Source: an optimization exercise on an open RTL-to-GDS flow (aim: small area). Production flows keep margins and buffers that such runs may drop.
Where RTL was checked, it was by simulation tests only, not by an equivalence proof against the original.
Not every run is shown, and edits may drop behaviour that the tests do not exercise.
The RTL of runs 6 to 9 was laid out without a check of its function.
Power figures rest on the tool's default switching activity, not on a simulated workload.

Run 1, metal 3:
Drawn at 4 px/um.
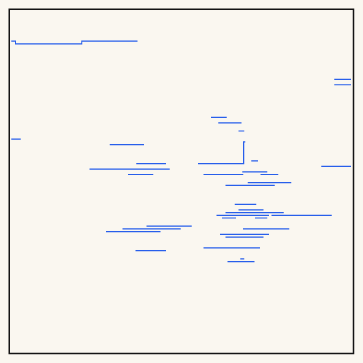
Run 1, sequential cells coloured by netlist name:
Drawn at 6 px/um.
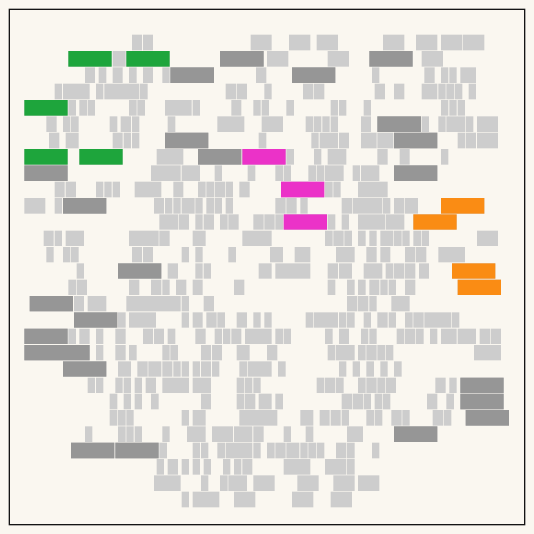
Run 1, wiring by layer:
Drawn at 6 px/um. Two of the layers only.
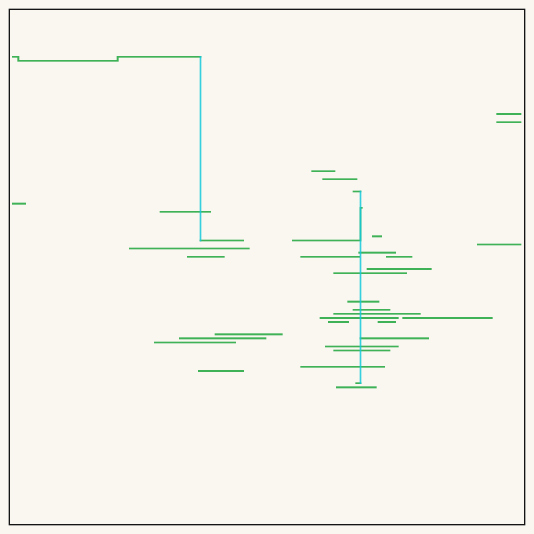
Run 1, wires after detailed routing:
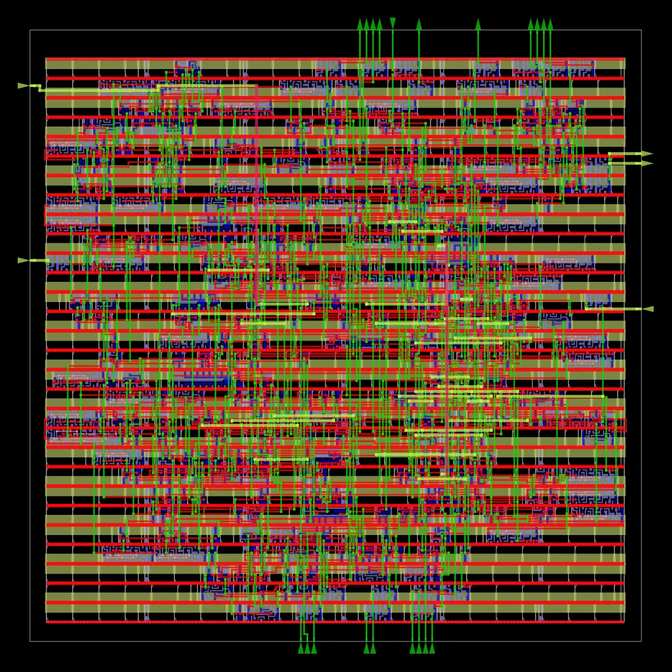
===== run.sh =====
#!/bin/bash
# synth_recipe.tcl (not shown) runs the flow's synth.tcl, then flattens the netlist and writes it again
# the make line also repeats each setting of config.mk as NAME=value (left out here)
make -C /OpenROAD-flow-scripts/flow DESIGN_CONFIG=/design/flow/config.mk WORK_HOME=/design/flow/orfs CLKGATE_MAP_FILE= SYNTH_SCRIPT=/design/flow/synth_recipe.tcl finish

===== config.mk =====
export PLATFORM = sky130hd
export DESIGN_NAME = Stopwatch_main
export DESIGN_NICKNAME = Stopwatch_main
export VERILOG_FILES = /design/flow/design.v
export SDC_FILE = /design/flow/constraint.sdc
export NUM_CORES = 4
export LEC_CHECK = 0
export ABC_AREA = 1
export CAP_MARGIN = 20
export CORE_MARGIN = 2
export CORE_UTILIZATION = 40
export SLEW_MARGIN = 20

===== constraint.sdc =====
create_clock -name core_clock -period 12.0 [get_ports {clk}]
set_input_delay 2.4000 -clock core_clock [delete_from_list [all_inputs] [get_ports {clk}]]
set_output_delay 2.4000 -clock core_clock [all_outputs]
set_load 0.01 [all_outputs]

===== design.v =====
`timescale 1ns / 1ps
module Stopwatch_main(
    input clk,
    input wire rst,
    input wire start,
    input wire [1:0] mode,
    input wire [3:0] init_0,
    input wire [3:0] init_1,
    output [7:0] sseg,
    output [3:0] an
    );
    reg [3:0] e;
    reg [4:0] m;
    wire fast = e[1] & e[0];                           
    wire blk  = ~e[1] & e[0];                          
    wire step = blk & ~m[4] & m[3] & m[2] & m[1] & m[0];  
    always @(posedge clk) begin
        if (rst) e <= 4'd14;
        else     e <= e + 4'd1;
        if (rst)      m <= 5'd0;
        else if (blk) m <= (m[4] & m[3]) ? 5'd0 : m + 5'd1;
    end
    reg p, t, started, run;
    wire tick = t ^ (start & ~p);
    wire T_comp;
    always @(posedge clk) begin
        if (rst) begin
            p <= 1'b0;
            t <= 1'b0;
            started <= 1'b0;
        end else if (step) begin
            p <= start;
            t <= tick;
            started <= started | tick | T_comp;
        end
        if (step) run <= tick & ~T_comp;
    end
    reg q;
    reg [3:0] d0, d1, d2, d3;
    reg cu;                 
    wire up = ~mode[1];
    wire n0 = d0[3] & d0[0];
    wire n1 = d1[3] & d1[0];
    wire n2 = d2[3] & d2[0];
    wire n3 = d3[3] & d3[0];
    wire z0 = ~(d0[3] | d0[2] | d0[1] | d0[0]);
    wire z1 = ~(d1[3] | d1[2] | d1[1] | d1[0]);
    wire z2 = ~(d2[3] | d2[2] | d2[1] | d2[0]);
    wire z3 = ~(d3[3] | d3[2] | d3[1] | d3[0]);
    assign T_comp = q | (cu ? (n3 & n2 & n1 & d0[3])
                            : (z3 & z2 & z1 & ~d0[3] & ~d0[2] & ~d0[1]));
    wire c1 = up ? n0 : z0;
    wire c2 = c1 & (up ? n1 : z1);
    wire c3 = c2 & (up ? n2 : z2);
    wire c4 = c3 & (up ? n3 : z3);
    wire top  = q & d3[2] & d3[1] & d2[1] & d2[0] & d1[3] & d0[1] & d0[0];
    wire wrap = up ? top : (c4 & ~q);
    function [3:0] bump;
        input [3:0] d;
        input u;
        reg z;
        begin
            z = ~(d[3] | d[2] | d[1] | d[0]);
            bump[0] = ~d[0];
            bump[1] = u ? ((d[1] ^ d[0]) & ~d[3]) : (~(d[1] ^ d[0]) & (d[3] | d[2] | d[1]));
            bump[2] = u ? (d[2] ^ (d[1] & d[0])) : ((d[2] ^ (~d[1] & ~d[0])) & ~z);
            bump[3] = u ? ((d[2] & d[1] & d[0]) | (d[3] & ~d[0])) : (z | (d[3] & d[0]));
        end
    endfunction
    wire [3:0] s0 = wrap ? {1'b0, 1'b0, ~up, ~up} : bump(d0, up);
    wire [3:0] s1 = wrap ? {~up, 1'b0, 1'b0, 1'b0} : bump(d1, up);
    wire [3:0] s2 = wrap ? {1'b0, 1'b0, ~up, ~up} : bump(d2, up);
    wire [3:0] s3 = wrap ? {1'b0, ~up, ~up, 1'b0} : bump(d3, up);
    wire sq = q ^ c4 ^ (up & top);
    wire ia = init_0[3] & (init_0[2] | init_0[1]);           
    wire [3:0] ih = {init_0[3] & ~ia,
                     ia ? (init_0[2] & init_0[1]) : init_0[2],
                     init_0[1] ^ ia,
                     init_0[0]};                             
    wire [4:0] ik = {1'b0, init_1} + {4'd0, ia};             
    wire ibig = ik[4] | (ik[3] & (ik[2] | ik[1]));
    wire [3:0] ith = ibig ? ik[3:0] + 4'd6 : ik[3:0];
    wire iwrap = init_1[3] & init_1[2] & init_1[1] & init_1[0]
               & init_0[3] & init_0[2] & init_0[1];          
    wire [3:0] p0, p1, p2, p3;
    wire pq = mode[0] & ibig & ~iwrap;
    assign p3 = mode[0] ? (iwrap ? 4'd0 : ith)
                        : {mode[1], 2'b00, mode[1]};
    assign p2 = mode[0] ? (iwrap ? {3'd0, init_0[0]} : ih)
                        : {mode[1], 2'b00, mode[1]};
    assign p1 = mode[0] ? {3'd0, iwrap}
                        : {mode[1], 2'b00, mode[1]};
    assign p0 = mode[0] ? {1'b0, iwrap, iwrap, 1'b0}
                        : {mode[1], 2'b00, mode[1]};
    wire go  = step & (~started | run);
    wire ld  = ~started;
    wire ww  = ~started | wrap;
    wire e0 = go;
    wire e1 = go & (ww | c1);
    wire e2 = go & (ww | c2);
    wire e3 = go & (ww | c3);
    wire eq = go & (ww | c4);
    always @(posedge clk) begin
        if (rst) begin
            q <= 1'b0; d3 <= 4'd0; d2 <= 4'd0; d1 <= 4'd0; d0 <= 4'd0;
            cu <= 1'b1;
        end else begin
            if (step) cu <= up;
            if (e0) d0 <= ld ? p0 : s0;
            if (e1) d1 <= ld ? p1 : s1;
            if (e2) d2 <= ld ? p2 : s2;
            if (e3) d3 <= ld ? p3 : s3;
            if (eq) q  <= ld ? pq : sq;
        end
    end
    reg [3:0] dig;
    wire [1:0] nx = {e[3] ^ e[2], ~e[2]};    
    always @(posedge clk) begin
        if (rst) dig <= 4'd15;
        else if (fast) begin
            case (nx)
                2'd0: dig <= d0;
                2'd1: dig <= d1;
                2'd2: dig <= d2;
                2'd3: dig <= d3;
            endcase
        end
    end
    wire [6:0] seg;
    assign seg[0] = (dig[0]&dig[1]&dig[2]) | (~dig[1]&~dig[2]&~dig[3]);
    assign seg[1] = (dig[0]&dig[1]) | (dig[1]&~dig[2]) | (dig[0]&~dig[2]&~dig[3]);
    assign seg[2] = (dig[0]) | (~dig[1]&dig[2]);
    assign seg[3] = (dig[0]&~dig[1]&~dig[2]) | (~dig[0]&~dig[1]&dig[2]) | (dig[0]&dig[1]&dig[2]);
    assign seg[4] = (~dig[0]&dig[1]&~dig[2]) | (dig[1]&dig[3]);
    assign seg[5] = ~((~dig[0]&~dig[1]) | (~dig[2]) | (dig[0]&dig[1]&~dig[3]));
    assign seg[6] = (~dig[0]&~dig[1]&dig[2]) | (dig[1]&dig[3]) | (dig[0]&~dig[1]&~dig[2]&~dig[3]);
    wire dark = dig[1] & dig[3];
    assign an[0] = dark | ~(~e[3] & ~e[2]);
    assign an[1] = dark | ~(~e[3] &  e[2]);
    assign an[2] = dark | ~( e[3] & ~e[2]);
    assign an[3] = dark | ~( e[3] &  e[2]);
    assign sseg = {an[2], seg};
endmodule

==> results.cfg, run 1 <==
[power]
power.leakage_nw = 1.38
p_sw_share_pct = 28.0
cellPowerDensity_mw_per_mm2 = 88.8
ir_worst_vdd_mv = 0.0733
power_frac_clock_pct = 36.4
combinationalPowerShare_pct = 18.1
p_sw_w = 0.0000758
seqPwrFrac_pct = 45.5
power.internal_w = 0.000195

[worst_setup_path]
worst-setup-path-type = primary input to flop
path_max_fanout = 19
crit_chain = clkdlybuf4s50_1 -> inv_1 -> o21ai_1 -> nand2_2 -> nor2_2 -> nand3_1 -> inv_1 -> ha_1 -> nand2_1 -> inv_1 -> nor2_1 -> nand2_4 -> inv_4 -> a21oi_4 -> o21ai_0 -> o21ai_0 -> nor2_1
cpPeakStageDelay_ns = 0.94
r2r_start = d2[0]
reg2reg_setup_slack_ns = 9.32
r2r-end = d3[1]
slowest_stage = clkdlybuf4s50_1
required_ns = 12.16
cp_data_arrival_time_ns = 5.68
end_kind = flop
crit_top_cell = inv_1
ff2ff_path_depth = 18
start_kind = primary input

[layout]
nets = 472
syn_to_final_growth_pct = 14.4
num_antenna_cells = 0
drive_gt1_share_pct = 5.63

[die]
core.rowCount = 29
die_w_um = 85.7
pin_count = 25
coreArea_mm2 = 0.00639
initial_core_util_pct = 41.8
fp.dieH_um = 85.7
dieArea_mm2 = 0.00734

[routing]
drtIter0Drc = 108
ant_nets = 0
first_pass_iters = 5
routed_via_density = 5.21
post-route-drc-count = 0

[cts]
cts_setup_buffers = 0
cts_tree = built
cts_resized = 0
clkSinkCount = 35
hold_buffers = 0
clock_latency_ns = 0.29
clock_path_buffers = 2
numCtsBuffers = 5
cts.clk_slew.worst_paths_ns = 0.08
ctsHtreeMaxLevel = 2
clock_tree.root_cell = clkbuf_8

[synth]
synth_edf_count = 1
synthAdderAreaFrac_pct = 7.50
synthCells = 423
ys_warn_count = 1
synthMuxAreaShare_pct = 0
ys_types = 41
synth_xor_area_share_pct = 2.95
synth_nets = 452
ys_seq_area_share_pct = 26.6
syn_area_mm2 = 0.00267
ys_seq_elements = 35
synth_top_family_by_area = simple AND/OR/NAND/NOR gates
synth-simple-area-share_pct = 34.9
synth_area_per_cell_um2 = 6.31
synth-async-reset-ratio_pct = 0
synthFlopType = dfxtp_1
synth_compound_area_share_pct = 17.9

[min_path]
worst_hold_path.num_cells = 2
hp-class = flop to flop
hold_end = p
min_from = p

[global_routing]
antenna_found_initial = 0
use_met2_pct = 31.4
grt_pass1_wl_mm = 11.9
globalRouteMet1Util_pct = 29.2
top_usage_layer = met2
grt_pass1_vias = 2511
grt_max_degree = 20
overflow = 0

[sta]
hold_viol = 0
setup_viol = 0
skew_ns = 0.00654
post-route-min-period_ns = 5.52
max_freq_ghz = 0.181
slew_viol_final = 0
finalCritPeriodShare_pct = 46.0
rsz0062_at_grt = false
fin_tns_setup_ns = 0
worst_pin_slew_ns = 0.727
relSlewSlack_pct = 51.4
holdWs_ns = 0.465

[run]
cap_violations = 0

[place]
dp_hpwl_mm = 5.48
place.gp.congestion = 0.936
portBuffers = 24

[outcome]
outcome = no timing/DRC/antenna violations
Notes on 'metal 3' above:
The layer holds 4.5% of the routed length. The wires run mostly horizontal.
final WL: 7.05 mm
met3 usage: 3.18%
vias: 2714

Notes on 'sequential cells coloured by netlist name' above:
d0: shown in orange, sequential cells 4, where middle right. d1: shown in magenta, sequential cells 3. m: shown in green, sequential cells 5, where upper left.
flip-flop and latch power: 0.000123 W
sequential cell area share: 23.3%
Reg area: 711 um^2
final core utilization: 47.8%

Notes on 'wiring by layer' above:
metal 3: shown in green, wire length 320 um. metal 4: shown in cyan, wire length 62.6 um.
Tot GR Track Use: 20.2%
drt wl/cell: 13.5 um

Notes on 'wires after detailed routing' above:
met1 wire length: 3.58 mm
uppermost routed layer: met4
DR WL met2: 3.09 mm
WL met3: 320 um

## run 1: Yosys cell counts (2+ instances only)
cell | count | area share, %
a21oi_1 | 34 | 6.4
buf_2 | 3 | 0.56
clkbuf_1 | 2 | 0.28
clkbuf_2 | 3 | 0.56
dfxtp_1 | 34 | 26
ha_1 | 16 | 7.5
inv_1 | 52 | 7.3
nand2_1 | 107 | 15
nand2_2 | 3 | 0.70
nand3_1 | 34 | 6.4
nand4_1 | 4 | 0.94
nor2_1 | 50 | 7.0
nor2_2 | 4 | 0.94
nor3_1 | 8 | 1.5
o2111ai_1 | 4 | 1.3
o211ai_1 | 5 | 1.4
o21ai_0 | 26 | 4.9
o21ai_1 | 2 | 0.38
o22ai_1 | 3 | 0.70
xnor2_1 | 5 | 1.6
xor2_1 | 4 | 1.3
## run 1: placed cells by master, fill, tap and decap left out, drive strengths merged
master           n
a211o            1
a211oi           1
a21oi           35
a221oi           1
clkbuf           6
clkdlybuf4s50   24
clkinv           3
dfxtp           34
edfxtp           1
ha              16
inv             54
nand2          111
nand3           35
nand4            4
nor2            55
nor3             9
o2111ai          4
o211ai           5
o21a             1
o21ai           29
o221ai           1
o22ai            3
o311ai           1
or2              1
xnor2            5
xor2             4
## run 1: routing by layer
metal	up-vias	wire length, um
li1	1429	-
met1	1212	3580
met2	68	3090
met3	5	320
met4	0	62
met5	-	0
## run 1: metrics by stage
stage | area [um^2] | cells | worst slack (ns) | total power (W)
after floorplan | 2670 | 423 | 7.76 | 0.000155
after global routing | 3050 | 521 | 6.20 | 0.000286
after detailed placement | 2940 | 513 | 6.24 | 0.000175
after global placement | 2940 | 513 | 6.38 | 0.000175
final | 3050 | 521 | 6.48 | 0.000271
after CTS | 3050 | 521 | 6.54 | 0.000273
## run 1: power groups by stage
stage	Sequential, W	Combinational (W)	Clock, W
2_1_floorplan	0.000125	0.0000301	0
3_5_place_dp	0.000126	0.0000492	0
4_1_cts	0.000123	0.0000494	0.000100
3_3_place_gp	0.000126	0.0000489	0
5_1_grt	0.000124	0.0000551	0.000107
6_report	0.000123	0.0000491	0.0000987
## run 1: layout make-up
type	instances	area, um^2
fillers	676	3330
multi-input cells	322	1690
clock buffers	6	93.8
well taps	77	96.3
repair buffers	24	240
inverters	55	210
flip-flops and latches	35	711
clock inverters	2	13.8
## run 1: critical path: cells and delay by family
kind	cells	cell delay, ns
and+or+nand+nor	7	0.85
AOI/OAI and AO/OA	4	0.60
adders and majority gates	1	0.13
buffers and inverters	5	1.70
## run 1: sequential cells by signal (all words and copies together), names as in the netlist, named ones only
signal	flops
dig	4
d2	4
m	5
run	1
started	1
d0	4
cu	1
t	1
d1	3
e	4
d3	4
p	1
q	1
## run 1: kinds of logic (layout without fill, tap and decap cells)
kind of cell	count (synthesis)	in the layout
DFF	35	35
and+or+nand+nor	215	215
AOI/OAI and AO/OA	82	82
xor gates and xnor gates	9	9
buffers and inverters	66	87
adders and majority gates	16	16
## run 1: worst max-delay path by stage
| stage | startpoint | endpoint | slack [ns] |
|---|---|---|---|
| 5_1_grt | mode[1] | flop | 6.20 |
| 3_5_place_dp | mode[1] | d1[1] | 6.24 |
| 6_report | mode[1] | d1[1] | 6.48 |
| 3_3_place_gp | mode[1] | d1[1] | 6.38 |
| 2_1_floorplan | mode[1] | d3[1] | 7.76 |
| 4_1_cts | mode[1] | d1[1] | 6.54 |
Run 1, placement by cell class:
Drawn at 6 px/um. Fill, decap, tap and diode cells in grey.
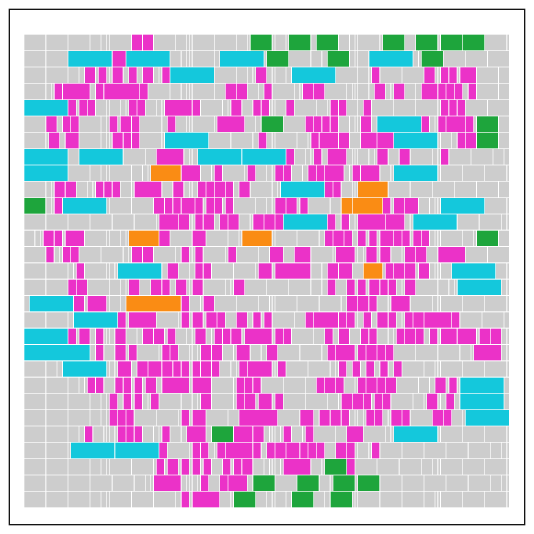

## Run 2: files that changed since run 1, shown whole
removed: run.sh
==> design.v <==
`timescale 1ns / 1ps
module Stopwatch_main(
    input clk,
    input wire rst,
    input wire start,
    input wire [1:0] mode,
    input wire [3:0] init_0,
    input wire [3:0] init_1,
    output [7:0] sseg,
    output [3:0] an
    );
    reg [3:0] e;
    reg [4:0] s;
    wire fast = e[1] & e[0];                     
    wire step = ~e[1] & e[0] & s[2] & s[1] & s[0];
    always @(posedge clk) begin
        if (rst) e <= 4'd14;
        else     e <= e + 4'd1;
        if (rst) s <= 5'd0;
        else     s <= {s[3:0], s[4] ^ s[1] ^ ~(s[2] | s[3])};
    end
    reg p, t, started, run;
    wire tick = t ^ (start & ~p);
    wire T_comp;
    always @(posedge clk) begin
        if (rst) begin
            p <= 1'b0;
            t <= 1'b0;
            started <= 1'b0;
            run <= 1'b0;
        end else if (step) begin
            p <= start;
            t <= tick;
            started <= started | tick | T_comp;
            run <= tick & ~T_comp;
        end
    end
    reg q;
    reg [3:0] d0, d1, d2, d3;
    reg cu;                 
    wire up = ~mode[1];
    wire n0 = d0[3] & d0[0];
    wire n1 = d1[3] & d1[0];
    wire n2 = d2[3] & d2[0];
    wire z0 = ~(d0[3] | d0[2] | d0[1] | d0[0]);
    wire z1 = ~(d1[3] | d1[2] | d1[1] | d1[0]);
    wire z2 = ~(d2[3] | d2[2] | d2[1] | d2[0]);
    wire n3 = d3[3] & d3[0];
    wire z3 = ~(d3[3] | d3[2] | d3[1] | d3[0]);
    assign T_comp = q | (cu ? (n3 & n2 & n1 & d0[3])
                            : (z3 & z2 & z1 & ~d0[3] & ~d0[2] & ~d0[1]));
    wire c1 = up ? n0 : z0;
    wire c2 = c1 & (up ? n1 : z1);
    wire c3 = c2 & (up ? n2 : z2);
    wire c4 = c3 & (up ? n3 : z3);
    wire top = q & d3[2] & d3[1] & d2[1] & d2[0] & d1[3] & d0[1] & d0[0];
    wire wd  = ~up & c4 & ~q;
    function [3:0] bump;
        input [3:0] d;
        input u;
        reg z;
        begin
            z = ~(d[3] | d[2] | d[1] | d[0]);
            bump[0] = ~d[0];
            bump[1] = u ? ((d[1] ^ d[0]) & ~d[3]) : (~(d[1] ^ d[0]) & (d[3] | d[2] | d[1]));
            bump[2] = u ? (d[2] ^ (d[1] & d[0])) : ((d[2] ^ (~d[1] & ~d[0])) & ~z);
            bump[3] = u ? (d[3] ? ~d[0] : (d[2] & d[1] & d[0])) : (d[3] ? d[0] : z);
        end
    endfunction
    wire [3:0] b0 = bump(d0, up);
    wire [3:0] b1 = bump(d1, up);
    wire [3:0] b2 = bump(d2, up);
    wire [3:0] b3 = bump(d3, up);
    wire [3:0] s0 = {b0[3] & ~wd, b0[2], b0[1] | wd, b0[0]};
    wire [3:0] s1 = {b1[3], b1[2], b1[1], b1[0] & ~wd};
    wire [3:0] s2 = {b2[3] & ~wd, b2[2], b2[1] | wd, b2[0]};
    wire [3:0] s3 = {b3[3] & ~wd, b3[2] | wd, b3[1] | wd, b3[0] & ~wd};
    wire sq = q ^ c4;
    wire ia = init_0[3] & (init_0[2] | init_0[1]);           
    wire [3:0] ih = {init_0[3] & ~ia,
                     ia ? (init_0[2] & init_0[1]) : init_0[2],
                     init_0[1] ^ ia,
                     init_0[0]};                             
    wire [4:0] ik = {1'b0, init_1} + {4'd0, ia};             
    wire ibig = ik[4] | (ik[3] & (ik[2] | ik[1]));
    wire [3:0] ith = ibig ? ik[3:0] + 4'd6 : ik[3:0];       
    wire iwrap = ik[4] & ih[2];                              
    wire pq = mode[0] & ibig & ~iwrap;
    wire [3:0] p0, p1, p2, p3;
    assign p3 = mode[0] ? (iwrap ? 4'd0 : ith)
                        : {mode[1], 2'b00, mode[1]};
    assign p2 = mode[0] ? (iwrap ? {3'd0, init_0[0]} : ih)
                        : {mode[1], 2'b00, mode[1]};
    assign p1 = mode[0] ? {3'd0, iwrap}
                        : {mode[1], 2'b00, mode[1]};
    assign p0 = mode[0] ? {1'b0, iwrap, iwrap, 1'b0}
                        : {mode[1], 2'b00, mode[1]};
    wire ld  = ~started;
    wire go  = step & (ld | run);
    wire e1 = go & (ld | c1);
    wire e2 = go & (ld | c2);
    wire e3 = go & (ld | c3);
    wire eq = go & (ld | c4);
    wire rT = rst | (step & started & run & up & top);
    always @(posedge clk) begin
        if (rst) cu <= 1'b1;
        else if (step) cu <= up;
        if (rT) begin
            q <= 1'b0; d3 <= 4'd0; d2 <= 4'd0; d1 <= 4'd0; d0 <= 4'd0;
        end else begin
            if (go) d0 <= ld ? p0 : s0;
            if (e1) d1 <= ld ? p1 : s1;
            if (e2) d2 <= ld ? p2 : s2;
            if (e3) d3 <= ld ? p3 : s3;
            if (eq) q  <= ld ? pq : sq;
        end
    end
    reg [3:0] dig;
    wire [1:0] nx = {e[3] ^ e[2], ~e[2]};    
    always @(posedge clk) begin
        if (rst) dig <= 4'd15;
        else if (fast) begin
            case (nx)
                2'd0: dig <= d0;
                2'd1: dig <= d1;
                2'd2: dig <= d2;
                2'd3: dig <= d3;
            endcase
        end
    end
    wire [6:0] seg;
    assign seg[0] = (dig[0]&dig[1]&dig[2]) | (~dig[1]&~dig[2]&~dig[3]);
    assign seg[1] = (dig[0]&dig[1]) | (dig[1]&~dig[2]) | (dig[0]&~dig[2]&~dig[3]);
    assign seg[2] = (dig[0]) | (~dig[1]&dig[2]);
    assign seg[3] = (dig[0]&~dig[1]&~dig[2]) | (~dig[0]&~dig[1]&dig[2]) | (dig[0]&dig[1]&dig[2]);
    assign seg[4] = (~dig[0]&dig[1]&~dig[2]) | (dig[1]&dig[3]);
    assign seg[5] = ~((~dig[0]&~dig[1]) | (~dig[2]) | (dig[0]&dig[1]&~dig[3]));
    assign seg[6] = (~dig[0]&~dig[1]&dig[2]) | (dig[1]&dig[3]) | (dig[0]&~dig[1]&~dig[2]&~dig[3]);
    wire dark = dig[1] & dig[3];
    assign an[0] = dark | ~(~e[3] & ~e[2]);
    assign an[1] = dark | ~(~e[3] &  e[2]);
    assign an[2] = dark | ~( e[3] & ~e[2]);
    assign an[3] = dark | ~( e[3] &  e[2]);
    assign sseg = {an[2], seg};
endmodule
==> flow/run.sh <==
#!/bin/bash
# Own layout flow: the standard flow (standard.sh) with these changes.
#  1. Synthesis is the standard synthesis (synth_recipe.tcl), except that
#     the final ABC technology mapping is run once with each of the scripts
#     flow/abc_map*.script (area-oriented: deepsyn with different seeds, then
#     &nf; no buffering or upsizing), and the mapping with the smallest cell
#     area is kept. Registers are not touched by ABC, so their names and
#     cell types are those of the standard synthesis.
#     Yosys's half/full adder extraction is off (ADDER_MAP_FILE empty), so
#     ABC maps the adders' logic with the rest.
#  2. Port buffers are sky130_fd_sc_hd__buf_1 (BUFFER_PORTS_ARGS).
#  3. Clock tree: CTS_ARGS below (clkbuf_8 buffers, no dummy loads).
# Every tool's full output goes to a log file in the work folder; ORFS's own
# logs are under orfs/logs/.
set -euo pipefail
W=$(pwd)
FL="$W/flow"

# synthesis script: synth_recipe.tcl with ABC's mapping replaced
{
  head -n 1 synth_recipe.tcl
  cat <<TCL
proc abc {args} {
  set i [lsearch -exact \$args -script]
  set libs {}
  foreach lib \$::env(LIB_FILES) { lappend libs -liberty \$lib }
  yosys design -save own_abc_pre
  set best -1
  foreach s [lsort [glob "$FL/abc_map*.script"]] {
    yosys design -load own_abc_pre
    lset args [expr {\$i + 1}] \$s
    yosys abc {*}\$args
    yosys tee -q -o {$W/own_abc_area.txt} stat {*}\$libs
    set fh [open {$W/own_abc_area.txt} r]
    set txt [read \$fh]
    close \$fh
    if {![regexp {Chip area for module[^:]*:\s*([0-9.]+)} \$txt -> a]} { error "no area" }
    puts "own abc: \$s area \$a"
    if {\$best < 0 || \$a < \$best} {
      set best \$a
      yosys design -save own_abc_best
    }
  }
  yosys design -load own_abc_best
  puts "own abc: kept area \$best"
}
TCL
  tail -n +2 synth_recipe.tcl
} > own_synth.tcl

# standard.sh with the synthesis script swapped
sed "s#$W/synth_recipe.tcl#$W/own_synth.tcl#g" standard.sh > own_standard.sh
grep -q own_synth.tcl own_standard.sh

# The standard synthesis in a folder of its own, to check register names
sed "s#WORK_HOME=$W/orfs #WORK_HOME=$W/orfs_std #" standard.sh > std_synth.sh
grep -q orfs_std std_synth.sh
bash std_synth.sh synth > "$W/std_synth.log" 2>&1

export ADDER_MAP_FILE=
export BUFFER_PORTS_ARGS="-buffer_cell sky130_fd_sc_hd__buf_1"
export CTS_ARGS="-root_buf sky130_fd_sc_hd__clkbuf_8 -buf_list sky130_fd_sc_hd__clkbuf_8 -dont_use_dummy_load -repair_clock_nets"
bash own_standard.sh synth > "$W/flow_synth.log" 2>&1

regs() {
  grep -E '^ *sky130_fd_sc_hd__[a-z0-9]*df[a-z0-9]*_[0-9]+ ' "$1" \
    | awk '{sub(/_[0-9]+$/, "", $1); print $1, $2}' | sort
}
regs orfs_std/results/sky130hd/Stopwatch_main/base/1_2_yosys.v > regs_std.txt
regs orfs/results/sky130hd/Stopwatch_main/base/1_2_yosys.v > regs_own.txt
if ! cmp -s regs_std.txt regs_own.txt || grep -qE ' _[0-9]+_$' regs_own.txt; then
  echo "register names differ from the standard synthesis" >&2
  diff regs_std.txt regs_own.txt >&2 || true
  exit 1
fi

bash own_standard.sh > "$W/flow_make.log" 2>&1
test -s out/final.def
==> flow/abc_map0.script <==
strash
&get -n
&deepsyn -T 5 -S 0
&dch -f
&nf -p -R 1000
&put
topo
dnsize
==> standard.sh <==
#!/bin/bash
# synth_recipe.tcl (not shown) runs the flow's synth.tcl, then flattens the netlist and writes it again
# the make line also repeats each setting of config.mk as NAME=value (left out here)
make -C /OpenROAD-flow-scripts/flow DESIGN_CONFIG=/design/flow/config.mk WORK_HOME=/design/flow/orfs CLKGATE_MAP_FILE= SYNTH_SCRIPT=/design/flow/synth_recipe.tcl "${@:-finish}"
==> config.mk <==
export PLATFORM = sky130hd
export DESIGN_NAME = Stopwatch_main
export DESIGN_NICKNAME = Stopwatch_main
export VERILOG_FILES = /design/flow/design.v
export SDC_FILE = /design/flow/constraint.sdc
export NUM_CORES = 4
export LEC_CHECK = 0
export CAP_MARGIN = 20
export CORE_MARGIN = 2
export CORE_UTILIZATION = 50
export SLEW_MARGIN = 20
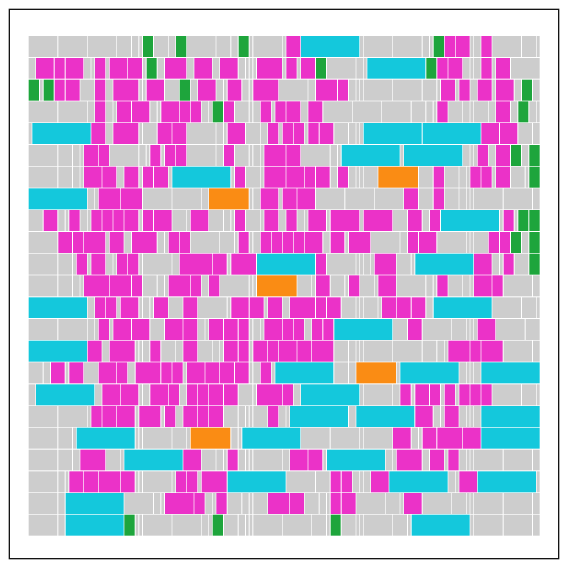
Run 2: placement by cell class
Drawn at 8 px/um. Fill, decap, tap and diode cells in grey.
clock drivers: shown in orange, cells 5, share of their area 3.1%. combinational and other logic: shown in magenta, cells 265, share of their area 61%. remaining buffers and delay cells: shown in green, cells 24, share of their area 4.0%. sequential cells: shown in cyan, cells 35, share of their area 31%.
Core Area: 0.00400 mm^2
Final Instance Area: 0.00229 mm^2
final core utilization: 57.3%
cell row count: 23

==> run 2 against run 1 <==
Compared with the run above:
- routed wire length fell by 23%
- fmax barely moved
- clock power fell by 25%
- critical path depth fell by 2
- clock-buffer cell count fell by 1
- global-route usage rose by 4.5 points
- sequential cell count did not move
- register-to-register slack got worse by 0.51 ns
- via count fell by 16%
- still clean
- sequential power rose by 3%
- utilization rose by 9.5 points
==> results.cfg, run 2 <==
[outcome]
outcome = no timing/DRC/antenna violations

[min_path]
hold_end = s[4]
min_from = s[3]
worst_hold_path.num_cells = 1
hp-class = flop to flop

[die]
fp.dieH_um = 68.5
pin_count = 25
die_w_um = 68.5
dieArea_mm2 = 0.00469
initial_core_util_pct = 52.0

[layout]
fin_cells = 379
largest_register = s
multiInputGateArea_mm2 = 0.00136
largest_register_ff_count = 5
syn_to_final_growth_pct = 10.3
num_antenna_cells = 0
fillers = 435
nets = 344
drive_gt1_share_pct = 1.52
layout_commonest_cell = nor2_1
seq_area_um2 = 701
final_cell_mix = nor2_1 (55), nand2_1 (48), dfxtp_1 (35), a21oi_1 (33), buf_1 (24)

[routing]
post-route-drc-count = 0
routed_via_density = 6.04
wire_per_inst_um = 14.2
first_pass_iters = 6
drt_wl_total_mm = 5.40
ant_nets = 0
drtIter0Drc = 122

[place]
placed_area_mm2 = 0.00222
place.gp.congestion = 0.956
dp_cells = 374
portBuffers = 24

[worst_setup_path]
worst-setup-path-type = primary input to flop
ff2ff_path_depth = 14
path_max_fanout = 21
start_kind = primary input
required_ns = 12.20
cp_data_arrival_time_ns = 5.73
r2r-end = d3[2]
end_kind = flop
r2r_start = d0[0]

[synth]
synth_commonest_cells = nor2_1 (55), nand2_1 (48), dfxtp_1 (35), a21oi_1 (33), nor3_1 (20)
synth_top_area_share_pct = 33.7
ys_types = 38
yosys.area.top_type = dfxtp_1
synth_nets = 314
ys_warn_count = 1
synthCells = 301
ys_seq_area_share_pct = 33.7
ys_seq_elements = 35
yosys-top-cells-area = dfxtp_1 (34%), nor2_1 (9.9%), nand2_1 (8.7%)
synth.most_common_cell = nor2_1
synth-async-reset-ratio_pct = 0
syn_area_mm2 = 0.00208
synth_area_per_cell_um2 = 6.91
synthFlopType = dfxtp_1

[power]
cellPowerDensity_mw_per_mm2 = 104
p_sw_w = 0.0000678
power.leakage_nw = 0.767
combinationalPowerShare_pct = 15.9
power.internal_w = 0.000172
seqPwrFrac_pct = 53.0
ir_worst_vdd_mv = 0.0532
p_sw_share_pct = 28.3

[cts]
cts.clk_slew.worst_paths_ns = 0.08
cts_resized = 0
cts_tree = built
cts_setup_buffers = 0
clkSinkCount = 35
clock_path_buffers = 2
numCtsBuffers = 5
ctsHtreeMaxLevel = 2
clock_tree.root_cell = clkbuf_8
clock_latency_ns = 0.29
hold_buffers = 0

[sta]
hold_viol = 0
worst_pin_slew_ns = 0.928
finalCritPeriodShare_pct = 46.0
relSlewSlack_pct = 38.1
setup_viol = 0
post-route-min-period_ns = 5.52
rsz0062_at_grt = false
skew_ns = 0.0190

[global_routing]
antenna_found_initial = 0
globalRouteMet1Util_pct = 33.4
top_usage_layer = met2
grt_util_all_layers_pct = 24.7
grt_max_degree = 22
grt_pass1_wl_mm = 8.69
overflow = 0
grtUsageMet3_pct = 5.36
grt_pass1_vias = 1904
use_met2_pct = 38.5

[run]
cap_violations = 0
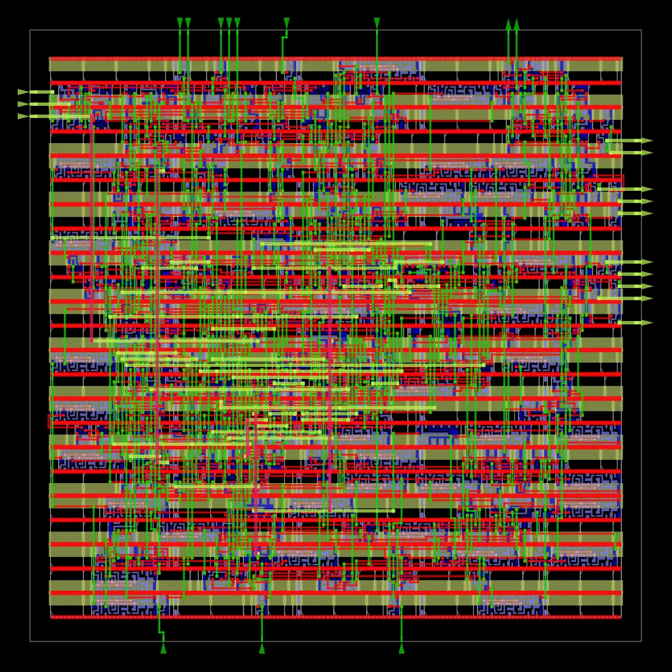
Run 2: wires after detailed routing
met1 wire length: 2.48 mm
vias: 2290

run 2: changes by cell type after synthesis, moves of 5 or more:
cell	previous run	this run
and2_0	0	6
ha_1	16	0
inv_1	52	0
nand2_1	107	48
nand3_1	34	9
nor2_1	50	55
nor2b_1	0	14
nor3_1	8	20
o211ai_1	5	0
o21ai_0	26	13
or3_1	0	5
run 2: worst max-delay path: stages:
cell and delay (ns):
buf_1 0.67, xnor2_1 0.21, nor2_1 0.13, nand2_1 0.07
or3_1 0.43, or3_1 0.37, a21oi_1 0.17, nor2b_1 0.33
nand2_1 0.15, o21a_1 0.19, nor3_1 0.13, a21oi_1 0.07
nor3_1 0.13, o21ai_0 0.11, a21oi_1 0.16
run 2: logic make-up after synthesis:
logic type | Yosys count | share of synthesized area (%)
flops | 35 | 33.7
compound gates | 86 | 26.1
xor+xnor | 4 | 1.69
buf+inv | 5 | 1.08
simple gates | 171 | 37.5
run 2: worst max path at each step:
stage             to     from  slack [ns]
3_5_place_dp   d3[2]  mode[1]        6.28
4_1_cts        d3[2]  mode[1]        6.56
3_3_place_gp   d3[2]  mode[1]        6.43
6_report       d3[2]  mode[1]        6.48
2_1_floorplan  d3[2]  mode[1]        7.40
5_1_grt        d3[2]  mode[1]        6.15
run 2: power by group through the flow:
stage / sequential (W) / clock (W) / combinational [W]
detailed placement: 0.000130 / 0 / 0.0000377
finish: 0.000127 / 0.0000744 / 0.0000381
global route: 0.000128 / 0.0000816 / 0.0000441
CTS: 0.000127 / 0.0000769 / 0.0000378
global placement: 0.000129 / 0 / 0.0000374
floorplan: 0.000128 / 0 / 0.0000264
run 2: layout make-up:
class | instances | share of cell area, %
timing repair buffer | 24 | 3.93
inverter | 4 | 0.655
multi-input combinational | 261 | 59.1
tap | 50 | 2.73
clock buffer | 5 | 3.00
sequential | 35 | 30.6
run 2: metrics by stage:
| stage | power, W | setup WS, ns | hold slack (ns) |
|---|---|---|---|
| finish | 0.000240 | 6.48 | 0.470 |
| global route | 0.000254 | 6.15 | 0.500 |
| CTS | 0.000242 | 6.56 | 0.472 |
| detailed placement | 0.000167 | 6.28 | 0.456 |
| global placement | 0.000167 | 6.43 | 0.445 |
| floorplan | 0.000154 | 7.40 | 0.431 |
run 2: routing by layer:
metal | part of all wire (%) | vias up
met2 | 44 | 94
li1 | - | 1167
met3 | 8.4 | 11
met4 | 1.9 | 0
met5 | 0 | -
met1 | 46 | 1018
Run 2, wiring by layer:
Drawn at 6 px/um. Two of the layers only.
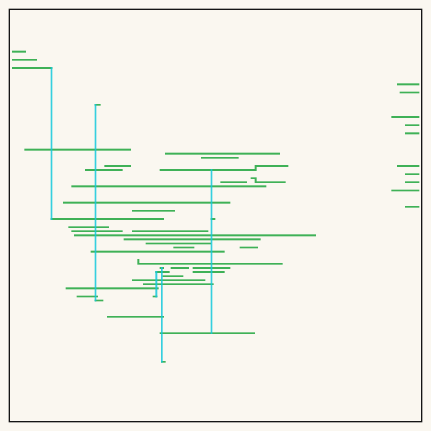

## Run 3: what changed since run 2
--- a/flow/run.sh
+++ b/flow/run.sh
@@ -61,3 +61,3 @@
 export BUFFER_PORTS_ARGS="-buffer_cell sky130_fd_sc_hd__buf_1"
-export CTS_ARGS="-root_buf sky130_fd_sc_hd__clkbuf_8 -buf_list sky130_fd_sc_hd__clkbuf_8 -dont_use_dummy_load -repair_clock_nets"
+export CTS_ARGS="-root_buf sky130_fd_sc_hd__clkbuf_16 -buf_list sky130_fd_sc_hd__clkbuf_16 -sink_clustering_enable -sink_clustering_size 40 -sink_clustering_max_diameter 1000 -dont_use_dummy_load -repair_clock_nets"
 bash own_standard.sh synth > "$W/flow_synth.log" 2>&1
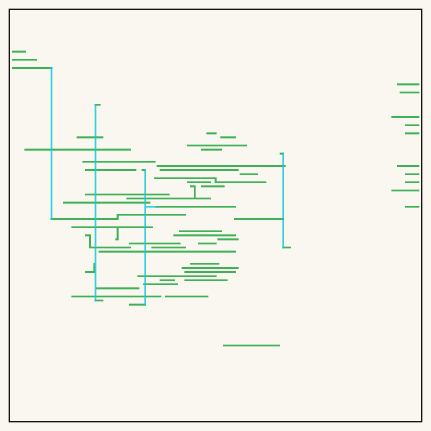
Run 3: wiring by layer
Drawn at 6 px/um. Two of the layers only.
metal 4: shown in cyan, wire length 97.7 um. metal 3: shown in green, wire length 432 um.
drt wl/cell: 14.4 um
final WL: 5.45 mm
Tot GR Track Use: 25.1%

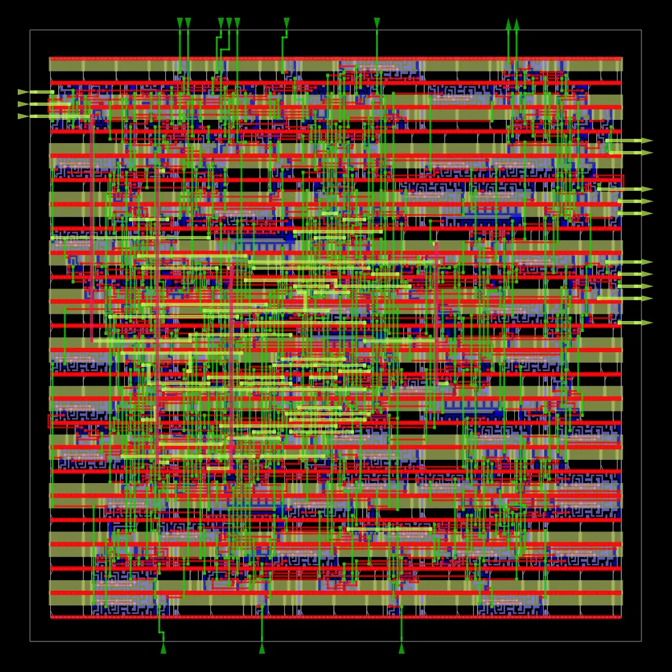
Run 3: wires after detailed routing
met1 wire length: 2.46 mm
vias: 2304
DR WL met2: 2.46 mm

==> run 3 against run 2 <==
Compared with the run above:
- critical path depth unchanged
- combinational power about the same
- still clean on timing, DRC and antenna
- utilization is 1.4 points higher
- clock power increased by 55%
- synthesized cell count is the same
- sequential cell count stayed put
- via count grew 0.61%
==> results.cfg, run 3 <==
[power]
power.leakage_nw = 0.792
power_frac_clock_pct = 41.0
power.internal_w = 0.000208
cellPowerDensity_mw_per_mm2 = 119
combinationalPowerShare_pct = 13.6
ir_worst_vdd_mv = 0.0647
seqPwrFrac_pct = 45.4
p_sw_share_pct = 26.0
p_sw_w = 0.0000728

[cts]
clkSinkCount = 35
ctsHtreeMaxLevel = 2
clock_latency_ns = 0.28
hold_buffers = 0
clock_tree.root_cell = clkbuf_16
clock_path_buffers = 2
cts_resized = 0
cts_setup_buffers = 0
cts_tree = built
numCtsBuffers = 5
cts.clk_slew.worst_paths_ns = 0.06

[synth]
yosys-top-cells-area = dfxtp_1 (34%), nor2_1 (9.9%), nand2_1 (8.7%)
yosys.area.top_type = dfxtp_1
synth_commonest_cells = nor2_1 (55), nand2_1 (48), dfxtp_1 (35), a21oi_1 (33), nor3_1 (20)
synth_edf_count = 0
ys_seq_area_share_pct = 33.7
synth_nets = 314
ys_warn_count = 1
ys_types = 38
syn_area_mm2 = 0.00208
synth_area_per_cell_um2 = 6.91
synth-async-reset-ratio_pct = 0
synthCells = 301
ys_seq_elements = 35
synth.most_common_cell = nor2_1
synth_top_area_share_pct = 33.7
synthFlopType = dfxtp_1

[min_path]
hp-class = flop to flop
worst_hold_path.num_cells = 2

[layout]
syn_to_final_growth_pct = 13.0
fillers = 424
largest_register_ff_count = 5
num_antenna_cells = 0
final_area_mm2 = 0.00235
final_cell_mix = nor2_1 (55), nand2_1 (48), dfxtp_1 (35), a21oi_1 (33), buf_1 (24)
largest_register = s
layout_commonest_cell = nor2_1
finish.utilization_pct = 58.7
drive_gt1_share_pct = 1.52
nets = 344

[place]
place.gp.congestion = 0.956
placed_area_mm2 = 0.00222
portBuffers = 24
dp_hpwl_mm = 4.00

[run]
cap_violations = 0

[worst_setup_path]
path_max_fanout = 21
worst-setup-path-type = primary input to flop
start_kind = primary input
cp_data_arrival_time_ns = 5.74
ff2ff_path_depth = 14
required_ns = 12.20
end_kind = flop

[routing]
first_pass_iters = 5
ant_nets = 0
post-route-drc-count = 0
routed_via_density = 6.08
drtIter0Drc = 127

[global_routing]
overflow = 0
antenna_found_initial = 0
grt_pass1_wl_mm = 8.81
grt_max_degree = 22
grt_pass1_vias = 1899

[die]
core.rowCount = 23
dieArea_mm2 = 0.00469
initial_core_util_pct = 52.0
die_w_um = 68.5
pin_count = 25
coreArea_mm2 = 0.00400
fp.dieH_um = 68.5

[sta]
skew_ns = 0.0157
relSlewSlack_pct = 37.9
finalCritPeriodShare_pct = 46.2
max_freq_ghz = 0.180
fin_tns_setup_ns = 0
setup_viol = 0
worst_pin_slew_ns = 0.931
hold_viol = 0
slew_viol_final = 0
rsz0062_at_grt = false
post-route-min-period_ns = 5.54

[outcome]
outcome = no timing/DRC/antenna violations
[run 3: cell counts after synthesis]
Identical to the previous run, type by type.
[run 3: layout make-up]
type	count	area, um^2	share of cell area (%)
Multi-Input combinational cell	261	1360	57.7
Sequential cell	35	701	29.8
Clock buffer	5	125	5.32
Timing Repair Buffer	24	90.1	3.83
Tap cell	50	62.6	2.66
Inverter	4	15.0	0.639
[run 3: stage by stage]
stage | setup slack [ns] | cells | power [W] | hold WS, ns
after floorplan | 7.40 | 301 | 0.000154 | 0.431
after global placement | 6.43 | 374 | 0.000167 | 0.445
after detailed placement | 6.28 | 374 | 0.000167 | 0.456
after CTS | 6.55 | 379 | 0.000282 | 0.469
after global routing | 6.14 | 379 | 0.000295 | 0.496
final | 6.46 | 379 | 0.000280 | 0.469
[run 3: critical path, cell delays in order]
cell	delay, ns
buf_1	0.68
xnor2_1	0.21
nor2_1	0.13
nand2_1	0.07
or3_1	0.43
or3_1	0.37
a21oi_1	0.17
nor2b_1	0.33
nand2_1	0.15
o21a_1	0.19
nor3_1	0.13
a21oi_1	0.07
nor3_1	0.13
o21ai_0	0.11
a21oi_1	0.16
[run 3: per-layer routing]
layer	GRT usage (%)	up-vias	part of all wire, %
met5	0	-	0
li1	-	1171	-
met1	34.1	1021	45
met2	39.2	102	45
met3	5.52	10	7.9
met4	8.25	0	1.8
[run 3: logic make-up after synthesis]
logic type      after synthesis  share of synthesized area, %
buf+inv                       5                          1.08
flops                        35                          33.7
xor+xnor                      4                          1.69
simple gates                171                          37.5
compound gates               86                          26.1
[run 3: power by group through the flow]
| stage | Sequential, W | Combinational (W) | Clock (W) |
|---|---|---|---|
| 2_1_floorplan | 0.000128 | 0.0000264 | 0 |
| 3_3_place_gp | 0.000129 | 0.0000374 | 0 |
| 3_5_place_dp | 0.000130 | 0.0000377 | 0 |
| 4_1_cts | 0.000127 | 0.0000378 | 0.000117 |
| 5_1_grt | 0.000128 | 0.0000441 | 0.000122 |
| 6_report | 0.000127 | 0.0000381 | 0.000115 |
[run 3: worst paths after layout]
| check | start | end | slack, ns |
|---|---|---|---|
| worst min register to register | p | p | 0.47 |
| worst max register to register | d0[0] | d3[2] | 8.81 |
| worst min-delay path | p | p | 0.47 |
| worst max-delay path | mode[1] | d3[2] | 6.46 |
Run 3, metal 3:
Drawn at 6 px/um.
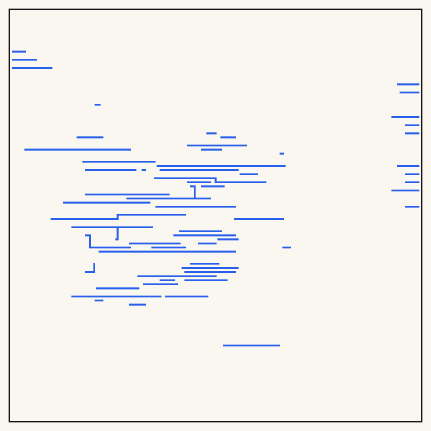

## Run 4: what changed since run 3
--- a/flow/run.sh
+++ b/flow/run.sh
@@ -61,3 +61,3 @@
 export BUFFER_PORTS_ARGS="-buffer_cell sky130_fd_sc_hd__buf_1"
-export CTS_ARGS="-root_buf sky130_fd_sc_hd__clkbuf_16 -buf_list sky130_fd_sc_hd__clkbuf_16 -sink_clustering_enable -sink_clustering_size 40 -sink_clustering_max_diameter 1000 -dont_use_dummy_load -repair_clock_nets"
+export CTS_ARGS="-root_buf sky130_fd_sc_hd__clkbuf_8 -buf_list sky130_fd_sc_hd__clkbuf_8 -sink_clustering_enable -dont_use_dummy_load -repair_clock_nets"
 bash own_standard.sh synth > "$W/flow_synth.log" 2>&1
==> flow/abc_map0.script (replaced) <==
strash
&get -n
&deepsyn -T 40 -S 0
&dch -f
&nf -p -R 1000
&put
topo
dnsize
==> flow/abc_map1.script (new file) <==
strash
&get -n
&deepsyn -T 40 -S 1
&dch -f
&nf -p -R 1000
&put
topo
dnsize
==> flow/abc_map2.script (new file) <==
strash
&get -n
&deepsyn -T 40 -S 2
&dch -f
&nf -p -R 1000
&put
topo
dnsize
==> flow/abc_map3.script (new file) <==
strash
&get -n
&deepsyn -T 40 -S 3
&dch -f
&nf -p -R 1000
&put
topo
dnsize
==> flow/abc_map4.script (new file) <==
strash
&get -n
&deepsyn -T 40 -S 4
&dch -f
&nf -p -R 1000
&put
topo
dnsize
==> flow/abc_map5.script (new file) <==
strash
&get -n
&deepsyn -T 40 -S 5
&dch -f
&nf -p -R 1000
&put
topo
dnsize
==> flow/abc_map6.script (new file) <==
strash
&get -n
&deepsyn -T 40 -S 6
&dch -f
&nf -p -R 1000
&put
topo
dnsize
==> flow/abc_map7.script (new file) <==
strash
&get -n
&deepsyn -T 40 -S 7
&dch -f
&nf -p -R 1000
&put
topo
dnsize
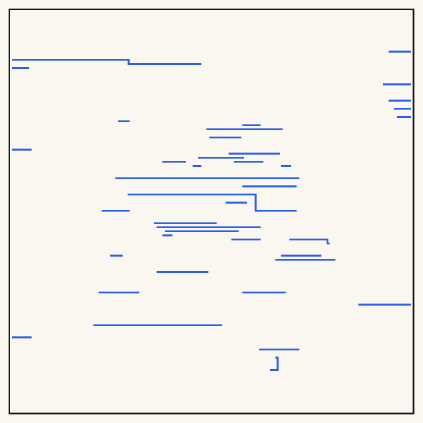
Run 4: metal 3
Drawn at 6 px/um.
The wires run mostly horizontal. The longest straight run is 30.4 um. The layer carries 313 um of wire. 34 nets have wire on it.
final WL: 5.14 mm
met3 usage: 4.00%
vias: 2076

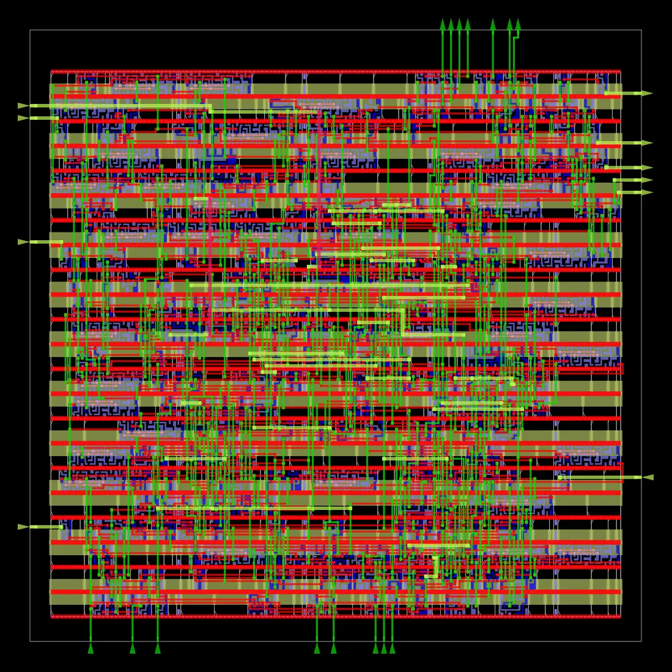
Run 4: wires after detailed routing
drt wl/cell: 14.5 um
WL met3: 313 um

==> run 4 against run 3 <==
Compared with the run above:
- cell count decreased by 6.3%
- synthesized cell count shrank 8.0%
- still clean
- routed wire length decreased by 5.7%
- clock power decreased by 34%
- sequential share of layout area up 1.7 points
==> results.cfg, run 4 <==
[cts]
cts_resized = 0
clock_tree.root_cell = clkbuf_8
cts_setup_buffers = 0
ctsHtreeMaxLevel = 2
numCtsBuffers = 5
clkSinkCount = 35
hold_buffers = 0
clock_latency_ns = 0.29

[synth]
synth_top_family_by_area = simple AND/OR/NAND/NOR gates
yosys-top-cells-area = dfxtp_1 (35%), nor2_1 (9.8%), nand2_1 (6.8%)
synth-simple-area-share_pct = 35.2
synth_top_area_share_pct = 35.2
synth.most_common_cell = nor2_1
synth_xor_area_share_pct = 3.08
synth-async-reset-ratio_pct = 0
synth_compound_area_share_pct = 25.0
ys_seq_elements = 35
synth_edf_count = 0
synthCells = 277
synthFlopType = dfxtp_1
ys_warn_count = 1
syn_area_mm2 = 0.00199
ys_types = 39
synth_nets = 290
synthAdderAreaFrac_pct = 0

[min_path]
hp-class = flop to flop
worst_hold_path.num_cells = 1
hold_end = t
min_from = t

[place]
portBuffers = 24
dp_hpwl_mm = 3.88

[run]
cap_violations = 0

[sta]
relSlewSlack_pct = 37.0
fin_tns_setup_ns = 0
post-route-min-period_ns = 4.83
worst_pin_slew_ns = 0.943
rsz0062_at_grt = false
slew_viol_final = 0
finalCritPeriodShare_pct = 40.3
max_freq_ghz = 0.207
setup_viol = 0

[worst_setup_path]
start_kind = primary input
r2r-end = d1[2]
cp_data_arrival_time_ns = 4.99
ff2ff_path_depth = 13
worst-setup-path-type = primary input to flop
r2r_start = s[2]
required_ns = 12.15
reg2reg_setup_slack_ns = 8.62

[die]
dieArea_mm2 = 0.00451
coreArea_mm2 = 0.00374
die_w_um = 67.1
pin_count = 25
fp.dieH_um = 67.1
core.rowCount = 22

[routing]
post-route-drc-count = 0
ant_nets = 0
drtIter0Drc = 189
routed_via_density = 5.85

[global_routing]
grt_pass1_wl_mm = 8.67
grt_util_all_layers_pct = 25.3
grt_max_degree = 19
antenna_found_initial = 0
grt_pass1_vias = 1842
globalRouteMet1Util_pct = 37.1
use_met2_pct = 38.4
overflow = 0
top_usage_layer = met2

[layout]
final_area_mm2 = 0.00222
final_cell_mix = nor2_1 (52), nand2_1 (36), dfxtp_1 (35), buf_1 (24), a21oi_1 (20)
layout_commonest_cell = nor2_1
syn_to_final_growth_pct = 11.4
finish.utilization_pct = 59.3
fillers = 387
num_antenna_cells = 0
largest_register = s
largest_register_ff_count = 5

[power]
ir_worst_vdd_mv = 0.0754
power.leakage_nw = 0.798

[outcome]
outcome = no timing/DRC/antenna violations
## run 4: critical path, stage by stage
cell,delay [ns]
buf_1,0.52
xor2_1,0.19
and3_1,0.23
nor2b_1,0.26
nand2_1,0.16
nor2_1,0.17
nor2_1,0.10
a21oi_1,0.21
nor2_1,0.12
and3_1,0.21
a22o_1,0.21
o21ai_0,0.15
a21oi_1,0.06
## run 4: per-layer routing
metal	part of all wire [%]	up-vias	wire length [um]
met2	43	70	2210
met1	50	946	2580
met3	6.1	5	313
li1	-	1055	-
met5	0	-	0
met4	0.60	0	31
## run 4: how the worst max path moves through the flow
stage	startpoint	to	slack, ns	cells after the start
floorplan	mode[1]	d1[2]	7.75	12
global placement	mode[1]	d1[2]	6.99	13
detailed placement	mode[1]	d1[2]	6.94	13
CTS	mode[1]	d1[2]	7.22	13
global route	mode[1]	d1[2]	6.81	13
finish	mode[1]	d1[2]	7.17	13
## run 4: logic make-up (layout without fill, tap and decap cells)
logic type | Yosys count | in the layout
AOI/OAI and AO/OA | 77 | 77
xor gates and xnor gates | 7 | 7
buffers and inverters | 7 | 37
DFF | 35 | 35
and+or+nand+nor | 151 | 151
## run 4: layout make-up
cell class / count / area, um^2 / area share (%)
Tap cell: 48 / 60.1 / 2.71
Inverter: 6 / 22.5 / 1.01
Sequential cell: 35 / 701 / 31.6
Multi-Input combinational cell: 235 / 1260 / 56.9
Timing Repair Buffer: 26 / 105 / 4.74
Clock buffer: 5 / 68.8 / 3.10
## run 4: power breakdown
part / leakage (nW) / internal [W] / switching [W]
clock: 0.0359 / 0.0000374 / 0.0000380
sequential: 0.285 / 0.000120 / 0.00000470
combinational: 0.477 / 0.0000123 / 0.0000215
## run 4: stage by stage
stage	worst slack [ns]	total power (W)	instances	hold WS [ns]
after floorplan	7.75	0.000148	277	0.420
after global placement	6.99	0.000160	350	0.439
after detailed placement	6.94	0.000161	350	0.444
after CTS	7.22	0.000235	355	0.457
after global routing	6.81	0.000244	355	0.471
final	7.17	0.000234	355	0.452
Run 4, sequential cells coloured by netlist name:
Drawn at 8 px/um.
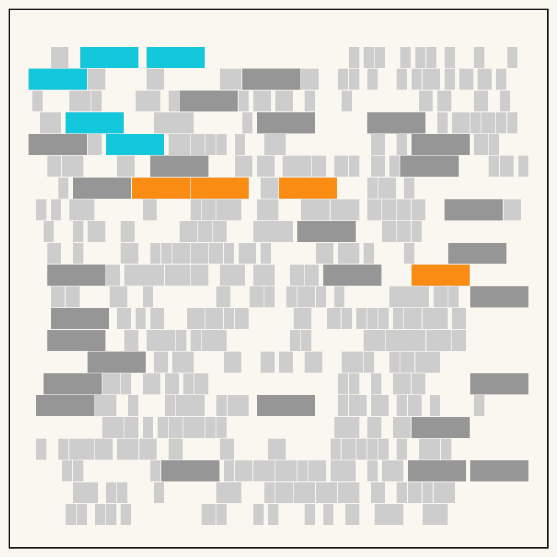

## Run 5: what changed since run 4
--- a/design.v
+++ b/design.v
@@ -37,4 +37,4 @@
     end
-    reg q;
-    reg [3:0] d0, d1, d2, d3;
+    reg [4:0] k;
+    reg [3:0] d0, d1, d2;
     reg cu;                 
@@ -47,6 +47,7 @@
     wire z2 = ~(d2[3] | d2[2] | d2[1] | d2[0]);
-    wire n3 = d3[3] & d3[0];
-    wire z3 = ~(d3[3] | d3[2] | d3[1] | d3[0]);
-    assign T_comp = q | (cu ? (n3 & n2 & n1 & d0[3])
-                            : (z3 & z2 & z1 & ~d0[3] & ~d0[2] & ~d0[1]));
+    wire big = k[4] | (k[3] & (k[2] | k[1]));    
+    wire k9  = k[3] & k[0] & ~k[4];              
+    wire kz  = ~(k[4] | k[3] | k[2] | k[1] | k[0]);
+    assign T_comp = big | (cu ? (k9 & n2 & n1 & d0[3])
+                              : (kz & z2 & z1 & ~d0[3] & ~d0[2] & ~d0[1]));
     wire c1 = up ? n0 : z0;
@@ -54,5 +55,4 @@
     wire c3 = c2 & (up ? n2 : z2);
-    wire c4 = c3 & (up ? n3 : z3);
-    wire top = q & d3[2] & d3[1] & d2[1] & d2[0] & d1[3] & d0[1] & d0[0];
-    wire wd  = ~up & c4 & ~q;
+    wire top = k[4] & d2[1] & d2[0] & d1[3] & d0[1] & d0[0];
+    wire wd  = ~up & c3 & kz;
     function [3:0] bump;
@@ -72,3 +72,2 @@
     wire [3:0] b2 = bump(d2, up);
-    wire [3:0] b3 = bump(d3, up);
     wire [3:0] s0 = {b0[3] & ~wd, b0[2], b0[1] | wd, b0[0]};
@@ -76,4 +75,4 @@
     wire [3:0] s2 = {b2[3] & ~wd, b2[2], b2[1] | wd, b2[0]};
-    wire [3:0] s3 = {b3[3] & ~wd, b3[2] | wd, b3[1] | wd, b3[0] & ~wd};
-    wire sq = q ^ c4;
+    wire [4:0] kb = up ? k + 5'd1 : k - 5'd1;
+    wire [4:0] sk = {kb[4], kb[3:0] & {4{~wd}}};
     wire ia = init_0[3] & (init_0[2] | init_0[1]);           
@@ -84,9 +83,7 @@
     wire [4:0] ik = {1'b0, init_1} + {4'd0, ia};             
-    wire ibig = ik[4] | (ik[3] & (ik[2] | ik[1]));
-    wire [3:0] ith = ibig ? ik[3:0] + 4'd6 : ik[3:0];       
     wire iwrap = ik[4] & ih[2];                              
-    wire pq = mode[0] & ibig & ~iwrap;
-    wire [3:0] p0, p1, p2, p3;
-    assign p3 = mode[0] ? (iwrap ? 4'd0 : ith)
-                        : {mode[1], 2'b00, mode[1]};
+    wire [4:0] pk;
+    wire [3:0] p0, p1, p2;
+    assign pk = mode[0] ? (iwrap ? 5'd0 : ik)
+                        : {1'b0, mode[1], 2'b00, mode[1]};
     assign p2 = mode[0] ? (iwrap ? {3'd0, init_0[0]} : ih)
@@ -101,4 +98,3 @@
     wire e2 = go & (ld | c2);
-    wire e3 = go & (ld | c3);
-    wire eq = go & (ld | c4);
+    wire ek = go & (ld | c3);
     wire rT = rst | (step & started & run & up & top);
@@ -108,3 +104,3 @@
         if (rT) begin
-            q <= 1'b0; d3 <= 4'd0; d2 <= 4'd0; d1 <= 4'd0; d0 <= 4'd0;
+            k <= 5'd0; d2 <= 4'd0; d1 <= 4'd0; d0 <= 4'd0;
         end else begin
@@ -113,4 +109,3 @@
             if (e2) d2 <= ld ? p2 : s2;
-            if (e3) d3 <= ld ? p3 : s3;
-            if (eq) q  <= ld ? pq : sq;
+            if (ek) k  <= ld ? pk : sk;
         end
@@ -119,2 +114,3 @@
     wire [1:0] nx = {e[3] ^ e[2], ~e[2]};    
+    wire [3:0] d3 = big ? k[3:0] + 4'd6 : k[3:0];    
     always @(posedge clk) begin
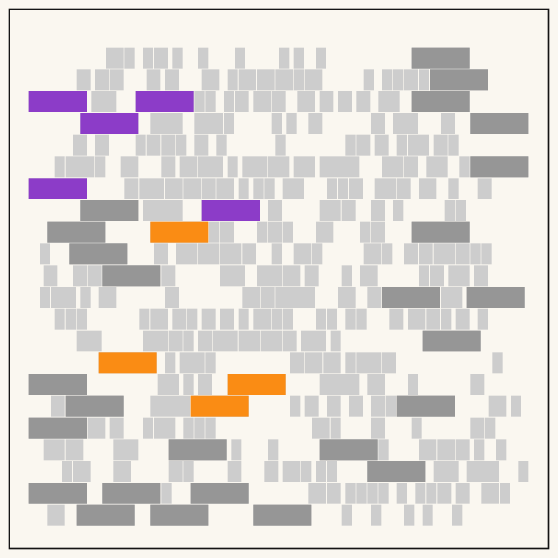
Run 5: sequential cells coloured by netlist name
Drawn at 8 px/um.
k: shown in purple, sequential cells 5, where upper left. d0: shown in orange, sequential cells 4.
final core utilization: 59.4%
sequential cell area share: 31.5%
Reg area: 701 um^2

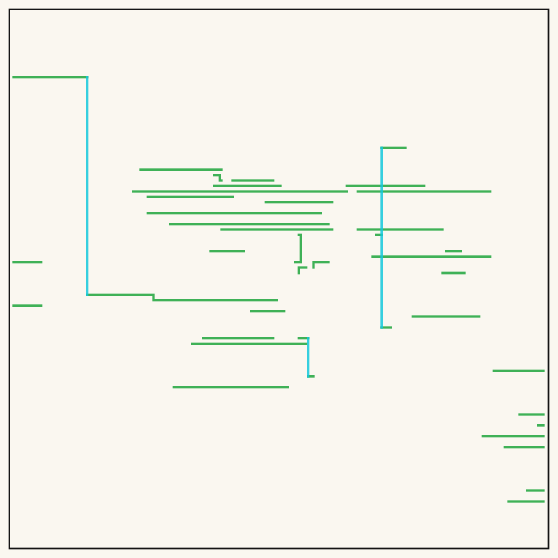
Run 5: wiring by layer
Drawn at 8 px/um. Two of the layers only.
metal 4: shown in cyan, wire length 54.4 um. metal 3: shown in green, wire length 320 um.
Tot GR Track Use: 24.9%
vias: 2112

==> run 5 against run 4 <==
Compared with the run above:
- sequential power about the same
- global-route usage decreased by 0.46 points
- routed wire length decreased by 2.1%
- still clean
- via count increased by 1.7%
- utilization increased by 0.13 points
- clock-buffer cell count unchanged
- worst setup slack improved by 0.21 ns
==> results.cfg, run 5 <==
[cts]
cts.clk_slew.worst_paths_ns = 0.07
cts_tree = built
numCtsBuffers = 5
clock_path_buffers = 2
clock_tree.root_cell = clkbuf_8
cts_resized = 0
clkSinkCount = 35
hold_buffers = 0
clock_latency_ns = 0.28
ctsHtreeMaxLevel = 2
cts_setup_buffers = 0

[worst_setup_path]
worst-setup-path-type = primary input to flop
r2r_start = s[1]
slowest_stage = buf_1
path_max_fanout = 19
r2r-end = k[2]
start_kind = primary input
ff2ff_path_depth = 14
cpPeakStageDelay_ns = 0.60
crit_top_cell = a21oi_1
required_ns = 12.19
end_kind = flop
reg2reg_setup_slack_ns = 9.06
cp_data_arrival_time_ns = 4.81
crit_chain = buf_1 -> nand3_1 -> o22ai_1 -> nand2_1 -> a21oi_1 -> a21oi_1 -> a31oi_1 -> o21ai_0 -> nor2b_1 -> nor3_1

[synth]
ys_warn_count = 1
synth_area_per_cell_um2 = 7.14
synth.most_common_cell = nor2_1
synth_edf_count = 0
synthCells = 280
yosys.area.top_type = dfxtp_1
synth_top_area_share_pct = 35.1
ys_seq_elements = 35
ys_seq_area_share_pct = 35.1
yosys-top-cells-area = dfxtp_1 (35%), nor2_1 (8.3%), nand2_1 (7.3%)
syn_area_mm2 = 0.00200
synth_nets = 293
synth-async-reset-ratio_pct = 0
synthFlopType = dfxtp_1
ys_types = 38
synth_commonest_cells = nor2_1 (44), nand2_1 (39), dfxtp_1 (35), a21oi_1 (26), o21ai_0 (24)

[global_routing]
overflow = 0
grt_pass1_wl_mm = 8.63
grt_max_degree = 20
antenna_found_initial = 0
grt_pass1_vias = 1831

[layout]
drive_gt1_share_pct = 2.26
num_antenna_cells = 0
nets = 325
layout_commonest_cell = nor2_1
final_cell_mix = nor2_1 (44), nand2_1 (39), dfxtp_1 (35), a21oi_1 (26)
fillers = 394
syn_to_final_growth_pct = 11.3
reg_top3 = k x5, s x5
final_area_mm2 = 0.00222

[die]
die_w_um = 67.2
core.rowCount = 22
pin_count = 25
initial_core_util_pct = 53.4
coreArea_mm2 = 0.00374
dieArea_mm2 = 0.00452
fp.dieH_um = 67.2

[power]
cellPowerDensity_mw_per_mm2 = 105
finalPower_w = 0.000233
ir_worst_vdd_mv = 0.0858
power.leakage_nw = 0.745

[routing]
routed_via_density = 5.90
wire_per_inst_um = 14.0
first_pass_iters = 4
ant_nets = 0
drt_wl_total_mm = 5.03
post-route-drc-count = 0
drtIter0Drc = 164

[place]
placed_area_mm2 = 0.00216
portBuffers = 24
place.gp.congestion = 0.869
dp_hpwl_mm = 3.83

[sta]
relSlewSlack_pct = 45.7
holdWs_ns = 0.458
rsz0062_at_grt = false
slew_viol_final = 0
fin_tns_setup_ns = 0
worst_pin_slew_ns = 0.814
hold_viol = 0
max_freq_ghz = 0.216
post-route-min-period_ns = 4.62
finalCritPeriodShare_pct = 38.5
setup_viol = 0
skew_ns = 0.00676

[run]
cap_violations = 0

[min_path]
hold_end = e[0]
hp-class = flop to flop
min_from = e[0]
worst_hold_path.num_cells = 1

[outcome]
outcome = no timing/DRC/antenna violations
[run 5: cells by family (layout without fill, tap and decap cells)]
logic type | after synthesis | in the layout | synth area share (%)
AO/OA/AOI/OAI | 80 | 80 | 24.4
AND/OR/NAND/NOR | 153 | 153 | 36.3
XOR/XNOR | 6 | 6 | 2.63
multiplexers | 1 | 1 | 0.501
flip-flops | 35 | 35 | 35.1
buffers and inverters | 5 | 35 | 1.13
[run 5: how the worst max path moves through the flow]
| stage | startpoint | to | cells past startpoint |
|---|---|---|---|
| 2_1_floorplan | mode[1] | d0[1] | 7 |
| 3_3_place_gp | mode[1] | k[2] | 10 |
| 3_5_place_dp | mode[1] | k[2] | 10 |
| 4_1_cts | mode[1] | k[2] | 10 |
| 6_report | mode[1] | k[2] | 10 |
| 5_1_grt | mode[1] | k[2] | 10 |
[run 5: where the power goes]
| group | internal, W | switching (W) | total (W) |
|---|---|---|---|
| sequential | 0.000120 | 0.00000569 | 0.000126 |
| combinational | 0.0000126 | 0.0000195 | 0.0000321 |
| clock | 0.0000373 | 0.0000371 | 0.0000744 |
[run 5: critical path, delay by kind of cell]
family,cells,cell delay [ns]
AOI/OAI and AO/OA,5,1.09
and+or+nand+nor,4,0.72
buffers and inverters,1,0.60
[run 5: per-stage QoR]
| stage | cells | setup WS, ns |
|---|---|---|
| 2_1_floorplan | 280 | 7.91 |
| 3_5_place_dp | 353 | 7.17 |
| 4_1_cts | 358 | 7.46 |
| 5_1_grt | 358 | 7.15 |
| 6_report | 358 | 7.38 |
| 3_3_place_gp | 353 | 7.38 |
[run 5: final cells by class]
| type | instances | area, um^2 | share of cell area, % |
|---|---|---|---|
| repair buffers | 26 | 105 | 4.72 |
| flip-flops and latches | 35 | 701 | 31.5 |
| multi-input cells | 240 | 1270 | 57.3 |
| well taps | 48 | 60.1 | 2.70 |
| inverters | 4 | 15.0 | 0.675 |
| clock buffers | 5 | 68.8 | 3.09 |
[run 5: per-layer routing]
metal | track usage (%) | vias up | part of all wire [%]
li1 | - | 1076 | -
met1 | 37.0 | 958 | 49
met2 | 35.5 | 71 | 43
met3 | 5.33 | 7 | 6.4
met4 | 7.91 | 0 | 1.1
met5 | 0 | - | 0
Run 5, metal 3:
Drawn at 6 px/um.
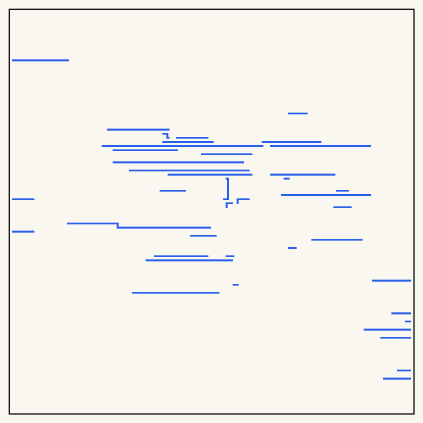

## Run 6: what changed since run 5
--- a/design.v
+++ b/design.v
@@ -29,3 +29,2 @@
             started <= 1'b0;
-            run <= 1'b0;
         end else if (step) begin
@@ -34,4 +33,4 @@
             started <= started | tick | T_comp;
-            run <= tick & ~T_comp;
         end
+        if (step) run <= tick & ~T_comp;
     end
--- a/flow/run.sh
+++ b/flow/run.sh
@@ -11,3 +11,3 @@
 #  2. Port buffers are sky130_fd_sc_hd__buf_1 (BUFFER_PORTS_ARGS).
-#  3. Clock tree: CTS_ARGS below (clkbuf_8 buffers, no dummy loads).
+#  3. Clock tree: CTS_ARGS below (clkbuf_4 buffers, no dummy loads).
 # Every tool's full output goes to a log file in the work folder; ORFS's own
@@ -61,3 +61,3 @@
 export BUFFER_PORTS_ARGS="-buffer_cell sky130_fd_sc_hd__buf_1"
-export CTS_ARGS="-root_buf sky130_fd_sc_hd__clkbuf_8 -buf_list sky130_fd_sc_hd__clkbuf_8 -sink_clustering_enable -dont_use_dummy_load -repair_clock_nets"
+export CTS_ARGS="-root_buf sky130_fd_sc_hd__clkbuf_4 -buf_list sky130_fd_sc_hd__clkbuf_4 -sink_clustering_enable -dont_use_dummy_load -repair_clock_nets"
 bash own_standard.sh synth > "$W/flow_synth.log" 2>&1
--- a/config.mk
+++ b/config.mk
@@ -9,3 +9,3 @@
 export CORE_MARGIN = 2
-export CORE_UTILIZATION = 50
+export CORE_UTILIZATION = 70
 export SLEW_MARGIN = 20
removed: flow/abc_map6.script
removed: flow/abc_map7.script
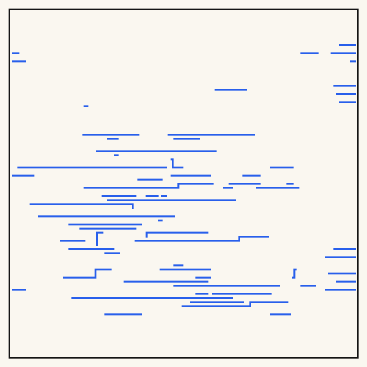
Run 6: metal 3
Drawn at 6 px/um.
The wires run mostly horizontal. The layer carries 455 um of wire. The longest straight run is 26.7 um. The layer holds 8.7% of the routed length. 53 nets have wire on it.
vias: 2198
final WL: 5.23 mm
met3 usage: 4.24%

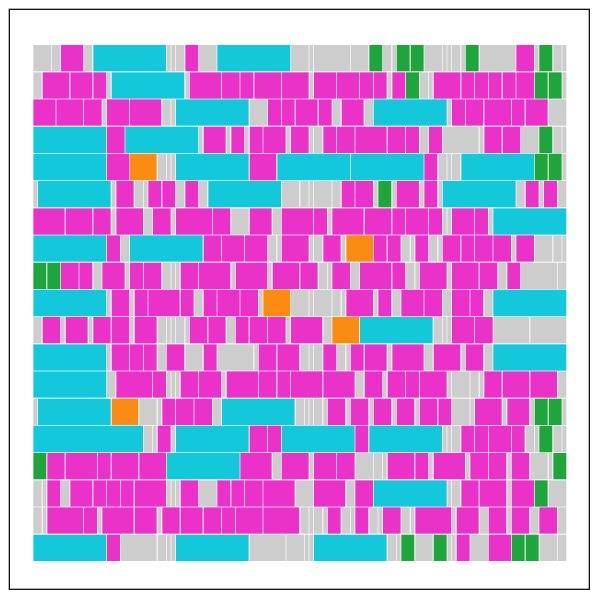
Run 6: placement by cell class
Drawn at 10 px/um. Fill, decap, tap and diode cells in grey.
clock drivers: shown in orange, cells 5, share of their area 1.7%. sequential cells: shown in cyan, cells 35, share of their area 33%. combinational and other logic: shown in magenta, cells 238, share of their area 61%. remaining buffers and delay cells: shown in green, cells 24, share of their area 4.2%.
cell row count: 19
Core Area: 0.00276 mm^2
sequential cell area share: 32.5%
Final Instance Area: 0.00219 mm^2
final core utilization: 79.4%

==> run 6 against run 5 <==
Compared with the run above:
- still clean
- clock power is 27% lower
- utilization rose by 20 points
- clock skew increased by 0.016 ns
- sequential power about the same
- sequential cell count is the same
- global-route usage up 8.3 points
- routed wire length up 4.1%
- clock-buffer cell count did not move
- first-iteration DRC count grew 28%
- register-to-register slack lost 0.93 ns
- synthesized cell count shrank 2.1%
- cell count is 7.0% lower
- critical endpoint is now k[3]
- largest cell class unchanged
==> results.cfg, run 6 <==
[synth]
synth_commonest_cells = nor2_1 (36), dfxtp_1 (34), nand2_1 (33), a21oi_1 (24), o21ai_0 (23)
ys_seq_area_share_pct = 35.0
synth-async-reset-ratio_pct = 0
synth_top_area_share_pct = 33.5
yosys.area.top_type = dfxtp_1
yosys-top-cells-area = dfxtp_1 (34%), nor2_1 (6.7%), nand2_1 (6.1%)
syn_area_mm2 = 0.00203
ys_types = 44
synth.most_common_cell = nor2_1
ys_seq_elements = 35

[sta]
slew_viol_final = 0
setup_viol = 0
finalCritPeriodShare_pct = 43.0
fin_tns_setup_ns = 0
post-route-min-period_ns = 5.16
worst_pin_slew_ns = 0.922
holdWs_ns = 0.479
rsz0062_at_grt = false
skew_ns = 0.0232

[global_routing]
grt_util_all_layers_pct = 33.2
grt_pass1_wl_mm = 8.62
grt_max_degree = 20
grt_pass1_vias = 1924
overflow = 0

[cts]
clock_path_buffers = 2
numCtsBuffers = 5
hold_buffers = 0
clock_tree.root_cell = clkbuf_4
clock_latency_ns = 0.34
cts.clk_slew.worst_paths_ns = 0.11
cts_setup_buffers = 0
clkSinkCount = 35
ctsHtreeMaxLevel = 2

[power]
cellPowerDensity_mw_per_mm2 = 97.3
ir_worst_vdd_mv = 0.140

[layout]
final_cell_mix = nor2_1 (36), dfxtp_1 (34), nand2_1 (33), a21oi_1 (24), buf_1 (24)
num_antenna_cells = 0
layout_commonest_cell = nor2_1
fillers = 225
syn_to_final_growth_pct = 7.82
fin_cells = 333

[routing]
routed_via_density = 6.60
ant_nets = 0
post-route-drc-count = 0
drtIter0Drc = 210
wire_per_inst_um = 15.7
dr.max_layer_used = met4

[worst_setup_path]
start_kind = primary input
reg2reg_setup_slack_ns = 8.13
slowest_stage = a2111oi_0
ff2ff_path_depth = 14
r2r-end = k[3]
end_kind = flop
cp_data_arrival_time_ns = 5.37

[place]
dp_cells = 328
dp_hpwl_mm = 3.87
place.gp.congestion = 0.992
placed_area_mm2 = 0.00215
portBuffers = 24

[die]
pin_count = 25
dieArea_mm2 = 0.00335
initial_core_util_pct = 73.6
die_w_um = 57.9

[outcome]
outcome = no timing/DRC/antenna violations

[min_path]
hp-class = flop to flop
hold_end = s[4]
worst_hold_path.num_cells = 1
run 6: changes by cell type after synthesis, sizes merged, moves of 5 or more:
cell,previous run,this run
nand3,17,9
nor2,44,36
xor2,3,8
nand2,39,33
run 6: cell type report:
cell class | count | area, um^2 | area share, %
sequential | 35 | 711 | 32.5
tap | 31 | 38.8 | 1.77
multi-input combinational | 230 | 1280 | 58.6
clock buffer | 5 | 37.5 | 1.71
inverter | 8 | 30.0 | 1.37
timing repair buffer | 24 | 90.1 | 4.11
run 6: where the power goes:
part | switching (W) | internal [W]
Sequential | 0.00000472 | 0.000120
Clock | 0.0000345 | 0.0000196
Combinational | 0.0000213 | 0.0000128
Total | 0.0000605 | 0.000153
run 6: worst max-delay path by stage:
stage               startpoint  slack [ns]  endpoint
detailed placement     mode[1]        6.60      k[3]
finish                 mode[1]        6.84      k[3]
floorplan              mode[1]        7.60      k[3]
global placement       mode[1]        6.76      k[3]
CTS                    mode[1]        6.94      k[3]
global route           mode[1]        6.51      k[3]
run 6: metrics by stage:
stage / utilization (%) / setup slack [ns]
6_report: 79.4 / 6.84
5_1_grt: 79.4 / 6.51
4_1_cts: 79.4 / 6.94
3_5_place_dp: 78.0 / 6.60
3_3_place_gp: 78.0 / 6.76
2_1_floorplan: - / 7.60
run 6: critical path: cells and delay by family:
kind,cells,cell delay (ns)
compound gates,7,2.06
buf+inv,1,0.47
simple gates,2,0.43
run 6: logic make-up (layout without fill, tap and decap cells):
kind of cell / after synthesis / after routing / share of synthesized area (%)
and+or+nand+nor: 128 / 128 / 29.9
AOI/OAI and AO/OA: 92 / 92 / 28.9
DFF: 35 / 35 / 35.0
xor gates and xnor gates: 10 / 10 / 4.31
buffers and inverters: 9 / 37 / 1.85
run 6: routing by layer:
metal  up-vias  global-route usage (%)
li1       1074                       -
met1       999                    45.5
met2       114                    54.4
met3        11                    4.24
met4         0                    11.3
met5         -                       0
Run 6, placement view:
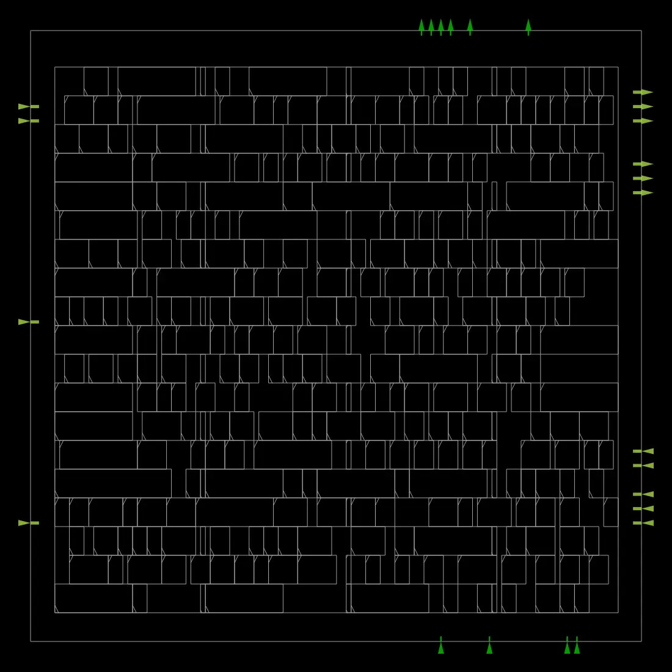

## Run 7: what changed since run 6
--- a/flow/run.sh
+++ b/flow/run.sh
@@ -61,3 +61,3 @@
 export BUFFER_PORTS_ARGS="-buffer_cell sky130_fd_sc_hd__buf_1"
-export CTS_ARGS="-root_buf sky130_fd_sc_hd__clkbuf_4 -buf_list sky130_fd_sc_hd__clkbuf_4 -sink_clustering_enable -dont_use_dummy_load -repair_clock_nets"
+export CTS_ARGS="-root_buf sky130_fd_sc_hd__clkbuf_4 -buf_list sky130_fd_sc_hd__clkbuf_4 -sink_clustering_enable -sink_clustering_max_diameter 25 -dont_use_dummy_load -repair_clock_nets"
 bash own_standard.sh synth > "$W/flow_synth.log" 2>&1
==> flow/abc_map0.script (replaced) <==
strash
&get -n
&deepsyn -T 5 -S 0
&dch -f
&nf -p -R 1000
&put
topo
dnsize
removed: flow/abc_map1.script
removed: flow/abc_map2.script
removed: flow/abc_map3.script
removed: flow/abc_map4.script
removed: flow/abc_map5.script
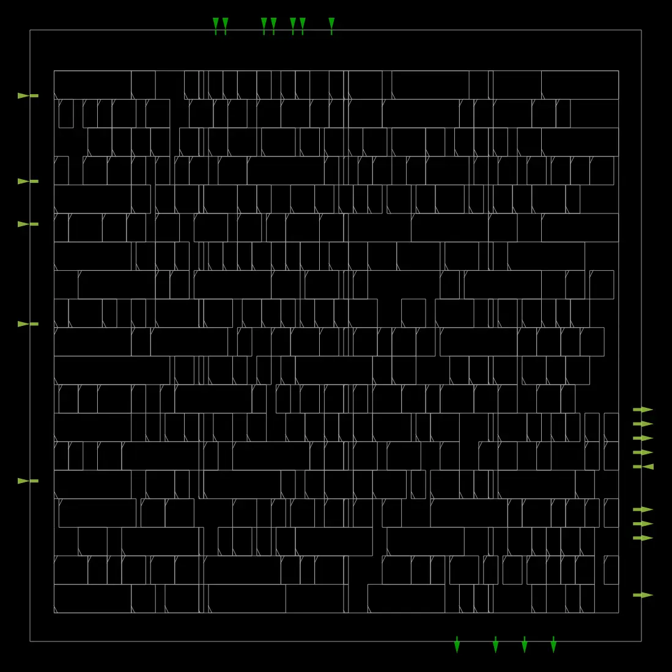
Run 7: placement view
Seq cells: 35
Core Area: 0.00278 mm^2
fin cells: 344
final core utilization: 79.9%
sequential cell area share: 32.0%

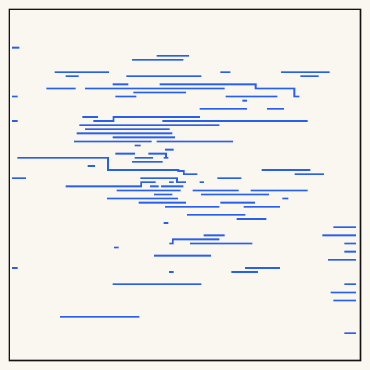
Run 7: metal 3
Drawn at 6 px/um.
The longest straight run is 23.9 um. The wires run mostly horizontal.
vias: 2292
met3 usage: 7.91%

==> run 7 against run 6 <==
Compared with the run above:
- non-clock buffer count stayed put
- sequential cell count did not move
- first-iteration DRC count increased by 10%
- sequential share of layout area down 0.48 points
- highest routed layer unchanged
- worst setup slack improved by 0.30 ns
- clock skew is 0.0067 ns higher
- die area grew 1.5%
- critical path depth shrank 2
- clock-buffer cell count unchanged
- cell count is 3.3% higher
- synthesized cell count grew 4.0%
==> results.cfg, run 7 <==
[routing]
drtIter0Drc = 231
routed_via_density = 6.66
post-route-drc-count = 0
wire_per_inst_um = 15.5
drt_wl_total_mm = 5.32
ant_nets = 0

[worst_setup_path]
r2r-end = k[4]
reg2reg_setup_slack_ns = 9.10
start_kind = primary input
slowest_stage = a21oi_1
end_kind = flop
ff2ff_path_depth = 7
critPathTopFamily = compound AO/OA/AOI/OAI gates
cp_num_buf_inv = 1

[sta]
rsz0062_at_grt = false
worst_pin_slew_ns = 1.02
post-route-min-period_ns = 4.86
finalCritPeriodShare_pct = 40.5
fin_tns_setup_ns = 0
setup_viol = 0
skew_ns = 0.0299
slew_viol_final = 0

[power]
power.internal_w = 0.000154
p_sw_share_pct = 30.0
cellPowerDensity_mw_per_mm2 = 99.0
seqPwrFrac_pct = 58.1
power_frac_clock_pct = 25.3
ir_worst_vdd_mv = 0.116
p_sw_w = 0.0000659
combinationalPowerShare_pct = 16.6

[die]
initial_core_util_pct = 74.2
pin_count = 25
dieArea_mm2 = 0.00340
die_w_um = 58.3
core.rowCount = 19

[cts]
clock_latency_ns = 0.34
hold_buffers = 0
clock_tree.root_cell = clkbuf_4
numCtsBuffers = 5
cts.clk_slew.worst_paths_ns = 0.10
clock_path_buffers = 2
cts_setup_buffers = 0
cts_resized = 0
ctsHtreeMaxLevel = 2
clkSinkCount = 35

[place]
placed_area_mm2 = 0.00218
portBuffers = 24
dp_cells = 339
place.gp.congestion = 0.960

[min_path]
hold_end = e[0]
hp-class = flop to flop
worst_hold_path.num_cells = 1

[global_routing]
grt_pass1_vias = 1962
grt_util_all_layers_pct = 34.6
grt_pass1_wl_mm = 9.03
grt_max_degree = 18

[layout]
final_area_mm2 = 0.00222
syn_to_final_growth_pct = 7.70
num_antenna_cells = 0
final_cell_mix = nor2_1 (36), nand2_1 (36), dfxtp_1 (34), o21ai_0 (26), a21oi_1 (25)

[synth]
synth_commonest_cells = nand2_1 (36), nor2_1 (36), dfxtp_1 (34), o21ai_0 (26), a21oi_1 (25)
synth-async-reset-ratio_pct = 0
ys_seq_area_share_pct = 34.4
yosys-top-cells-area = dfxtp_1 (33%), nand2_1 (6.5%), nor2_1 (6.5%)
ys_seq_elements = 35
synth_top_area_share_pct = 33.0
yosys.area.top_type = dfxtp_1
syn_area_mm2 = 0.00206

[run]
cap_violations = 0

[outcome]
outcome = no timing/DRC/antenna violations
run 7: layer usage:
layer,wire length [um],GRT usage [%]
met5,0,0
met4,148,11.6
met3,554,7.91
met2,2320,52.8
met1,2300,48.4
run 7: worst max path at each step:
| stage | slack (ns) | to | depth (start not counted) | from |
|---|---|---|---|---|
| 6_report | 7.14 | k[4] | 8 | mode[1] |
| 5_1_grt | 6.91 | k[4] | 10 | mode[1] |
| 4_1_cts | 7.21 | k[4] | 10 | mode[1] |
| 3_5_place_dp | 6.88 | k[1] | 10 | mode[1] |
| 3_3_place_gp | 7.01 | k[1] | 10 | mode[1] |
| 2_1_floorplan | 7.85 | k[4] | 9 | mode[1] |
run 7: area by class of cell:
type                            count  area [um^2]
Inverter                            7         26.3
Timing Repair Buffer               24         90.1
Sequential cell                    35          711
Multi-Input combinational cell    242         1320
Fill cell                         215          559
Tap cell                           31         38.8
Clock buffer                        5         37.5
run 7: cell families (layout without fill, tap and decap cells):
kind of cell	count (synthesis)	count (layout)	synth area share (%)
buffers and inverters	8	36	1.64
AO/OA/AOI/OAI	89	89	26.9
AND/OR/NAND/NOR	144	144	33.1
flip-flops	35	35	34.4
XOR/XNOR	8	8	3.40
multiplexers	1	1	0.546
run 7: power by group through the flow:
stage                     Sequential (W)  Combinational [W]  Clock (W)
after floorplan                 0.000129          0.0000246          0
after detailed placement        0.000130          0.0000358          0
after global placement          0.000130          0.0000348          0
final                           0.000128          0.0000365  0.0000557
after global routing            0.000129          0.0000409  0.0000620
after CTS                       0.000128          0.0000360  0.0000561
run 7: through the flow:
| step | setup WS, ns | hold WS [ns] | power (W) |
|---|---|---|---|
| final | 7.14 | 0.473 | 0.000220 |
| after detailed placement | 6.88 | 0.452 | 0.000166 |
| after global routing | 6.91 | 0.480 | 0.000232 |
| after floorplan | 7.85 | 0.422 | 0.000153 |
| after CTS | 7.21 | 0.477 | 0.000220 |
| after global placement | 7.01 | 0.436 | 0.000165 |
run 7: worst register-to-register path, cell delays in order (launching register included):
cell     delay [ns]
dfxtp_1        0.38
nor2b_1        0.17
nand4_1        0.23
o21ai_0        0.87
nand2_1        0.25
nor2_1         0.43
a21oi_1        0.14
mux2_1         0.33
Run 7, sequential cells coloured by netlist name:
Drawn at 8 px/um.
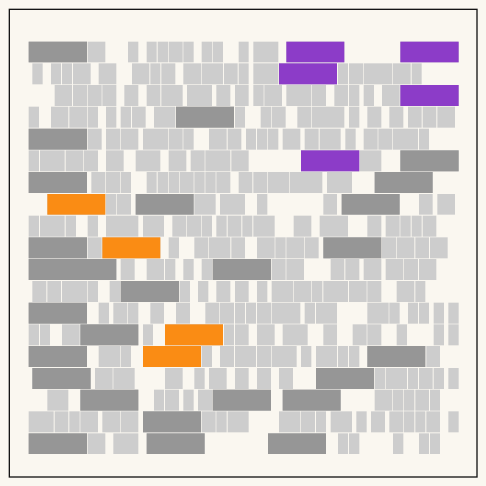

## Run 8: what changed since run 7
--- a/design.v
+++ b/design.v
@@ -16,3 +16,3 @@
     always @(posedge clk) begin
-        if (rst) e <= 4'd14;
+        if (rst) e <= 4'd2;
         else     e <= e + 4'd1;
@@ -65,3 +65,3 @@
             bump[2] = u ? (d[2] ^ (d[1] & d[0])) : ((d[2] ^ (~d[1] & ~d[0])) & ~z);
-            bump[3] = u ? (d[3] ? ~d[0] : (d[2] & d[1] & d[0])) : (d[3] ? d[0] : z);
+            bump[3] = u ? ((d[2] & d[1] & d[0]) | (d[3] & ~d[0])) : (z | (d[3] & d[0]));
         end
@@ -112,3 +112,2 @@
     reg [3:0] dig;
-    wire [1:0] nx = {e[3] ^ e[2], ~e[2]};    
     wire [3:0] d3 = big ? k[3:0] + 4'd6 : k[3:0];    
@@ -117,3 +116,3 @@
         else if (fast) begin
-            case (nx)
+            case (e[3:2])
                 2'd0: dig <= d0;
@@ -134,6 +133,6 @@
     wire dark = dig[1] & dig[3];
-    assign an[0] = dark | ~(~e[3] & ~e[2]);
-    assign an[1] = dark | ~(~e[3] &  e[2]);
-    assign an[2] = dark | ~( e[3] & ~e[2]);
-    assign an[3] = dark | ~( e[3] &  e[2]);
+    assign an[0] = dark | ~(~e[3] &  e[2]);
+    assign an[1] = dark | ~( e[3] & ~e[2]);
+    assign an[2] = dark | ~( e[3] &  e[2]);
+    assign an[3] = dark | ~(~e[3] & ~e[2]);
     assign sseg = {an[2], seg};
--- a/flow/run.sh
+++ b/flow/run.sh
@@ -54,24 +54,5 @@
 
-# The standard synthesis in a folder of its own, to check register names
-sed "s#WORK_HOME=$W/orfs #WORK_HOME=$W/orfs_std #" standard.sh > std_synth.sh
-grep -q orfs_std std_synth.sh
-bash std_synth.sh synth > "$W/std_synth.log" 2>&1
-
 export ADDER_MAP_FILE=
 export BUFFER_PORTS_ARGS="-buffer_cell sky130_fd_sc_hd__buf_1"
-export CTS_ARGS="-root_buf sky130_fd_sc_hd__clkbuf_4 -buf_list sky130_fd_sc_hd__clkbuf_4 -sink_clustering_enable -sink_clustering_max_diameter 25 -dont_use_dummy_load -repair_clock_nets"
-bash own_standard.sh synth > "$W/flow_synth.log" 2>&1
-
-regs() {
-  grep -E '^ *sky130_fd_sc_hd__[a-z0-9]*df[a-z0-9]*_[0-9]+ ' "$1" \
-    | awk '{sub(/_[0-9]+$/, "", $1); print $1, $2}' | sort
-}
-regs orfs_std/results/sky130hd/Stopwatch_main/base/1_2_yosys.v > regs_std.txt
-regs orfs/results/sky130hd/Stopwatch_main/base/1_2_yosys.v > regs_own.txt
-if ! cmp -s regs_std.txt regs_own.txt || grep -qE ' _[0-9]+_$' regs_own.txt; then
-  echo "register names differ from the standard synthesis" >&2
-  diff regs_std.txt regs_own.txt >&2 || true
-  exit 1
-fi
-
+export CTS_ARGS="-root_buf sky130_fd_sc_hd__clkbuf_4 -buf_list sky130_fd_sc_hd__clkbuf_4 -sink_clustering_enable -dont_use_dummy_load -repair_clock_nets"
 bash own_standard.sh > "$W/flow_make.log" 2>&1
==> flow/abc_map0.script (replaced) <==
strash
&get -n
&deepsyn -T 40 -S 0
&dch -f
&nf -p -R 1000
&put
topo
dnsize
==> flow/abc_map1.script (new file) <==
strash
&get -n
&deepsyn -T 40 -S 1
&dch -f
&nf -p -R 1000
&put
topo
dnsize
==> flow/abc_map2.script (new file) <==
strash
&get -n
&deepsyn -T 40 -S 2
&dch -f
&nf -p -R 1000
&put
topo
dnsize
==> flow/abc_map3.script (new file) <==
strash
&get -n
&deepsyn -T 40 -S 3
&dch -f
&nf -p -R 1000
&put
topo
dnsize
==> flow/abc_map4.script (new file) <==
strash
&get -n
&deepsyn -T 40 -S 4
&dch -f
&nf -p -R 1000
&put
topo
dnsize
==> flow/abc_map5.script (new file) <==
strash
&get -n
&deepsyn -T 40 -S 5
&dch -f
&nf -p -R 1000
&put
topo
dnsize
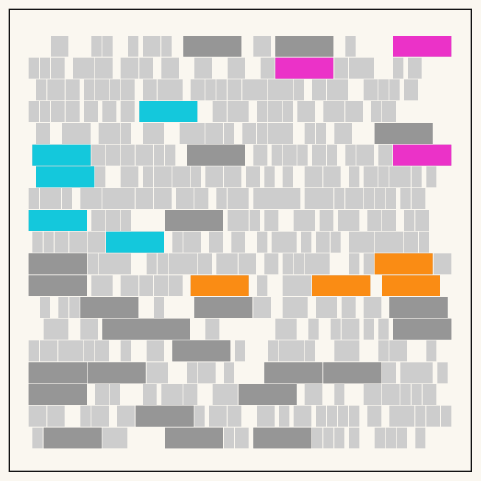
Run 8: sequential cells coloured by netlist name
Drawn at 8 px/um.
d1: shown in magenta, sequential cells 3. d0: shown in orange, sequential cells 4, where middle right. k: shown in cyan, sequential cells 5.
final core utilization: 79.9%
sequential cell area share: 32.6%
flip-flop and latch power: 0.000124 W

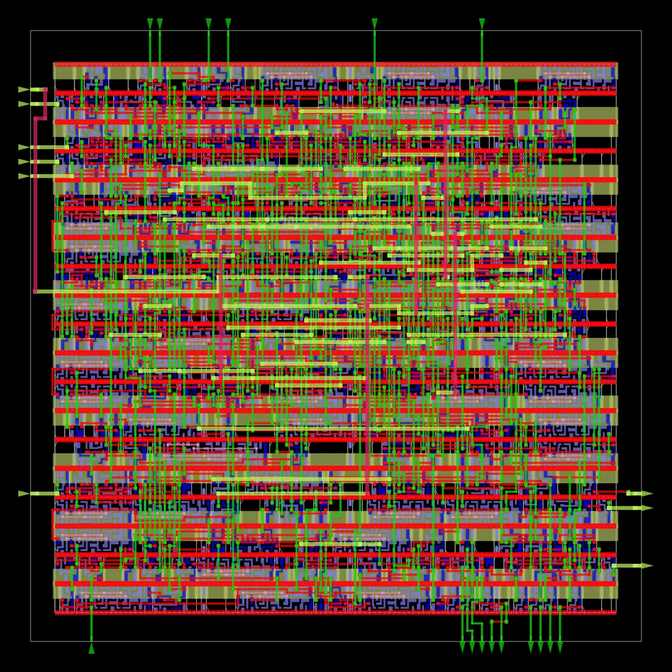
Run 8: wires after detailed routing
Tot GR Track Use: 30.6%
vias: 2101

==> run 8 against run 7 <==
Compared with the run above:
- die area shrank 2.4%
- register-to-register slack worse by 0.98 ns
- worst setup slack got worse by 0.54 ns
- cell count shrank 2.9%
- routed wire length down 11%
- critical endpoint is now k[3]
- global-route usage fell by 4.0 points
- via count down 8.3%
- fmax decreased by 10%
- critical path depth grew 4
==> results.cfg, run 8 <==
[outcome]
outcome = no timing/DRC/antenna violations

[routing]
post-route-drc-count = 0
ant_nets = 0
drt_wl_total_mm = 4.74
routed_via_density = 6.29
drtIter0Drc = 226
wire_per_inst_um = 14.2

[global_routing]
grt_max_degree = 21
grt_pass1_vias = 1673
grt_pass1_wl_mm = 7.77

[cts]
numCtsBuffers = 5
cts_setup_buffers = 0
clock_latency_ns = 0.36
clkSinkCount = 35
cts.clk_slew.worst_paths_ns = 0.10
cts_tree = built
clock_path_buffers = 2
hold_buffers = 0
ctsHtreeMaxLevel = 2
clock_tree.root_cell = clkbuf_4
cts_resized = 0

[sta]
fin_tns_setup_ns = 0
worst_pin_slew_ns = 0.772
setup_viol = 0
slew_viol_final = 0
relSlewSlack_pct = 48.4
skew_ns = 0.0320
rsz0062_at_grt = false
post-route-min-period_ns = 5.40
holdWs_ns = 0.465
finalCritPeriodShare_pct = 45.0

[layout]
final_cell_mix = nor2_1 (40), nand2_1 (40), dfxtp_1 (34), buf_1 (24), nor3_1 (21)
final_area_mm2 = 0.00218
syn_to_final_growth_pct = 8.65
num_antenna_cells = 0

[place]
portBuffers = 24
placed_area_mm2 = 0.00215
place.gp.congestion = 0.947

[synth]
syn_area_mm2 = 0.00201
yosys-top-cells-area = dfxtp_1 (34%), nand2_1 (7.5%), nor2_1 (7.5%)
yosys.area.top_type = dfxtp_1
synth_commonest_cells = nand2_1 (40), nor2_1 (40), dfxtp_1 (34), nor3_1 (21), a21oi_1 (19)
ys_types = 43
ys_seq_elements = 35
ys_seq_area_share_pct = 35.4
synth-async-reset-ratio_pct = 0
synth_top_area_share_pct = 33.9

[worst_setup_path]
end_kind = flop
ff2ff_path_depth = 13
required_ns = 12.25
reg2reg_setup_slack_ns = 8.12
start_kind = primary input
critPathTopFamily = simple AND/OR/NAND/NOR gates
crit_chain = buf_1 -> clkinv_1 -> nand2_1 -> o22ai_1 -> nand2b_1 -> a31oi_1 -> nor3b_1 -> and2_0 -> o21ai_0 -> a31oi_1 -> o2111a_1 -> nor3_1
cp_num_buf_inv = 2
path_max_fanout = 11
r2r-end = k[3]
slowest_stage = nor3b_1
r2r_start = s[1]

[run]
cap_violations = 0

[min_path]
worst_hold_path.num_cells = 2
min_from = t
hold_end = t
hp-class = flop to flop

[die]
coreArea_mm2 = 0.00273
fp.dieH_um = 57.6
die_w_um = 57.6
pin_count = 25
dieArea_mm2 = 0.00332
core.rowCount = 19
initial_core_util_pct = 73.5

[power]
ir_worst_vdd_mv = 0.117
cellPowerDensity_mw_per_mm2 = 95.9
run 8: cell types whose count changed in the layout (fill, tap and decap cells not counted), sizes merged, moves of 3 or more:
cell,change
and2,+4
a21oi,-6
o21ai,-12
a211oi,+3
or3,+3
nor2,+4
nand4,-3
nand2,+4
and3,+3
nor3,+9
nand3,-13
run 8: report_power, final:
part | switching (W) | total [W] | leakage (nW) | internal (W)
clock | 0.0000371 | 0.0000567 | 0.0230 | 0.0000195
combinational | 0.0000181 | 0.0000290 | 0.461 | 0.0000110
sequential | 0.00000374 | 0.000124 | 0.286 | 0.000120
total | 0.0000589 | 0.000209 | 0.770 | 0.000151
run 8: logic make-up (layout without fill, tap and decap cells):
group                     Yosys count  in the layout  synth area share [%]
buffers and inverters               6             35                  1.31
muxes                               2              2                  1.06
DFF                                35             35                  35.4
AOI/OAI and AO/OA                  71             71                  23.4
xor gates and xnor gates            7              7                  3.05
and+or+nand+nor                   153            153                  35.9
run 8: layer usage:
metal,GRT usage [%],vias up,part of all wire [%]
li1,-,1062,-
met1,44.7,911,45
met2,42.9,115,43
met3,9.30,13,9.5
met4,10.6,0,2.0
met5,0,-,0
run 8: area by class of cell:
type | instances | area [um^2]
fillers | 213 | 551
multi-input cells | 233 | 1280
well taps | 31 | 38.8
clock buffers | 5 | 37.5
inverters | 5 | 18.8
flip-flops and latches | 35 | 711
repair buffers | 25 | 97.6
run 8: worst register-to-register path: stages (launching register included):
cell	delay (ns)
dfxtp_1	0.38
nand3_1	0.09
nor3b_1	0.64
and2_0	0.33
nand2_1	0.13
nand2_1	0.17
nand2b_1	0.12
a31oi_1	0.35
nor3b_1	0.59
and2_0	0.30
o21ai_0	0.18
a31oi_1	0.23
o2111a_1	0.22
nor3_1	0.05
run 8: worst max path at each step:
stage	startpoint	to	cells after the start
final	mode[1]	k[3]	12
after global routing	mode[1]	k[3]	12
after CTS	mode[1]	k[3]	12
after detailed placement	mode[1]	k[3]	12
after global placement	mode[1]	k[3]	12
after floorplan	mode[1]	k[3]	11
run 8: stage by stage:
step / std cells / total power, W / setup WS, ns
after CTS: 334 / 0.000209 / 6.69
after global placement: 329 / 0.000155 / 6.54
after floorplan: 274 / 0.000145 / 7.30
after global routing: 334 / 0.000220 / 6.30
final: 334 / 0.000209 / 6.60
after detailed placement: 329 / 0.000155 / 6.35
Run 8, placement by cell class:
Drawn at 10 px/um. Fill, decap, tap and diode cells in grey.
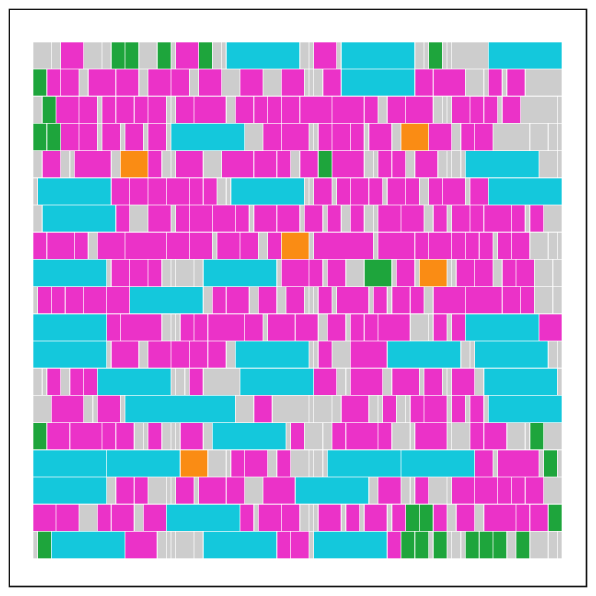

--- run 9 (changed files replaced; the others as in run 8) ---
removed: flow/run.sh
removed: flow/abc_map0.script
removed: flow/abc_map1.script
removed: flow/abc_map2.script
removed: flow/abc_map3.script
removed: flow/abc_map4.script
removed: flow/abc_map5.script
removed: standard.sh
==> design.v <==
`timescale 1ns / 1ps
module hexto7segment(
    input [3:0] x,
    output reg [7:0] r
    );
    always @(*)
        case(x)
            4'b0000: r = 8'b10000001;
            4'b0001: r = 8'b11001111;
            4'b0010: r = 8'b10010010;
            4'b0011: r = 8'b10000110;
            4'b0100: r = 8'b11001100;
            4'b0101: r = 8'b10100100;
            4'b0110: r = 8'b10100000;
            4'b0111: r = 8'b10001111;
            4'b1000: r = 8'b10000000;
            4'b1001: r = 8'b10001100;
            4'b1010: r = 8'b10001000;
            4'b1011: r = 8'b11100000;
            4'b1100: r = 8'b10110001;
            4'b1101: r = 8'b11000010;
            4'b1110: r = 8'b10110000;
            4'b1111: r = 8'b10111000;
        endcase
endmodule
`timescale 1ns / 1ps
module Mux_behavioral(
    input [13:0] i0,
    input [13:0] i1,
    input [13:0] i2,
    input [13:0] i3,
    input wire [1:0] s,
    output reg [13:0] y
    );
    always @(*) begin
        y = 1'b0;
            case(s)
            2'b00 : y = i0;
            2'b01 : y = i1;
            2'b10 : y = i2;
            2'b11 : y = i3;
            default : begin
                y = 0;
            end
            endcase
    end
endmodule
`timescale 1ns / 1ps
module Mux_input(
    input wire [13:0] A,
    input [13:0] i0,
    input [13:0] i1,
    input [13:0] i2,
    input [13:0] i3,
    input [1:0] s,
    output reg [13:0] x,
    output reg [13:0] y
    );
    always@(*) begin
        case(s)
            2'b00:begin
                x = A + 1;
                y = i0; 
            end
            2'b01:begin
                x = A + 1;
                y = i1; 
            end
            2'b10:begin
                x = A - 1;
                y = i2; 
            end
            2'b11:begin
                x = A - 1;
                y = i1; 
            end
            default begin
                x = 0;
                y = 0;
            end
        endcase
    end
endmodule
`timescale 1ns / 1ps
module clk_div_display(
    input clk,
    input rst,
    output wire clk_out_state,
    output wire clk_out_fast
    );
    reg [6:0] COUNT;
    reg [6:0] COUNT_next;
    always @(*) begin
            COUNT_next = COUNT + 1;
            if(COUNT_next >= 100) begin
                COUNT_next = 0;
            end
    end
    assign clk_out_state = COUNT_next[6] & ~COUNT[6];
    assign clk_out_fast = COUNT_next[1] & ~COUNT[1];
    always @(posedge clk) begin
            if(rst)
                COUNT <= 0;
            else
                COUNT <= COUNT_next;
    end
endmodule
`timescale 1ns / 1ps
module stopwatch_state(
    input clk,
    input en,
    input start,
    input rst,
    input T_comp,
    output reg [1:0] T_s,
    output reg T_ld
    );
    localparam [1:0] SW_Init = 0,
                     SW_Tick = 1,
                     SW_Pause = 2;
    reg [1:0] SW_State;
    reg [1:0] next_state;
    reg [1:0] State_Toggle;
    localparam [1:0] State_s0 = 0, State_s1 = 1, State_s2 = 2, State_s3 = 3;
    reg tick;
    always@(posedge clk) begin
      if(rst) begin
            SW_State = SW_Init;
            State_Toggle = State_s0;
            tick = 0;
            T_s <= 2'b00;
            T_ld <= 1'b1;
      end
      else if(en) begin
        if(rst) begin
            SW_State = SW_Init;
            State_Toggle = State_s0;
            tick = 0;
        end
        else begin
                case(State_Toggle)
                    State_s0 : begin
                        if(!start)
                            State_Toggle = State_s0;
                        else if(rst)
                            State_Toggle = State_s0;
                        else
                            State_Toggle = State_s1;
                    end
                    State_s1 : begin
                        if(start)
                            State_Toggle = State_s1;
                        else if(rst)
                            State_Toggle = State_s0;
                        else
                            State_Toggle = State_s2;
                    end
                    State_s2 : begin
                        if(!start)
                            State_Toggle = State_s2;
                        else if(rst)
                            State_Toggle = State_s0;
                        else
                            State_Toggle = State_s3;
                    end
                    State_s3 : begin
                        if(!start)
                            State_Toggle = State_s0;
                        else if(rst)
                            State_Toggle = State_s0;
                        else
                            State_Toggle = State_s3;
                    end
                    default : begin
                        State_Toggle = State_s0;
                    end
                endcase
                case(State_Toggle)
                    State_s0 : begin
                        tick = 1'b0;
                    end
                    State_s1 : begin
                        tick = 1'b1;
                    end
                    State_s2 : begin
                        tick = 1'b1;
                    end
                    State_s3 : begin
                        tick = 1'b0;
                    end
                    default : begin
                        tick = 1'b0;
                    end
                endcase                
                case(SW_State)
                    SW_Init : begin
                        if(rst) begin
                            SW_State = SW_Init;
                        end
                        else if(tick && !rst && !T_comp) begin
                            SW_State = SW_Tick;
                        end
                        else if(!rst && T_comp) begin
                            SW_State = SW_Pause;
                        end
                        else begin
                            SW_State = SW_Init;
                        end
                    end
                    SW_Tick : begin
                        if(rst) begin
                            SW_State = SW_Init;
                        end
                        else if(tick && !T_comp && !rst) begin
                            SW_State = SW_Tick;
                        end
                        else if(!rst &&(!tick || (tick && T_comp))) begin
                            SW_State = SW_Pause;
                        end
                        else begin
                            SW_State = SW_Init;
                        end
                    end
                    SW_Pause : begin
                        if(rst) begin
                            SW_State = SW_Init;
                        end
                        else if(!rst &&(!tick || (tick && T_comp))) begin
                            SW_State = SW_Pause;
                        end
                        else if(tick && !rst && !T_comp) begin
                            SW_State = SW_Tick;
                        end
                        else begin
                            SW_State = SW_Init;
                        end
                    end
                    default : begin
                        SW_State = SW_Init;
                    end
                endcase
        end
        case(SW_State)
            SW_Init : begin
                T_s <= 2'b00; 
                T_ld <= 1'b1;
            end
            SW_Tick : begin
                T_s <= 2'b01; 
                T_ld <= 1'b1;
            end
            SW_Pause : begin
                T_s <= 2'b10; 
                T_ld <= 1'b1;
            end
            default : begin
                T_s <= 2'b00;
                T_ld <= 1'b1;
            end
        endcase
      end
    end
endmodule
`timescale 1ns / 1ps
module stopwatch_datapath(
    input [1:0] T_s,
    input [1:0] mode,
    input [3:0] init_0,
    input [3:0] init_1,
    input T_ld,
    input clk,
    input en,
    input rst,
    output reg [13:0] T,
    output reg T_comp
    );
    wire [13:0] increment;
    wire [13:0] T_out;
    wire [13:0] T_initial;
    wire [13:0] T_init_low;
    wire [13:0] T_init_high;
    wire [13:0] init_value;
    wire data_clock;
    assign T_init_low = 0;
    assign T_init_high = 9999;
    assign init_value = (init_1*10)+init_0;
    assign data_clock = clk;
    localparam [1:0] Mux_i0 = 0, Mux_i1 = 1, Mux_i2 = 2;
    Mux_input m2(.A(T), .i0(T_init_low), .i1(init_value*(100)), .i2(T_init_high), .i3(11), .s(mode), .x(increment), .y(T_initial));
    Mux_behavioral m1(.i0(T_initial), .i1(increment), .i2(T), .i3(0), .s(T_s), .y(T_out));
    always@(posedge data_clock) begin
      if(rst) begin
        T_comp <= 0;
        T <= 0;
      end
      else if(en) begin
        case(mode)
            2'b00:begin
                if(T_out >= 9998) begin 
                    T_comp <= 1;
                end
                else begin
                    T_comp <= 0;
                end
            end
            2'b01:begin
                if(T_out >= 9998) begin 
                    T_comp <= 1;
                end
                else begin
                    T_comp <= 0;
                end
            end
            2'b10:begin
                if(T_out <= 0001 || T_out > 9999) begin 
                    T_comp <= 1;
                end
                else begin
                    T_comp <= 0;
                end
            end
            2'b11:begin
                if(T_out <= 0001 || T_out > 9999) begin 
                    T_comp <= 1;
                end
                else begin
                    T_comp <= 0;
                end
            end
        endcase
        if(T_ld)
            T <= T_out;
      end
    end
endmodule
`timescale 1ns / 1ps
module time_mux_state_machine(
    input clk,
    input en,
    input rst,
    input [7:0] in0,
    input [7:0] in1,
    input [7:0] in2,
    input [7:0] in3,
    output reg [3:0] an,
    output reg [7:0] sseg
    );
    reg [1:0] state;
    reg [1:0] next_state;
    always @(*) begin
        case(state)  
            2'b00: next_state = 2'b01;
            2'b01: next_state = 2'b10;
            2'b10: next_state = 2'b11;
            2'b11: next_state = 2'b00;
            default: begin
                next_state = 2'b00;
            end
        endcase
    end
    always @(posedge clk) begin
      if(rst) begin
        sseg <= 8'b11111111;
        an <= 4'b1111;
      end
      else if(en) begin
        case(state)  
            2'b00: sseg <= in0 & 8'b11111111;
            2'b01: sseg <= in1 & 8'b11111111;
            2'b10: sseg <= in2 & 8'b01111111;
            2'b11: sseg <= in3 & 8'b11111111;
            default: begin
                sseg <= in0;
            end
        endcase
        case(state)  
            2'b00: an <= 4'b1110;
            2'b01: an <= 4'b1101;
            2'b10: an <= 4'b1011;
            2'b11: an <= 4'b0111;
            default: begin
                an <= 4'b1110;
            end
        endcase
      end
    end
    always @(posedge clk) begin
            if(rst)
                state <= 2'b00;
            else if(en)
                state <= next_state;
    end
endmodule
`timescale 1ns / 1ps
module time_multiplexing_main(
    input clk,
    input en,
    input rst,
    input [15:0] sw,
    output [3:0] an,
    output [7:0] sseg
    );
    wire [7:0] in0, in1, in2, in3;
    hexto7segment c1 (.x(sw[3:0]), .r(in0));
    hexto7segment c2 (.x(sw[7:4]), .r(in1));
    hexto7segment c3 (.x(sw[11:8]), .r(in2));
    hexto7segment c4 (.x(sw[15:12]), .r(in3));
    time_mux_state_machine c6(
        .clk(clk),
        .en(en),
        .rst(rst),
        .in0(in0),
        .in1(in1),
        .in2(in2),
        .in3(in3),
        .an(an),
        .sseg(sseg));
endmodule
`timescale 1ns / 1ps
module Stopwatch_main(
    input clk,
    input wire rst,
    input wire start,
    input wire [1:0] mode,
    input wire [3:0] init_0,
    input wire [3:0] init_1,
    output [7:0] sseg,
    output [3:0] an
    );
    wire [1:0] T_s;
    wire T_ld, T_comp;
    wire [13:0] T;
    reg [15:0] sw;
    wire slow_clk;
    wire fast_clk;
    clk_div_display c0(.clk(clk), .rst(rst), .clk_out_state(slow_clk), .clk_out_fast(fast_clk));
    stopwatch_state s0(.clk(clk), .en(slow_clk), .start(start), .rst(rst), .T_comp(T_comp), .T_s(T_s), .T_ld(T_ld) );
    stopwatch_datapath s1(.T_s(T_s), .mode(mode), .init_0(init_0), .init_1(init_1), .T_ld(T_ld), .clk(clk), .en(slow_clk), .rst(rst), .T(T), .T_comp(T_comp));
    always@(T) begin
        sw[3:0] = T % 10;
        sw[7:4] = (T/10)%10;
        sw[11:8] = (T/100)%(10);
        sw[15:12] = (T/1000)%(10);
    end
    time_multiplexing_main d0(.clk(clk), .en(fast_clk), .rst(rst), .sw(sw), .an(an), .sseg(sseg));
endmodule
==> run.sh <==
#!/bin/bash
# synth_recipe.tcl (not shown) runs the flow's synth.tcl, then flattens the netlist and writes it again
# the make line also repeats each setting of config.mk as NAME=value (left out here)
make -C /OpenROAD-flow-scripts/flow DESIGN_CONFIG=/design/flow/config.mk WORK_HOME=/design/flow/orfs CLKGATE_MAP_FILE= SYNTH_SCRIPT=/design/flow/synth_recipe.tcl finish
==> config.mk <==
export PLATFORM = sky130hd
export DESIGN_NAME = Stopwatch_main
export DESIGN_NICKNAME = Stopwatch_main
export VERILOG_FILES = /design/flow/design.v
export SDC_FILE = /design/flow/constraint.sdc
export NUM_CORES = 4
export LEC_CHECK = 0
export CAP_MARGIN = 20
export CORE_MARGIN = 2
export CORE_UTILIZATION = 40
export SLEW_MARGIN = 20
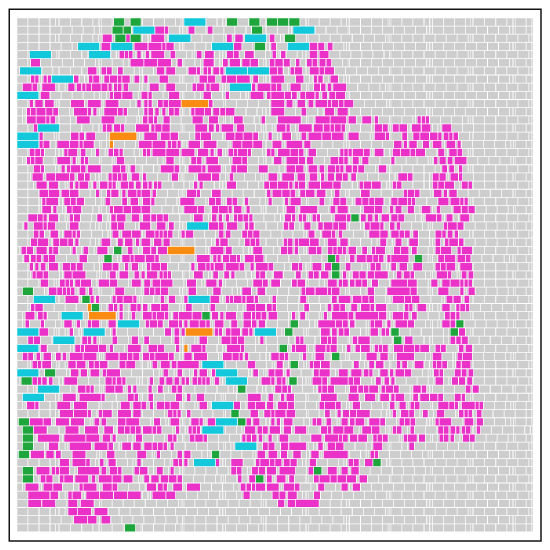
Run 9: placement by cell class
Drawn at 3 px/um. Fill, decap, tap and diode cells in grey.
remaining buffers and delay cells: shown in green, cells 52, share of their area 3.7%. combinational and other logic: shown in magenta, cells 1612, share of their area 88%. clock drivers and dummy loads: shown in orange, cells 8, share of their area 1.1%. sequential cells: shown in cyan, cells 41, share of their area 6.8%.
sequential cell area share: 6.52%
cell row count: 63
final core utilization: 42.7%
Final Instance Area: 0.0126 mm^2

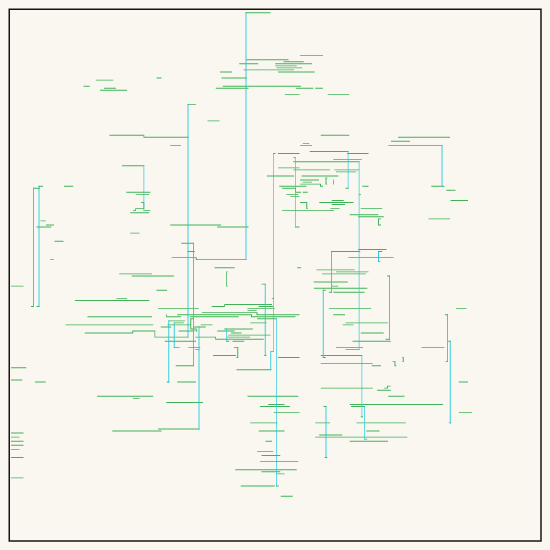
Run 9: wiring by layer
Drawn at 3 px/um. Two of the layers only.
metal 4: shown in cyan, wire length 778 um. metal 3: shown in green, wire length 1730 um.
final WL: 37.0 mm
Tot GR Track Use: 23.1%
vias: 13500

==> run 9 against run 8 <==
Compared with the run above:
- still clean
- combinational power increased to 11 times the previous value
- non-clock buffer count increased by 27
- fmax decreased by 51%
- critical path depth increased by 20
- sequential cell count increased by 6
- worst setup slack got worse by 5.7 ns
- worst hold slack improved by 0.0039 ns
- sequential power increased by 23%
- synthesized area increased to 5.9 times the previous value
- global-route usage decreased by 7.6 points
- die area increased to 9.4 times the previous value
- via count increased to 6.4 times the previous value
- critical endpoint is now d0.c6.sseg[6]
- highest routed layer unchanged
==> results.cfg, run 9 <==
[synth]
synth_top_family_by_area = compound AO/OA/AOI/OAI gates
ys_types = 106
synth_xor_area_share_pct = 6.73
synthAdderAreaFrac_pct = 11.7
synth-async-reset-ratio_pct = 0
yosys-top-cells-area = ha_1 (9.9%), dfxtp_1 (6.9%), a21oi_1 (5.6%)
yosys.area.top_type = ha_1
ys_seq_area_share_pct = 6.88
synth_compound_area_share_pct = 37.0
synth-simple-area-share_pct = 27.6
synth_top_area_share_pct = 9.86
syn_area_mm2 = 0.0119
synth_commonest_cells = nor2_1 (171), nand2_1 (163), a21oi_1 (133), o21ai_0 (106), ha_1 (94)
ys_seq_elements = 41

[worst_setup_path]
start_kind = flop
ff2ff_path_depth = 32
cpPeakStageDelay_ns = 0.64
required_ns = 12.18
end_kind = flop
r2r_start = s1.T[11]
slowest_stage = or3b_2
reg2reg_setup_slack_ns = 0.89
path_max_fanout = 15

[cts]
cts_tree = built
numCtsBuffers = 5
clkSinkCount = 41
hold_buffers = 0
clock_latency_ns = 0.30
clock_path_buffers = 2
ctsHtreeMaxLevel = 2
clock_tree.root_cell = clkbuf_16

[routing]
routed_via_density = 6.40
wire_per_inst_um = 17.6
ant_nets = 0
drtIter0Drc = 1112
post-route-drc-count = 0

[die]
fp.dieH_um = 177
initial_core_util_pct = 40.5
pin_count = 25
die_w_um = 177
dieArea_mm2 = 0.0312
coreArea_mm2 = 0.0295

[sta]
post-route-min-period_ns = 11.11
fin_tns_setup_ns = 0
finalCritPeriodShare_pct = 92.6
slew_viol_final = 0
worst_pin_slew_ns = 0.930
rsz0062_at_grt = false
setup_viol = 0
skew_ns = 0.0125
max_freq_ghz = 0.0900
relSlewSlack_pct = 37.5
holdWs_ns = 0.469

[power]
combinationalPowerShare_pct = 51.6
p_sw_w = 0.000231
power_frac_clock_pct = 22.8
seqPwrFrac_pct = 25.6
cellPowerDensity_mw_per_mm2 = 47.1
power.internal_w = 0.000362
ir_worst_vdd_mv = 0.0552
p_sw_share_pct = 38.9
finalPower_w = 0.000593

[min_path]
hold_end = d0.c6.an[1]
worst_hold_path.num_cells = 1
min_from = d0.c6.an[1]

[place]
portBuffers = 24
dp_cells = 2087
placed_area_mm2 = 0.0124

[layout]
fin_cells = 2103
largest_register = s1.T
drive_gt1_share_pct = 6.83
syn_to_final_growth_pct = 5.46
largest_register_ff_count = 14
num_antenna_cells = 0
fillers = 3112
final_cell_mix = nor2_1 (171), nand2_1 (163), a21oi_1 (133), o21ai_0 (106), ha_1 (94)

[global_routing]
grt_pass1_wl_mm = 60.8
grt_max_degree = 39
grt_pass1_vias = 12300

[outcome]
outcome = no timing/DRC/antenna violations
## run 9: changes by cell type after synthesis, moves of 73 or more
| cell | previous run | this run |
|---|---|---|
| o21ai_0 | 14 | 106 |
| ha_1 | 0 | 94 |
| nand2_1 | 40 | 163 |
| clkbuf_1 | 0 | 83 |
| nor2_1 | 40 | 171 |
| a21oi_1 | 19 | 133 |
| xnor2_1 | 2 | 75 |
## run 9: through the flow
stage	setup WS, ns	util, %
finish	0.892	42.7
global route	0.125	42.7
CTS	0.245	42.4
detailed placement	0.308	41.9
global placement	0.825	41.9
floorplan	2.17	-
## run 9: cells by family (layout without fill, tap and decap cells)
| kind of cell | Yosys count | count (layout) |
|---|---|---|
| AND/OR/NAND/NOR | 659 | 659 |
| AO/OA/AOI/OAI | 637 | 637 |
| buffers and inverters | 184 | 134 |
| adder cells (fa/ha/maj) | 109 | 109 |
| XOR/XNOR | 90 | 90 |
| multiplexers | 43 | 43 |
| flip-flops | 41 | 41 |
## run 9: power by group through the flow
| stage | registers, W | clock network (W) | logic (W) |
|---|---|---|---|
| CTS | 0.000152 | 0.000139 | 0.000309 |
| global route | 0.000153 | 0.000144 | 0.000354 |
| detailed placement | 0.000155 | 0 | 0.000306 |
| finish | 0.000152 | 0.000135 | 0.000306 |
| global placement | 0.000155 | 0 | 0.000303 |
| floorplan | 0.000156 | 0 | 0.000232 |
## run 9: how the worst max path moves through the flow
stage	to	slack, ns
after detailed placement	d0.c6.sseg[6]	0.31
after CTS	d0.c6.sseg[6]	0.25
final	d0.c6.sseg[6]	0.89
after floorplan	d0.c6.sseg[4]	2.17
after global routing	d0.c6.sseg[1]	0.13
after global placement	d0.c6.sseg[6]	0.83
## run 9: critical path: cells and delay by family (launching register included)
| kind | cells | cell delay (ns) |
|---|---|---|
| xor+xnor | 1 | 0.19 |
| compound gates | 14 | 4.49 |
| simple gates | 15 | 5.30 |
| flops | 1 | 0.30 |
| fa+ha+maj | 2 | 0.70 |
## run 9: repair_timing
item / 4_1_cts / 5_1_grt
endpoints found under the hold margin: 0 / 0
resized for setup: 0 / 6
buffers inserted: 0 / 8
setup endpoints to repair: 0 / 7
## run 9: metal layers
layer  vias to the layer above  routed length [um]  GRT usage (%)
met5                         -                   0              0
li1                       6580                   -              -
met3                        58                1730           1.44
met1                      6395               17300           31.7
met4                         0                 777           6.82
met2                       427               17100           38.7
## run 9: cell type report
| cell class | instances | area (um^2) | share of cell area [%] |
|---|---|---|---|
| repair buffers | 52 | 450 | 3.58 |
| clock buffers | 8 | 136 | 1.08 |
| well taps | 390 | 488 | 3.88 |
| inverters | 74 | 278 | 2.21 |
| flip-flops and latches | 41 | 821 | 6.52 |
| multi-input cells | 1538 | 10400 | 82.7 |

==> gallery <==
Wiring by layer.
Drawn at 8 px/um. Two of the layers only.
picture 1
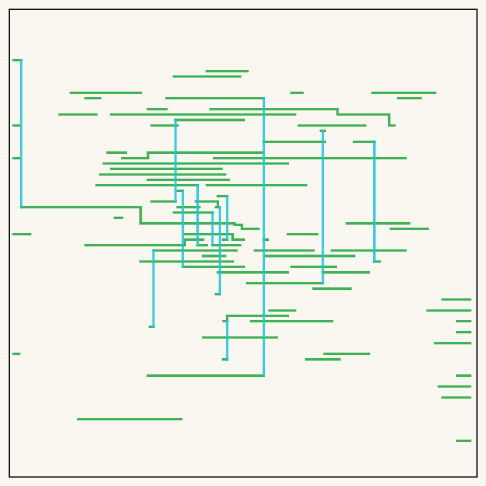
picture 2
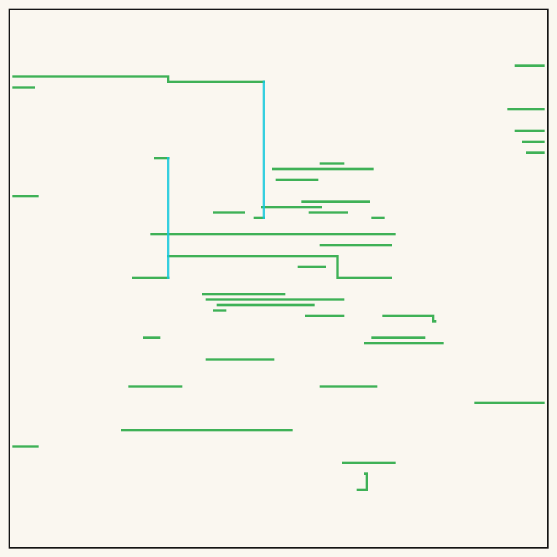
picture 3
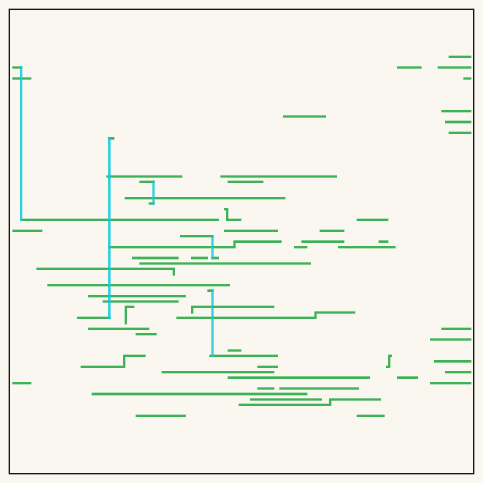
picture 4
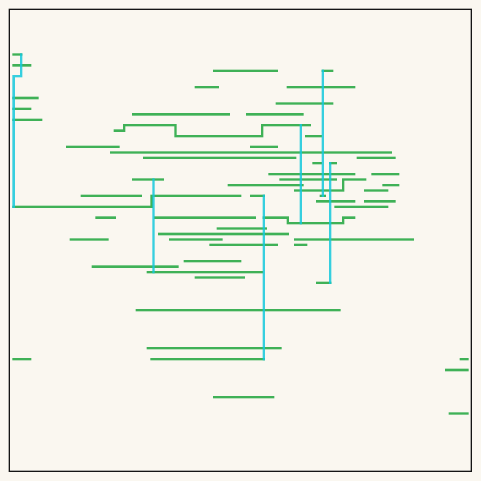
- picture 1 = run 7
- picture 4 = run 8
- picture 3 = run 6
- picture 2 = run 4
The one with the largest die is picture 2.

Key to picture 4:
metal 3: shown in green, wire length 454 um. metal 4: shown in cyan, wire length 94.8 um.


## Gallery

Placement by cell class.
Plate I
Drawn at 8 px/um. Fill, decap, tap and diode cells in grey.
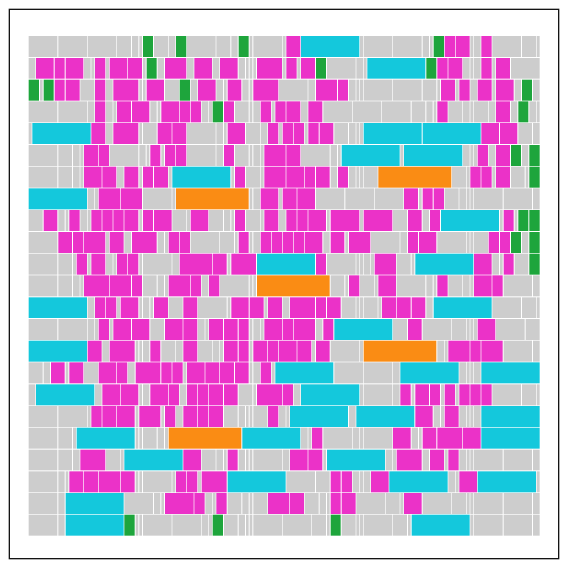
Plate II
Drawn at 8 px/um. Fill, decap, tap and diode cells in grey.
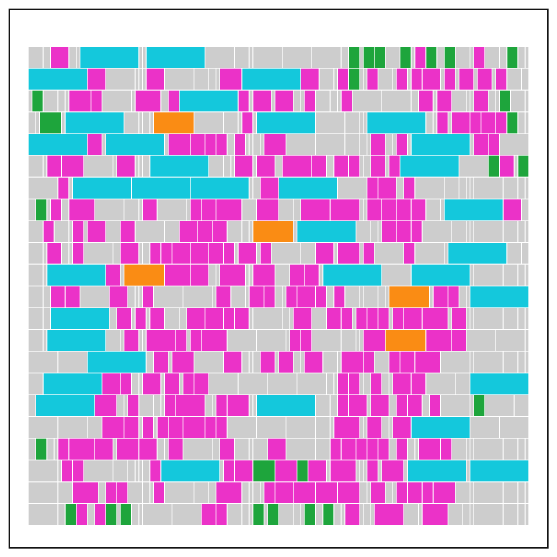
Plate III
Drawn at 10 px/um. Fill, decap, tap and diode cells in grey.
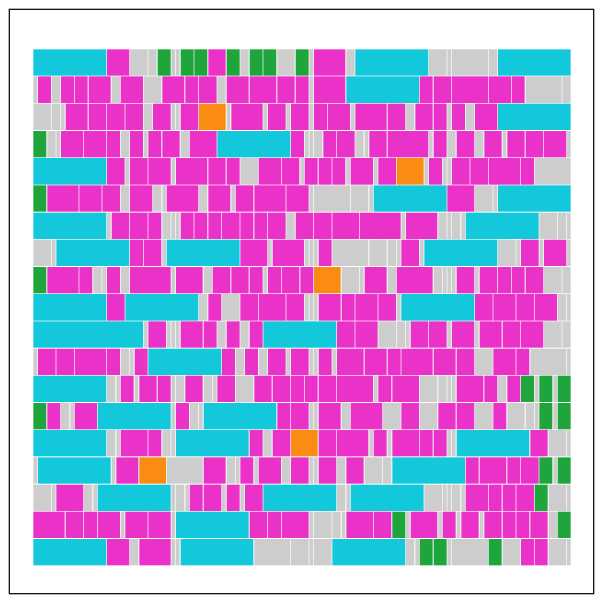
Plate IV
Drawn at 8 px/um. Fill, decap, tap and diode cells in grey.
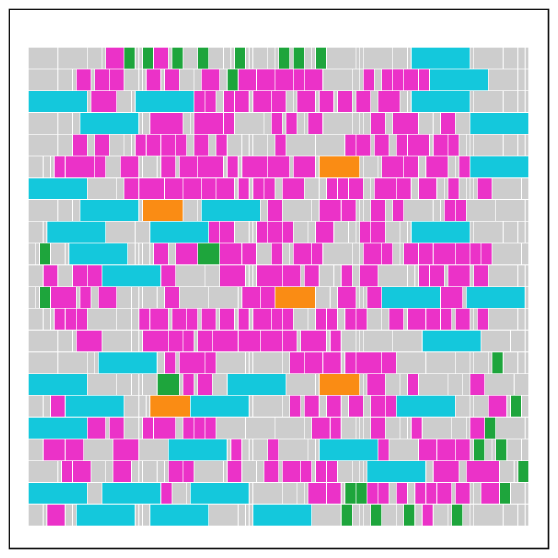
| from | picture |
|---|---|
| run 4 | Plate II |
| run 7 | Plate III |
| run 5 | Plate IV |
| run 3 | Plate I |

port drivers added, routing unchanged:
The results above use ideal ports. As a check the final layouts listed here were re-extracted and re-timed, cells and wires unchanged.
Step 1 (the two cells are an assumption about what drives the block):
set clk [get_ports {clk}]
set_driving_cell -lib_cell sky130_fd_sc_hd__clkbuf_16 $clk
set_driving_cell -lib_cell sky130_fd_sc_hd__buf_2 [delete_from_list [all_inputs] $clk]
Step 2 adds t to the input delays and takes it off the output delays; t is the mean of the earliest and latest rising clock arrival at the registers after step 1. Input paths then give back, and output paths get back, about the clock's delay inside the block.
Slacks: no drivers / after step 1 / after step 2; pairs: no drivers / after step 1.
run	t, ns	setup slack, ns	hold WS [ns]	worst setup path after step 2	worst register clock-pin slew, ns
run 1	0.312	6.479 / 6.484 / 6.171	0.465 / 0.465 / 0.465	input to register	0.08 / 0.08
run 2	0.308	6.479 / 6.479 / 6.171	0.470 / 0.470 / 0.470	input to register	0.08 / 0.08
run 3	0.306	6.458 / 6.464 / 6.158	0.469 / 0.469 / 0.469	input to register	0.06 / 0.06
run 4	0.304	7.168 / 7.171 / 6.867	0.452 / 0.452 / 0.452	input to register	0.08 / 0.08
run 5	0.304	7.380 / 7.382 / 7.077	0.458 / 0.458 / 0.458	input to register	0.07 / 0.07
run 6	0.349	6.842 / 6.841 / 6.492	0.479 / 0.479 / 0.479	input to register	0.11 / 0.11
run 7	0.352	7.141 / 7.139 / 6.787	0.473 / 0.473 / 0.473	input to register	0.11 / 0.11
run 8	0.367	6.601 / 6.601 / 6.234	0.465 / 0.465 / 0.465	input to register	0.12 / 0.12
run 9	0.337	0.892 / 0.892 / 0.892	0.469 / 0.469 / 0.469	register to register	0.07 / 0.07
After both steps setup and hold are still met in every run listed. For run 8, which loses most, drivers alone change the setup slack by 0.000 ns; drivers and shift together by -0.367 ns.
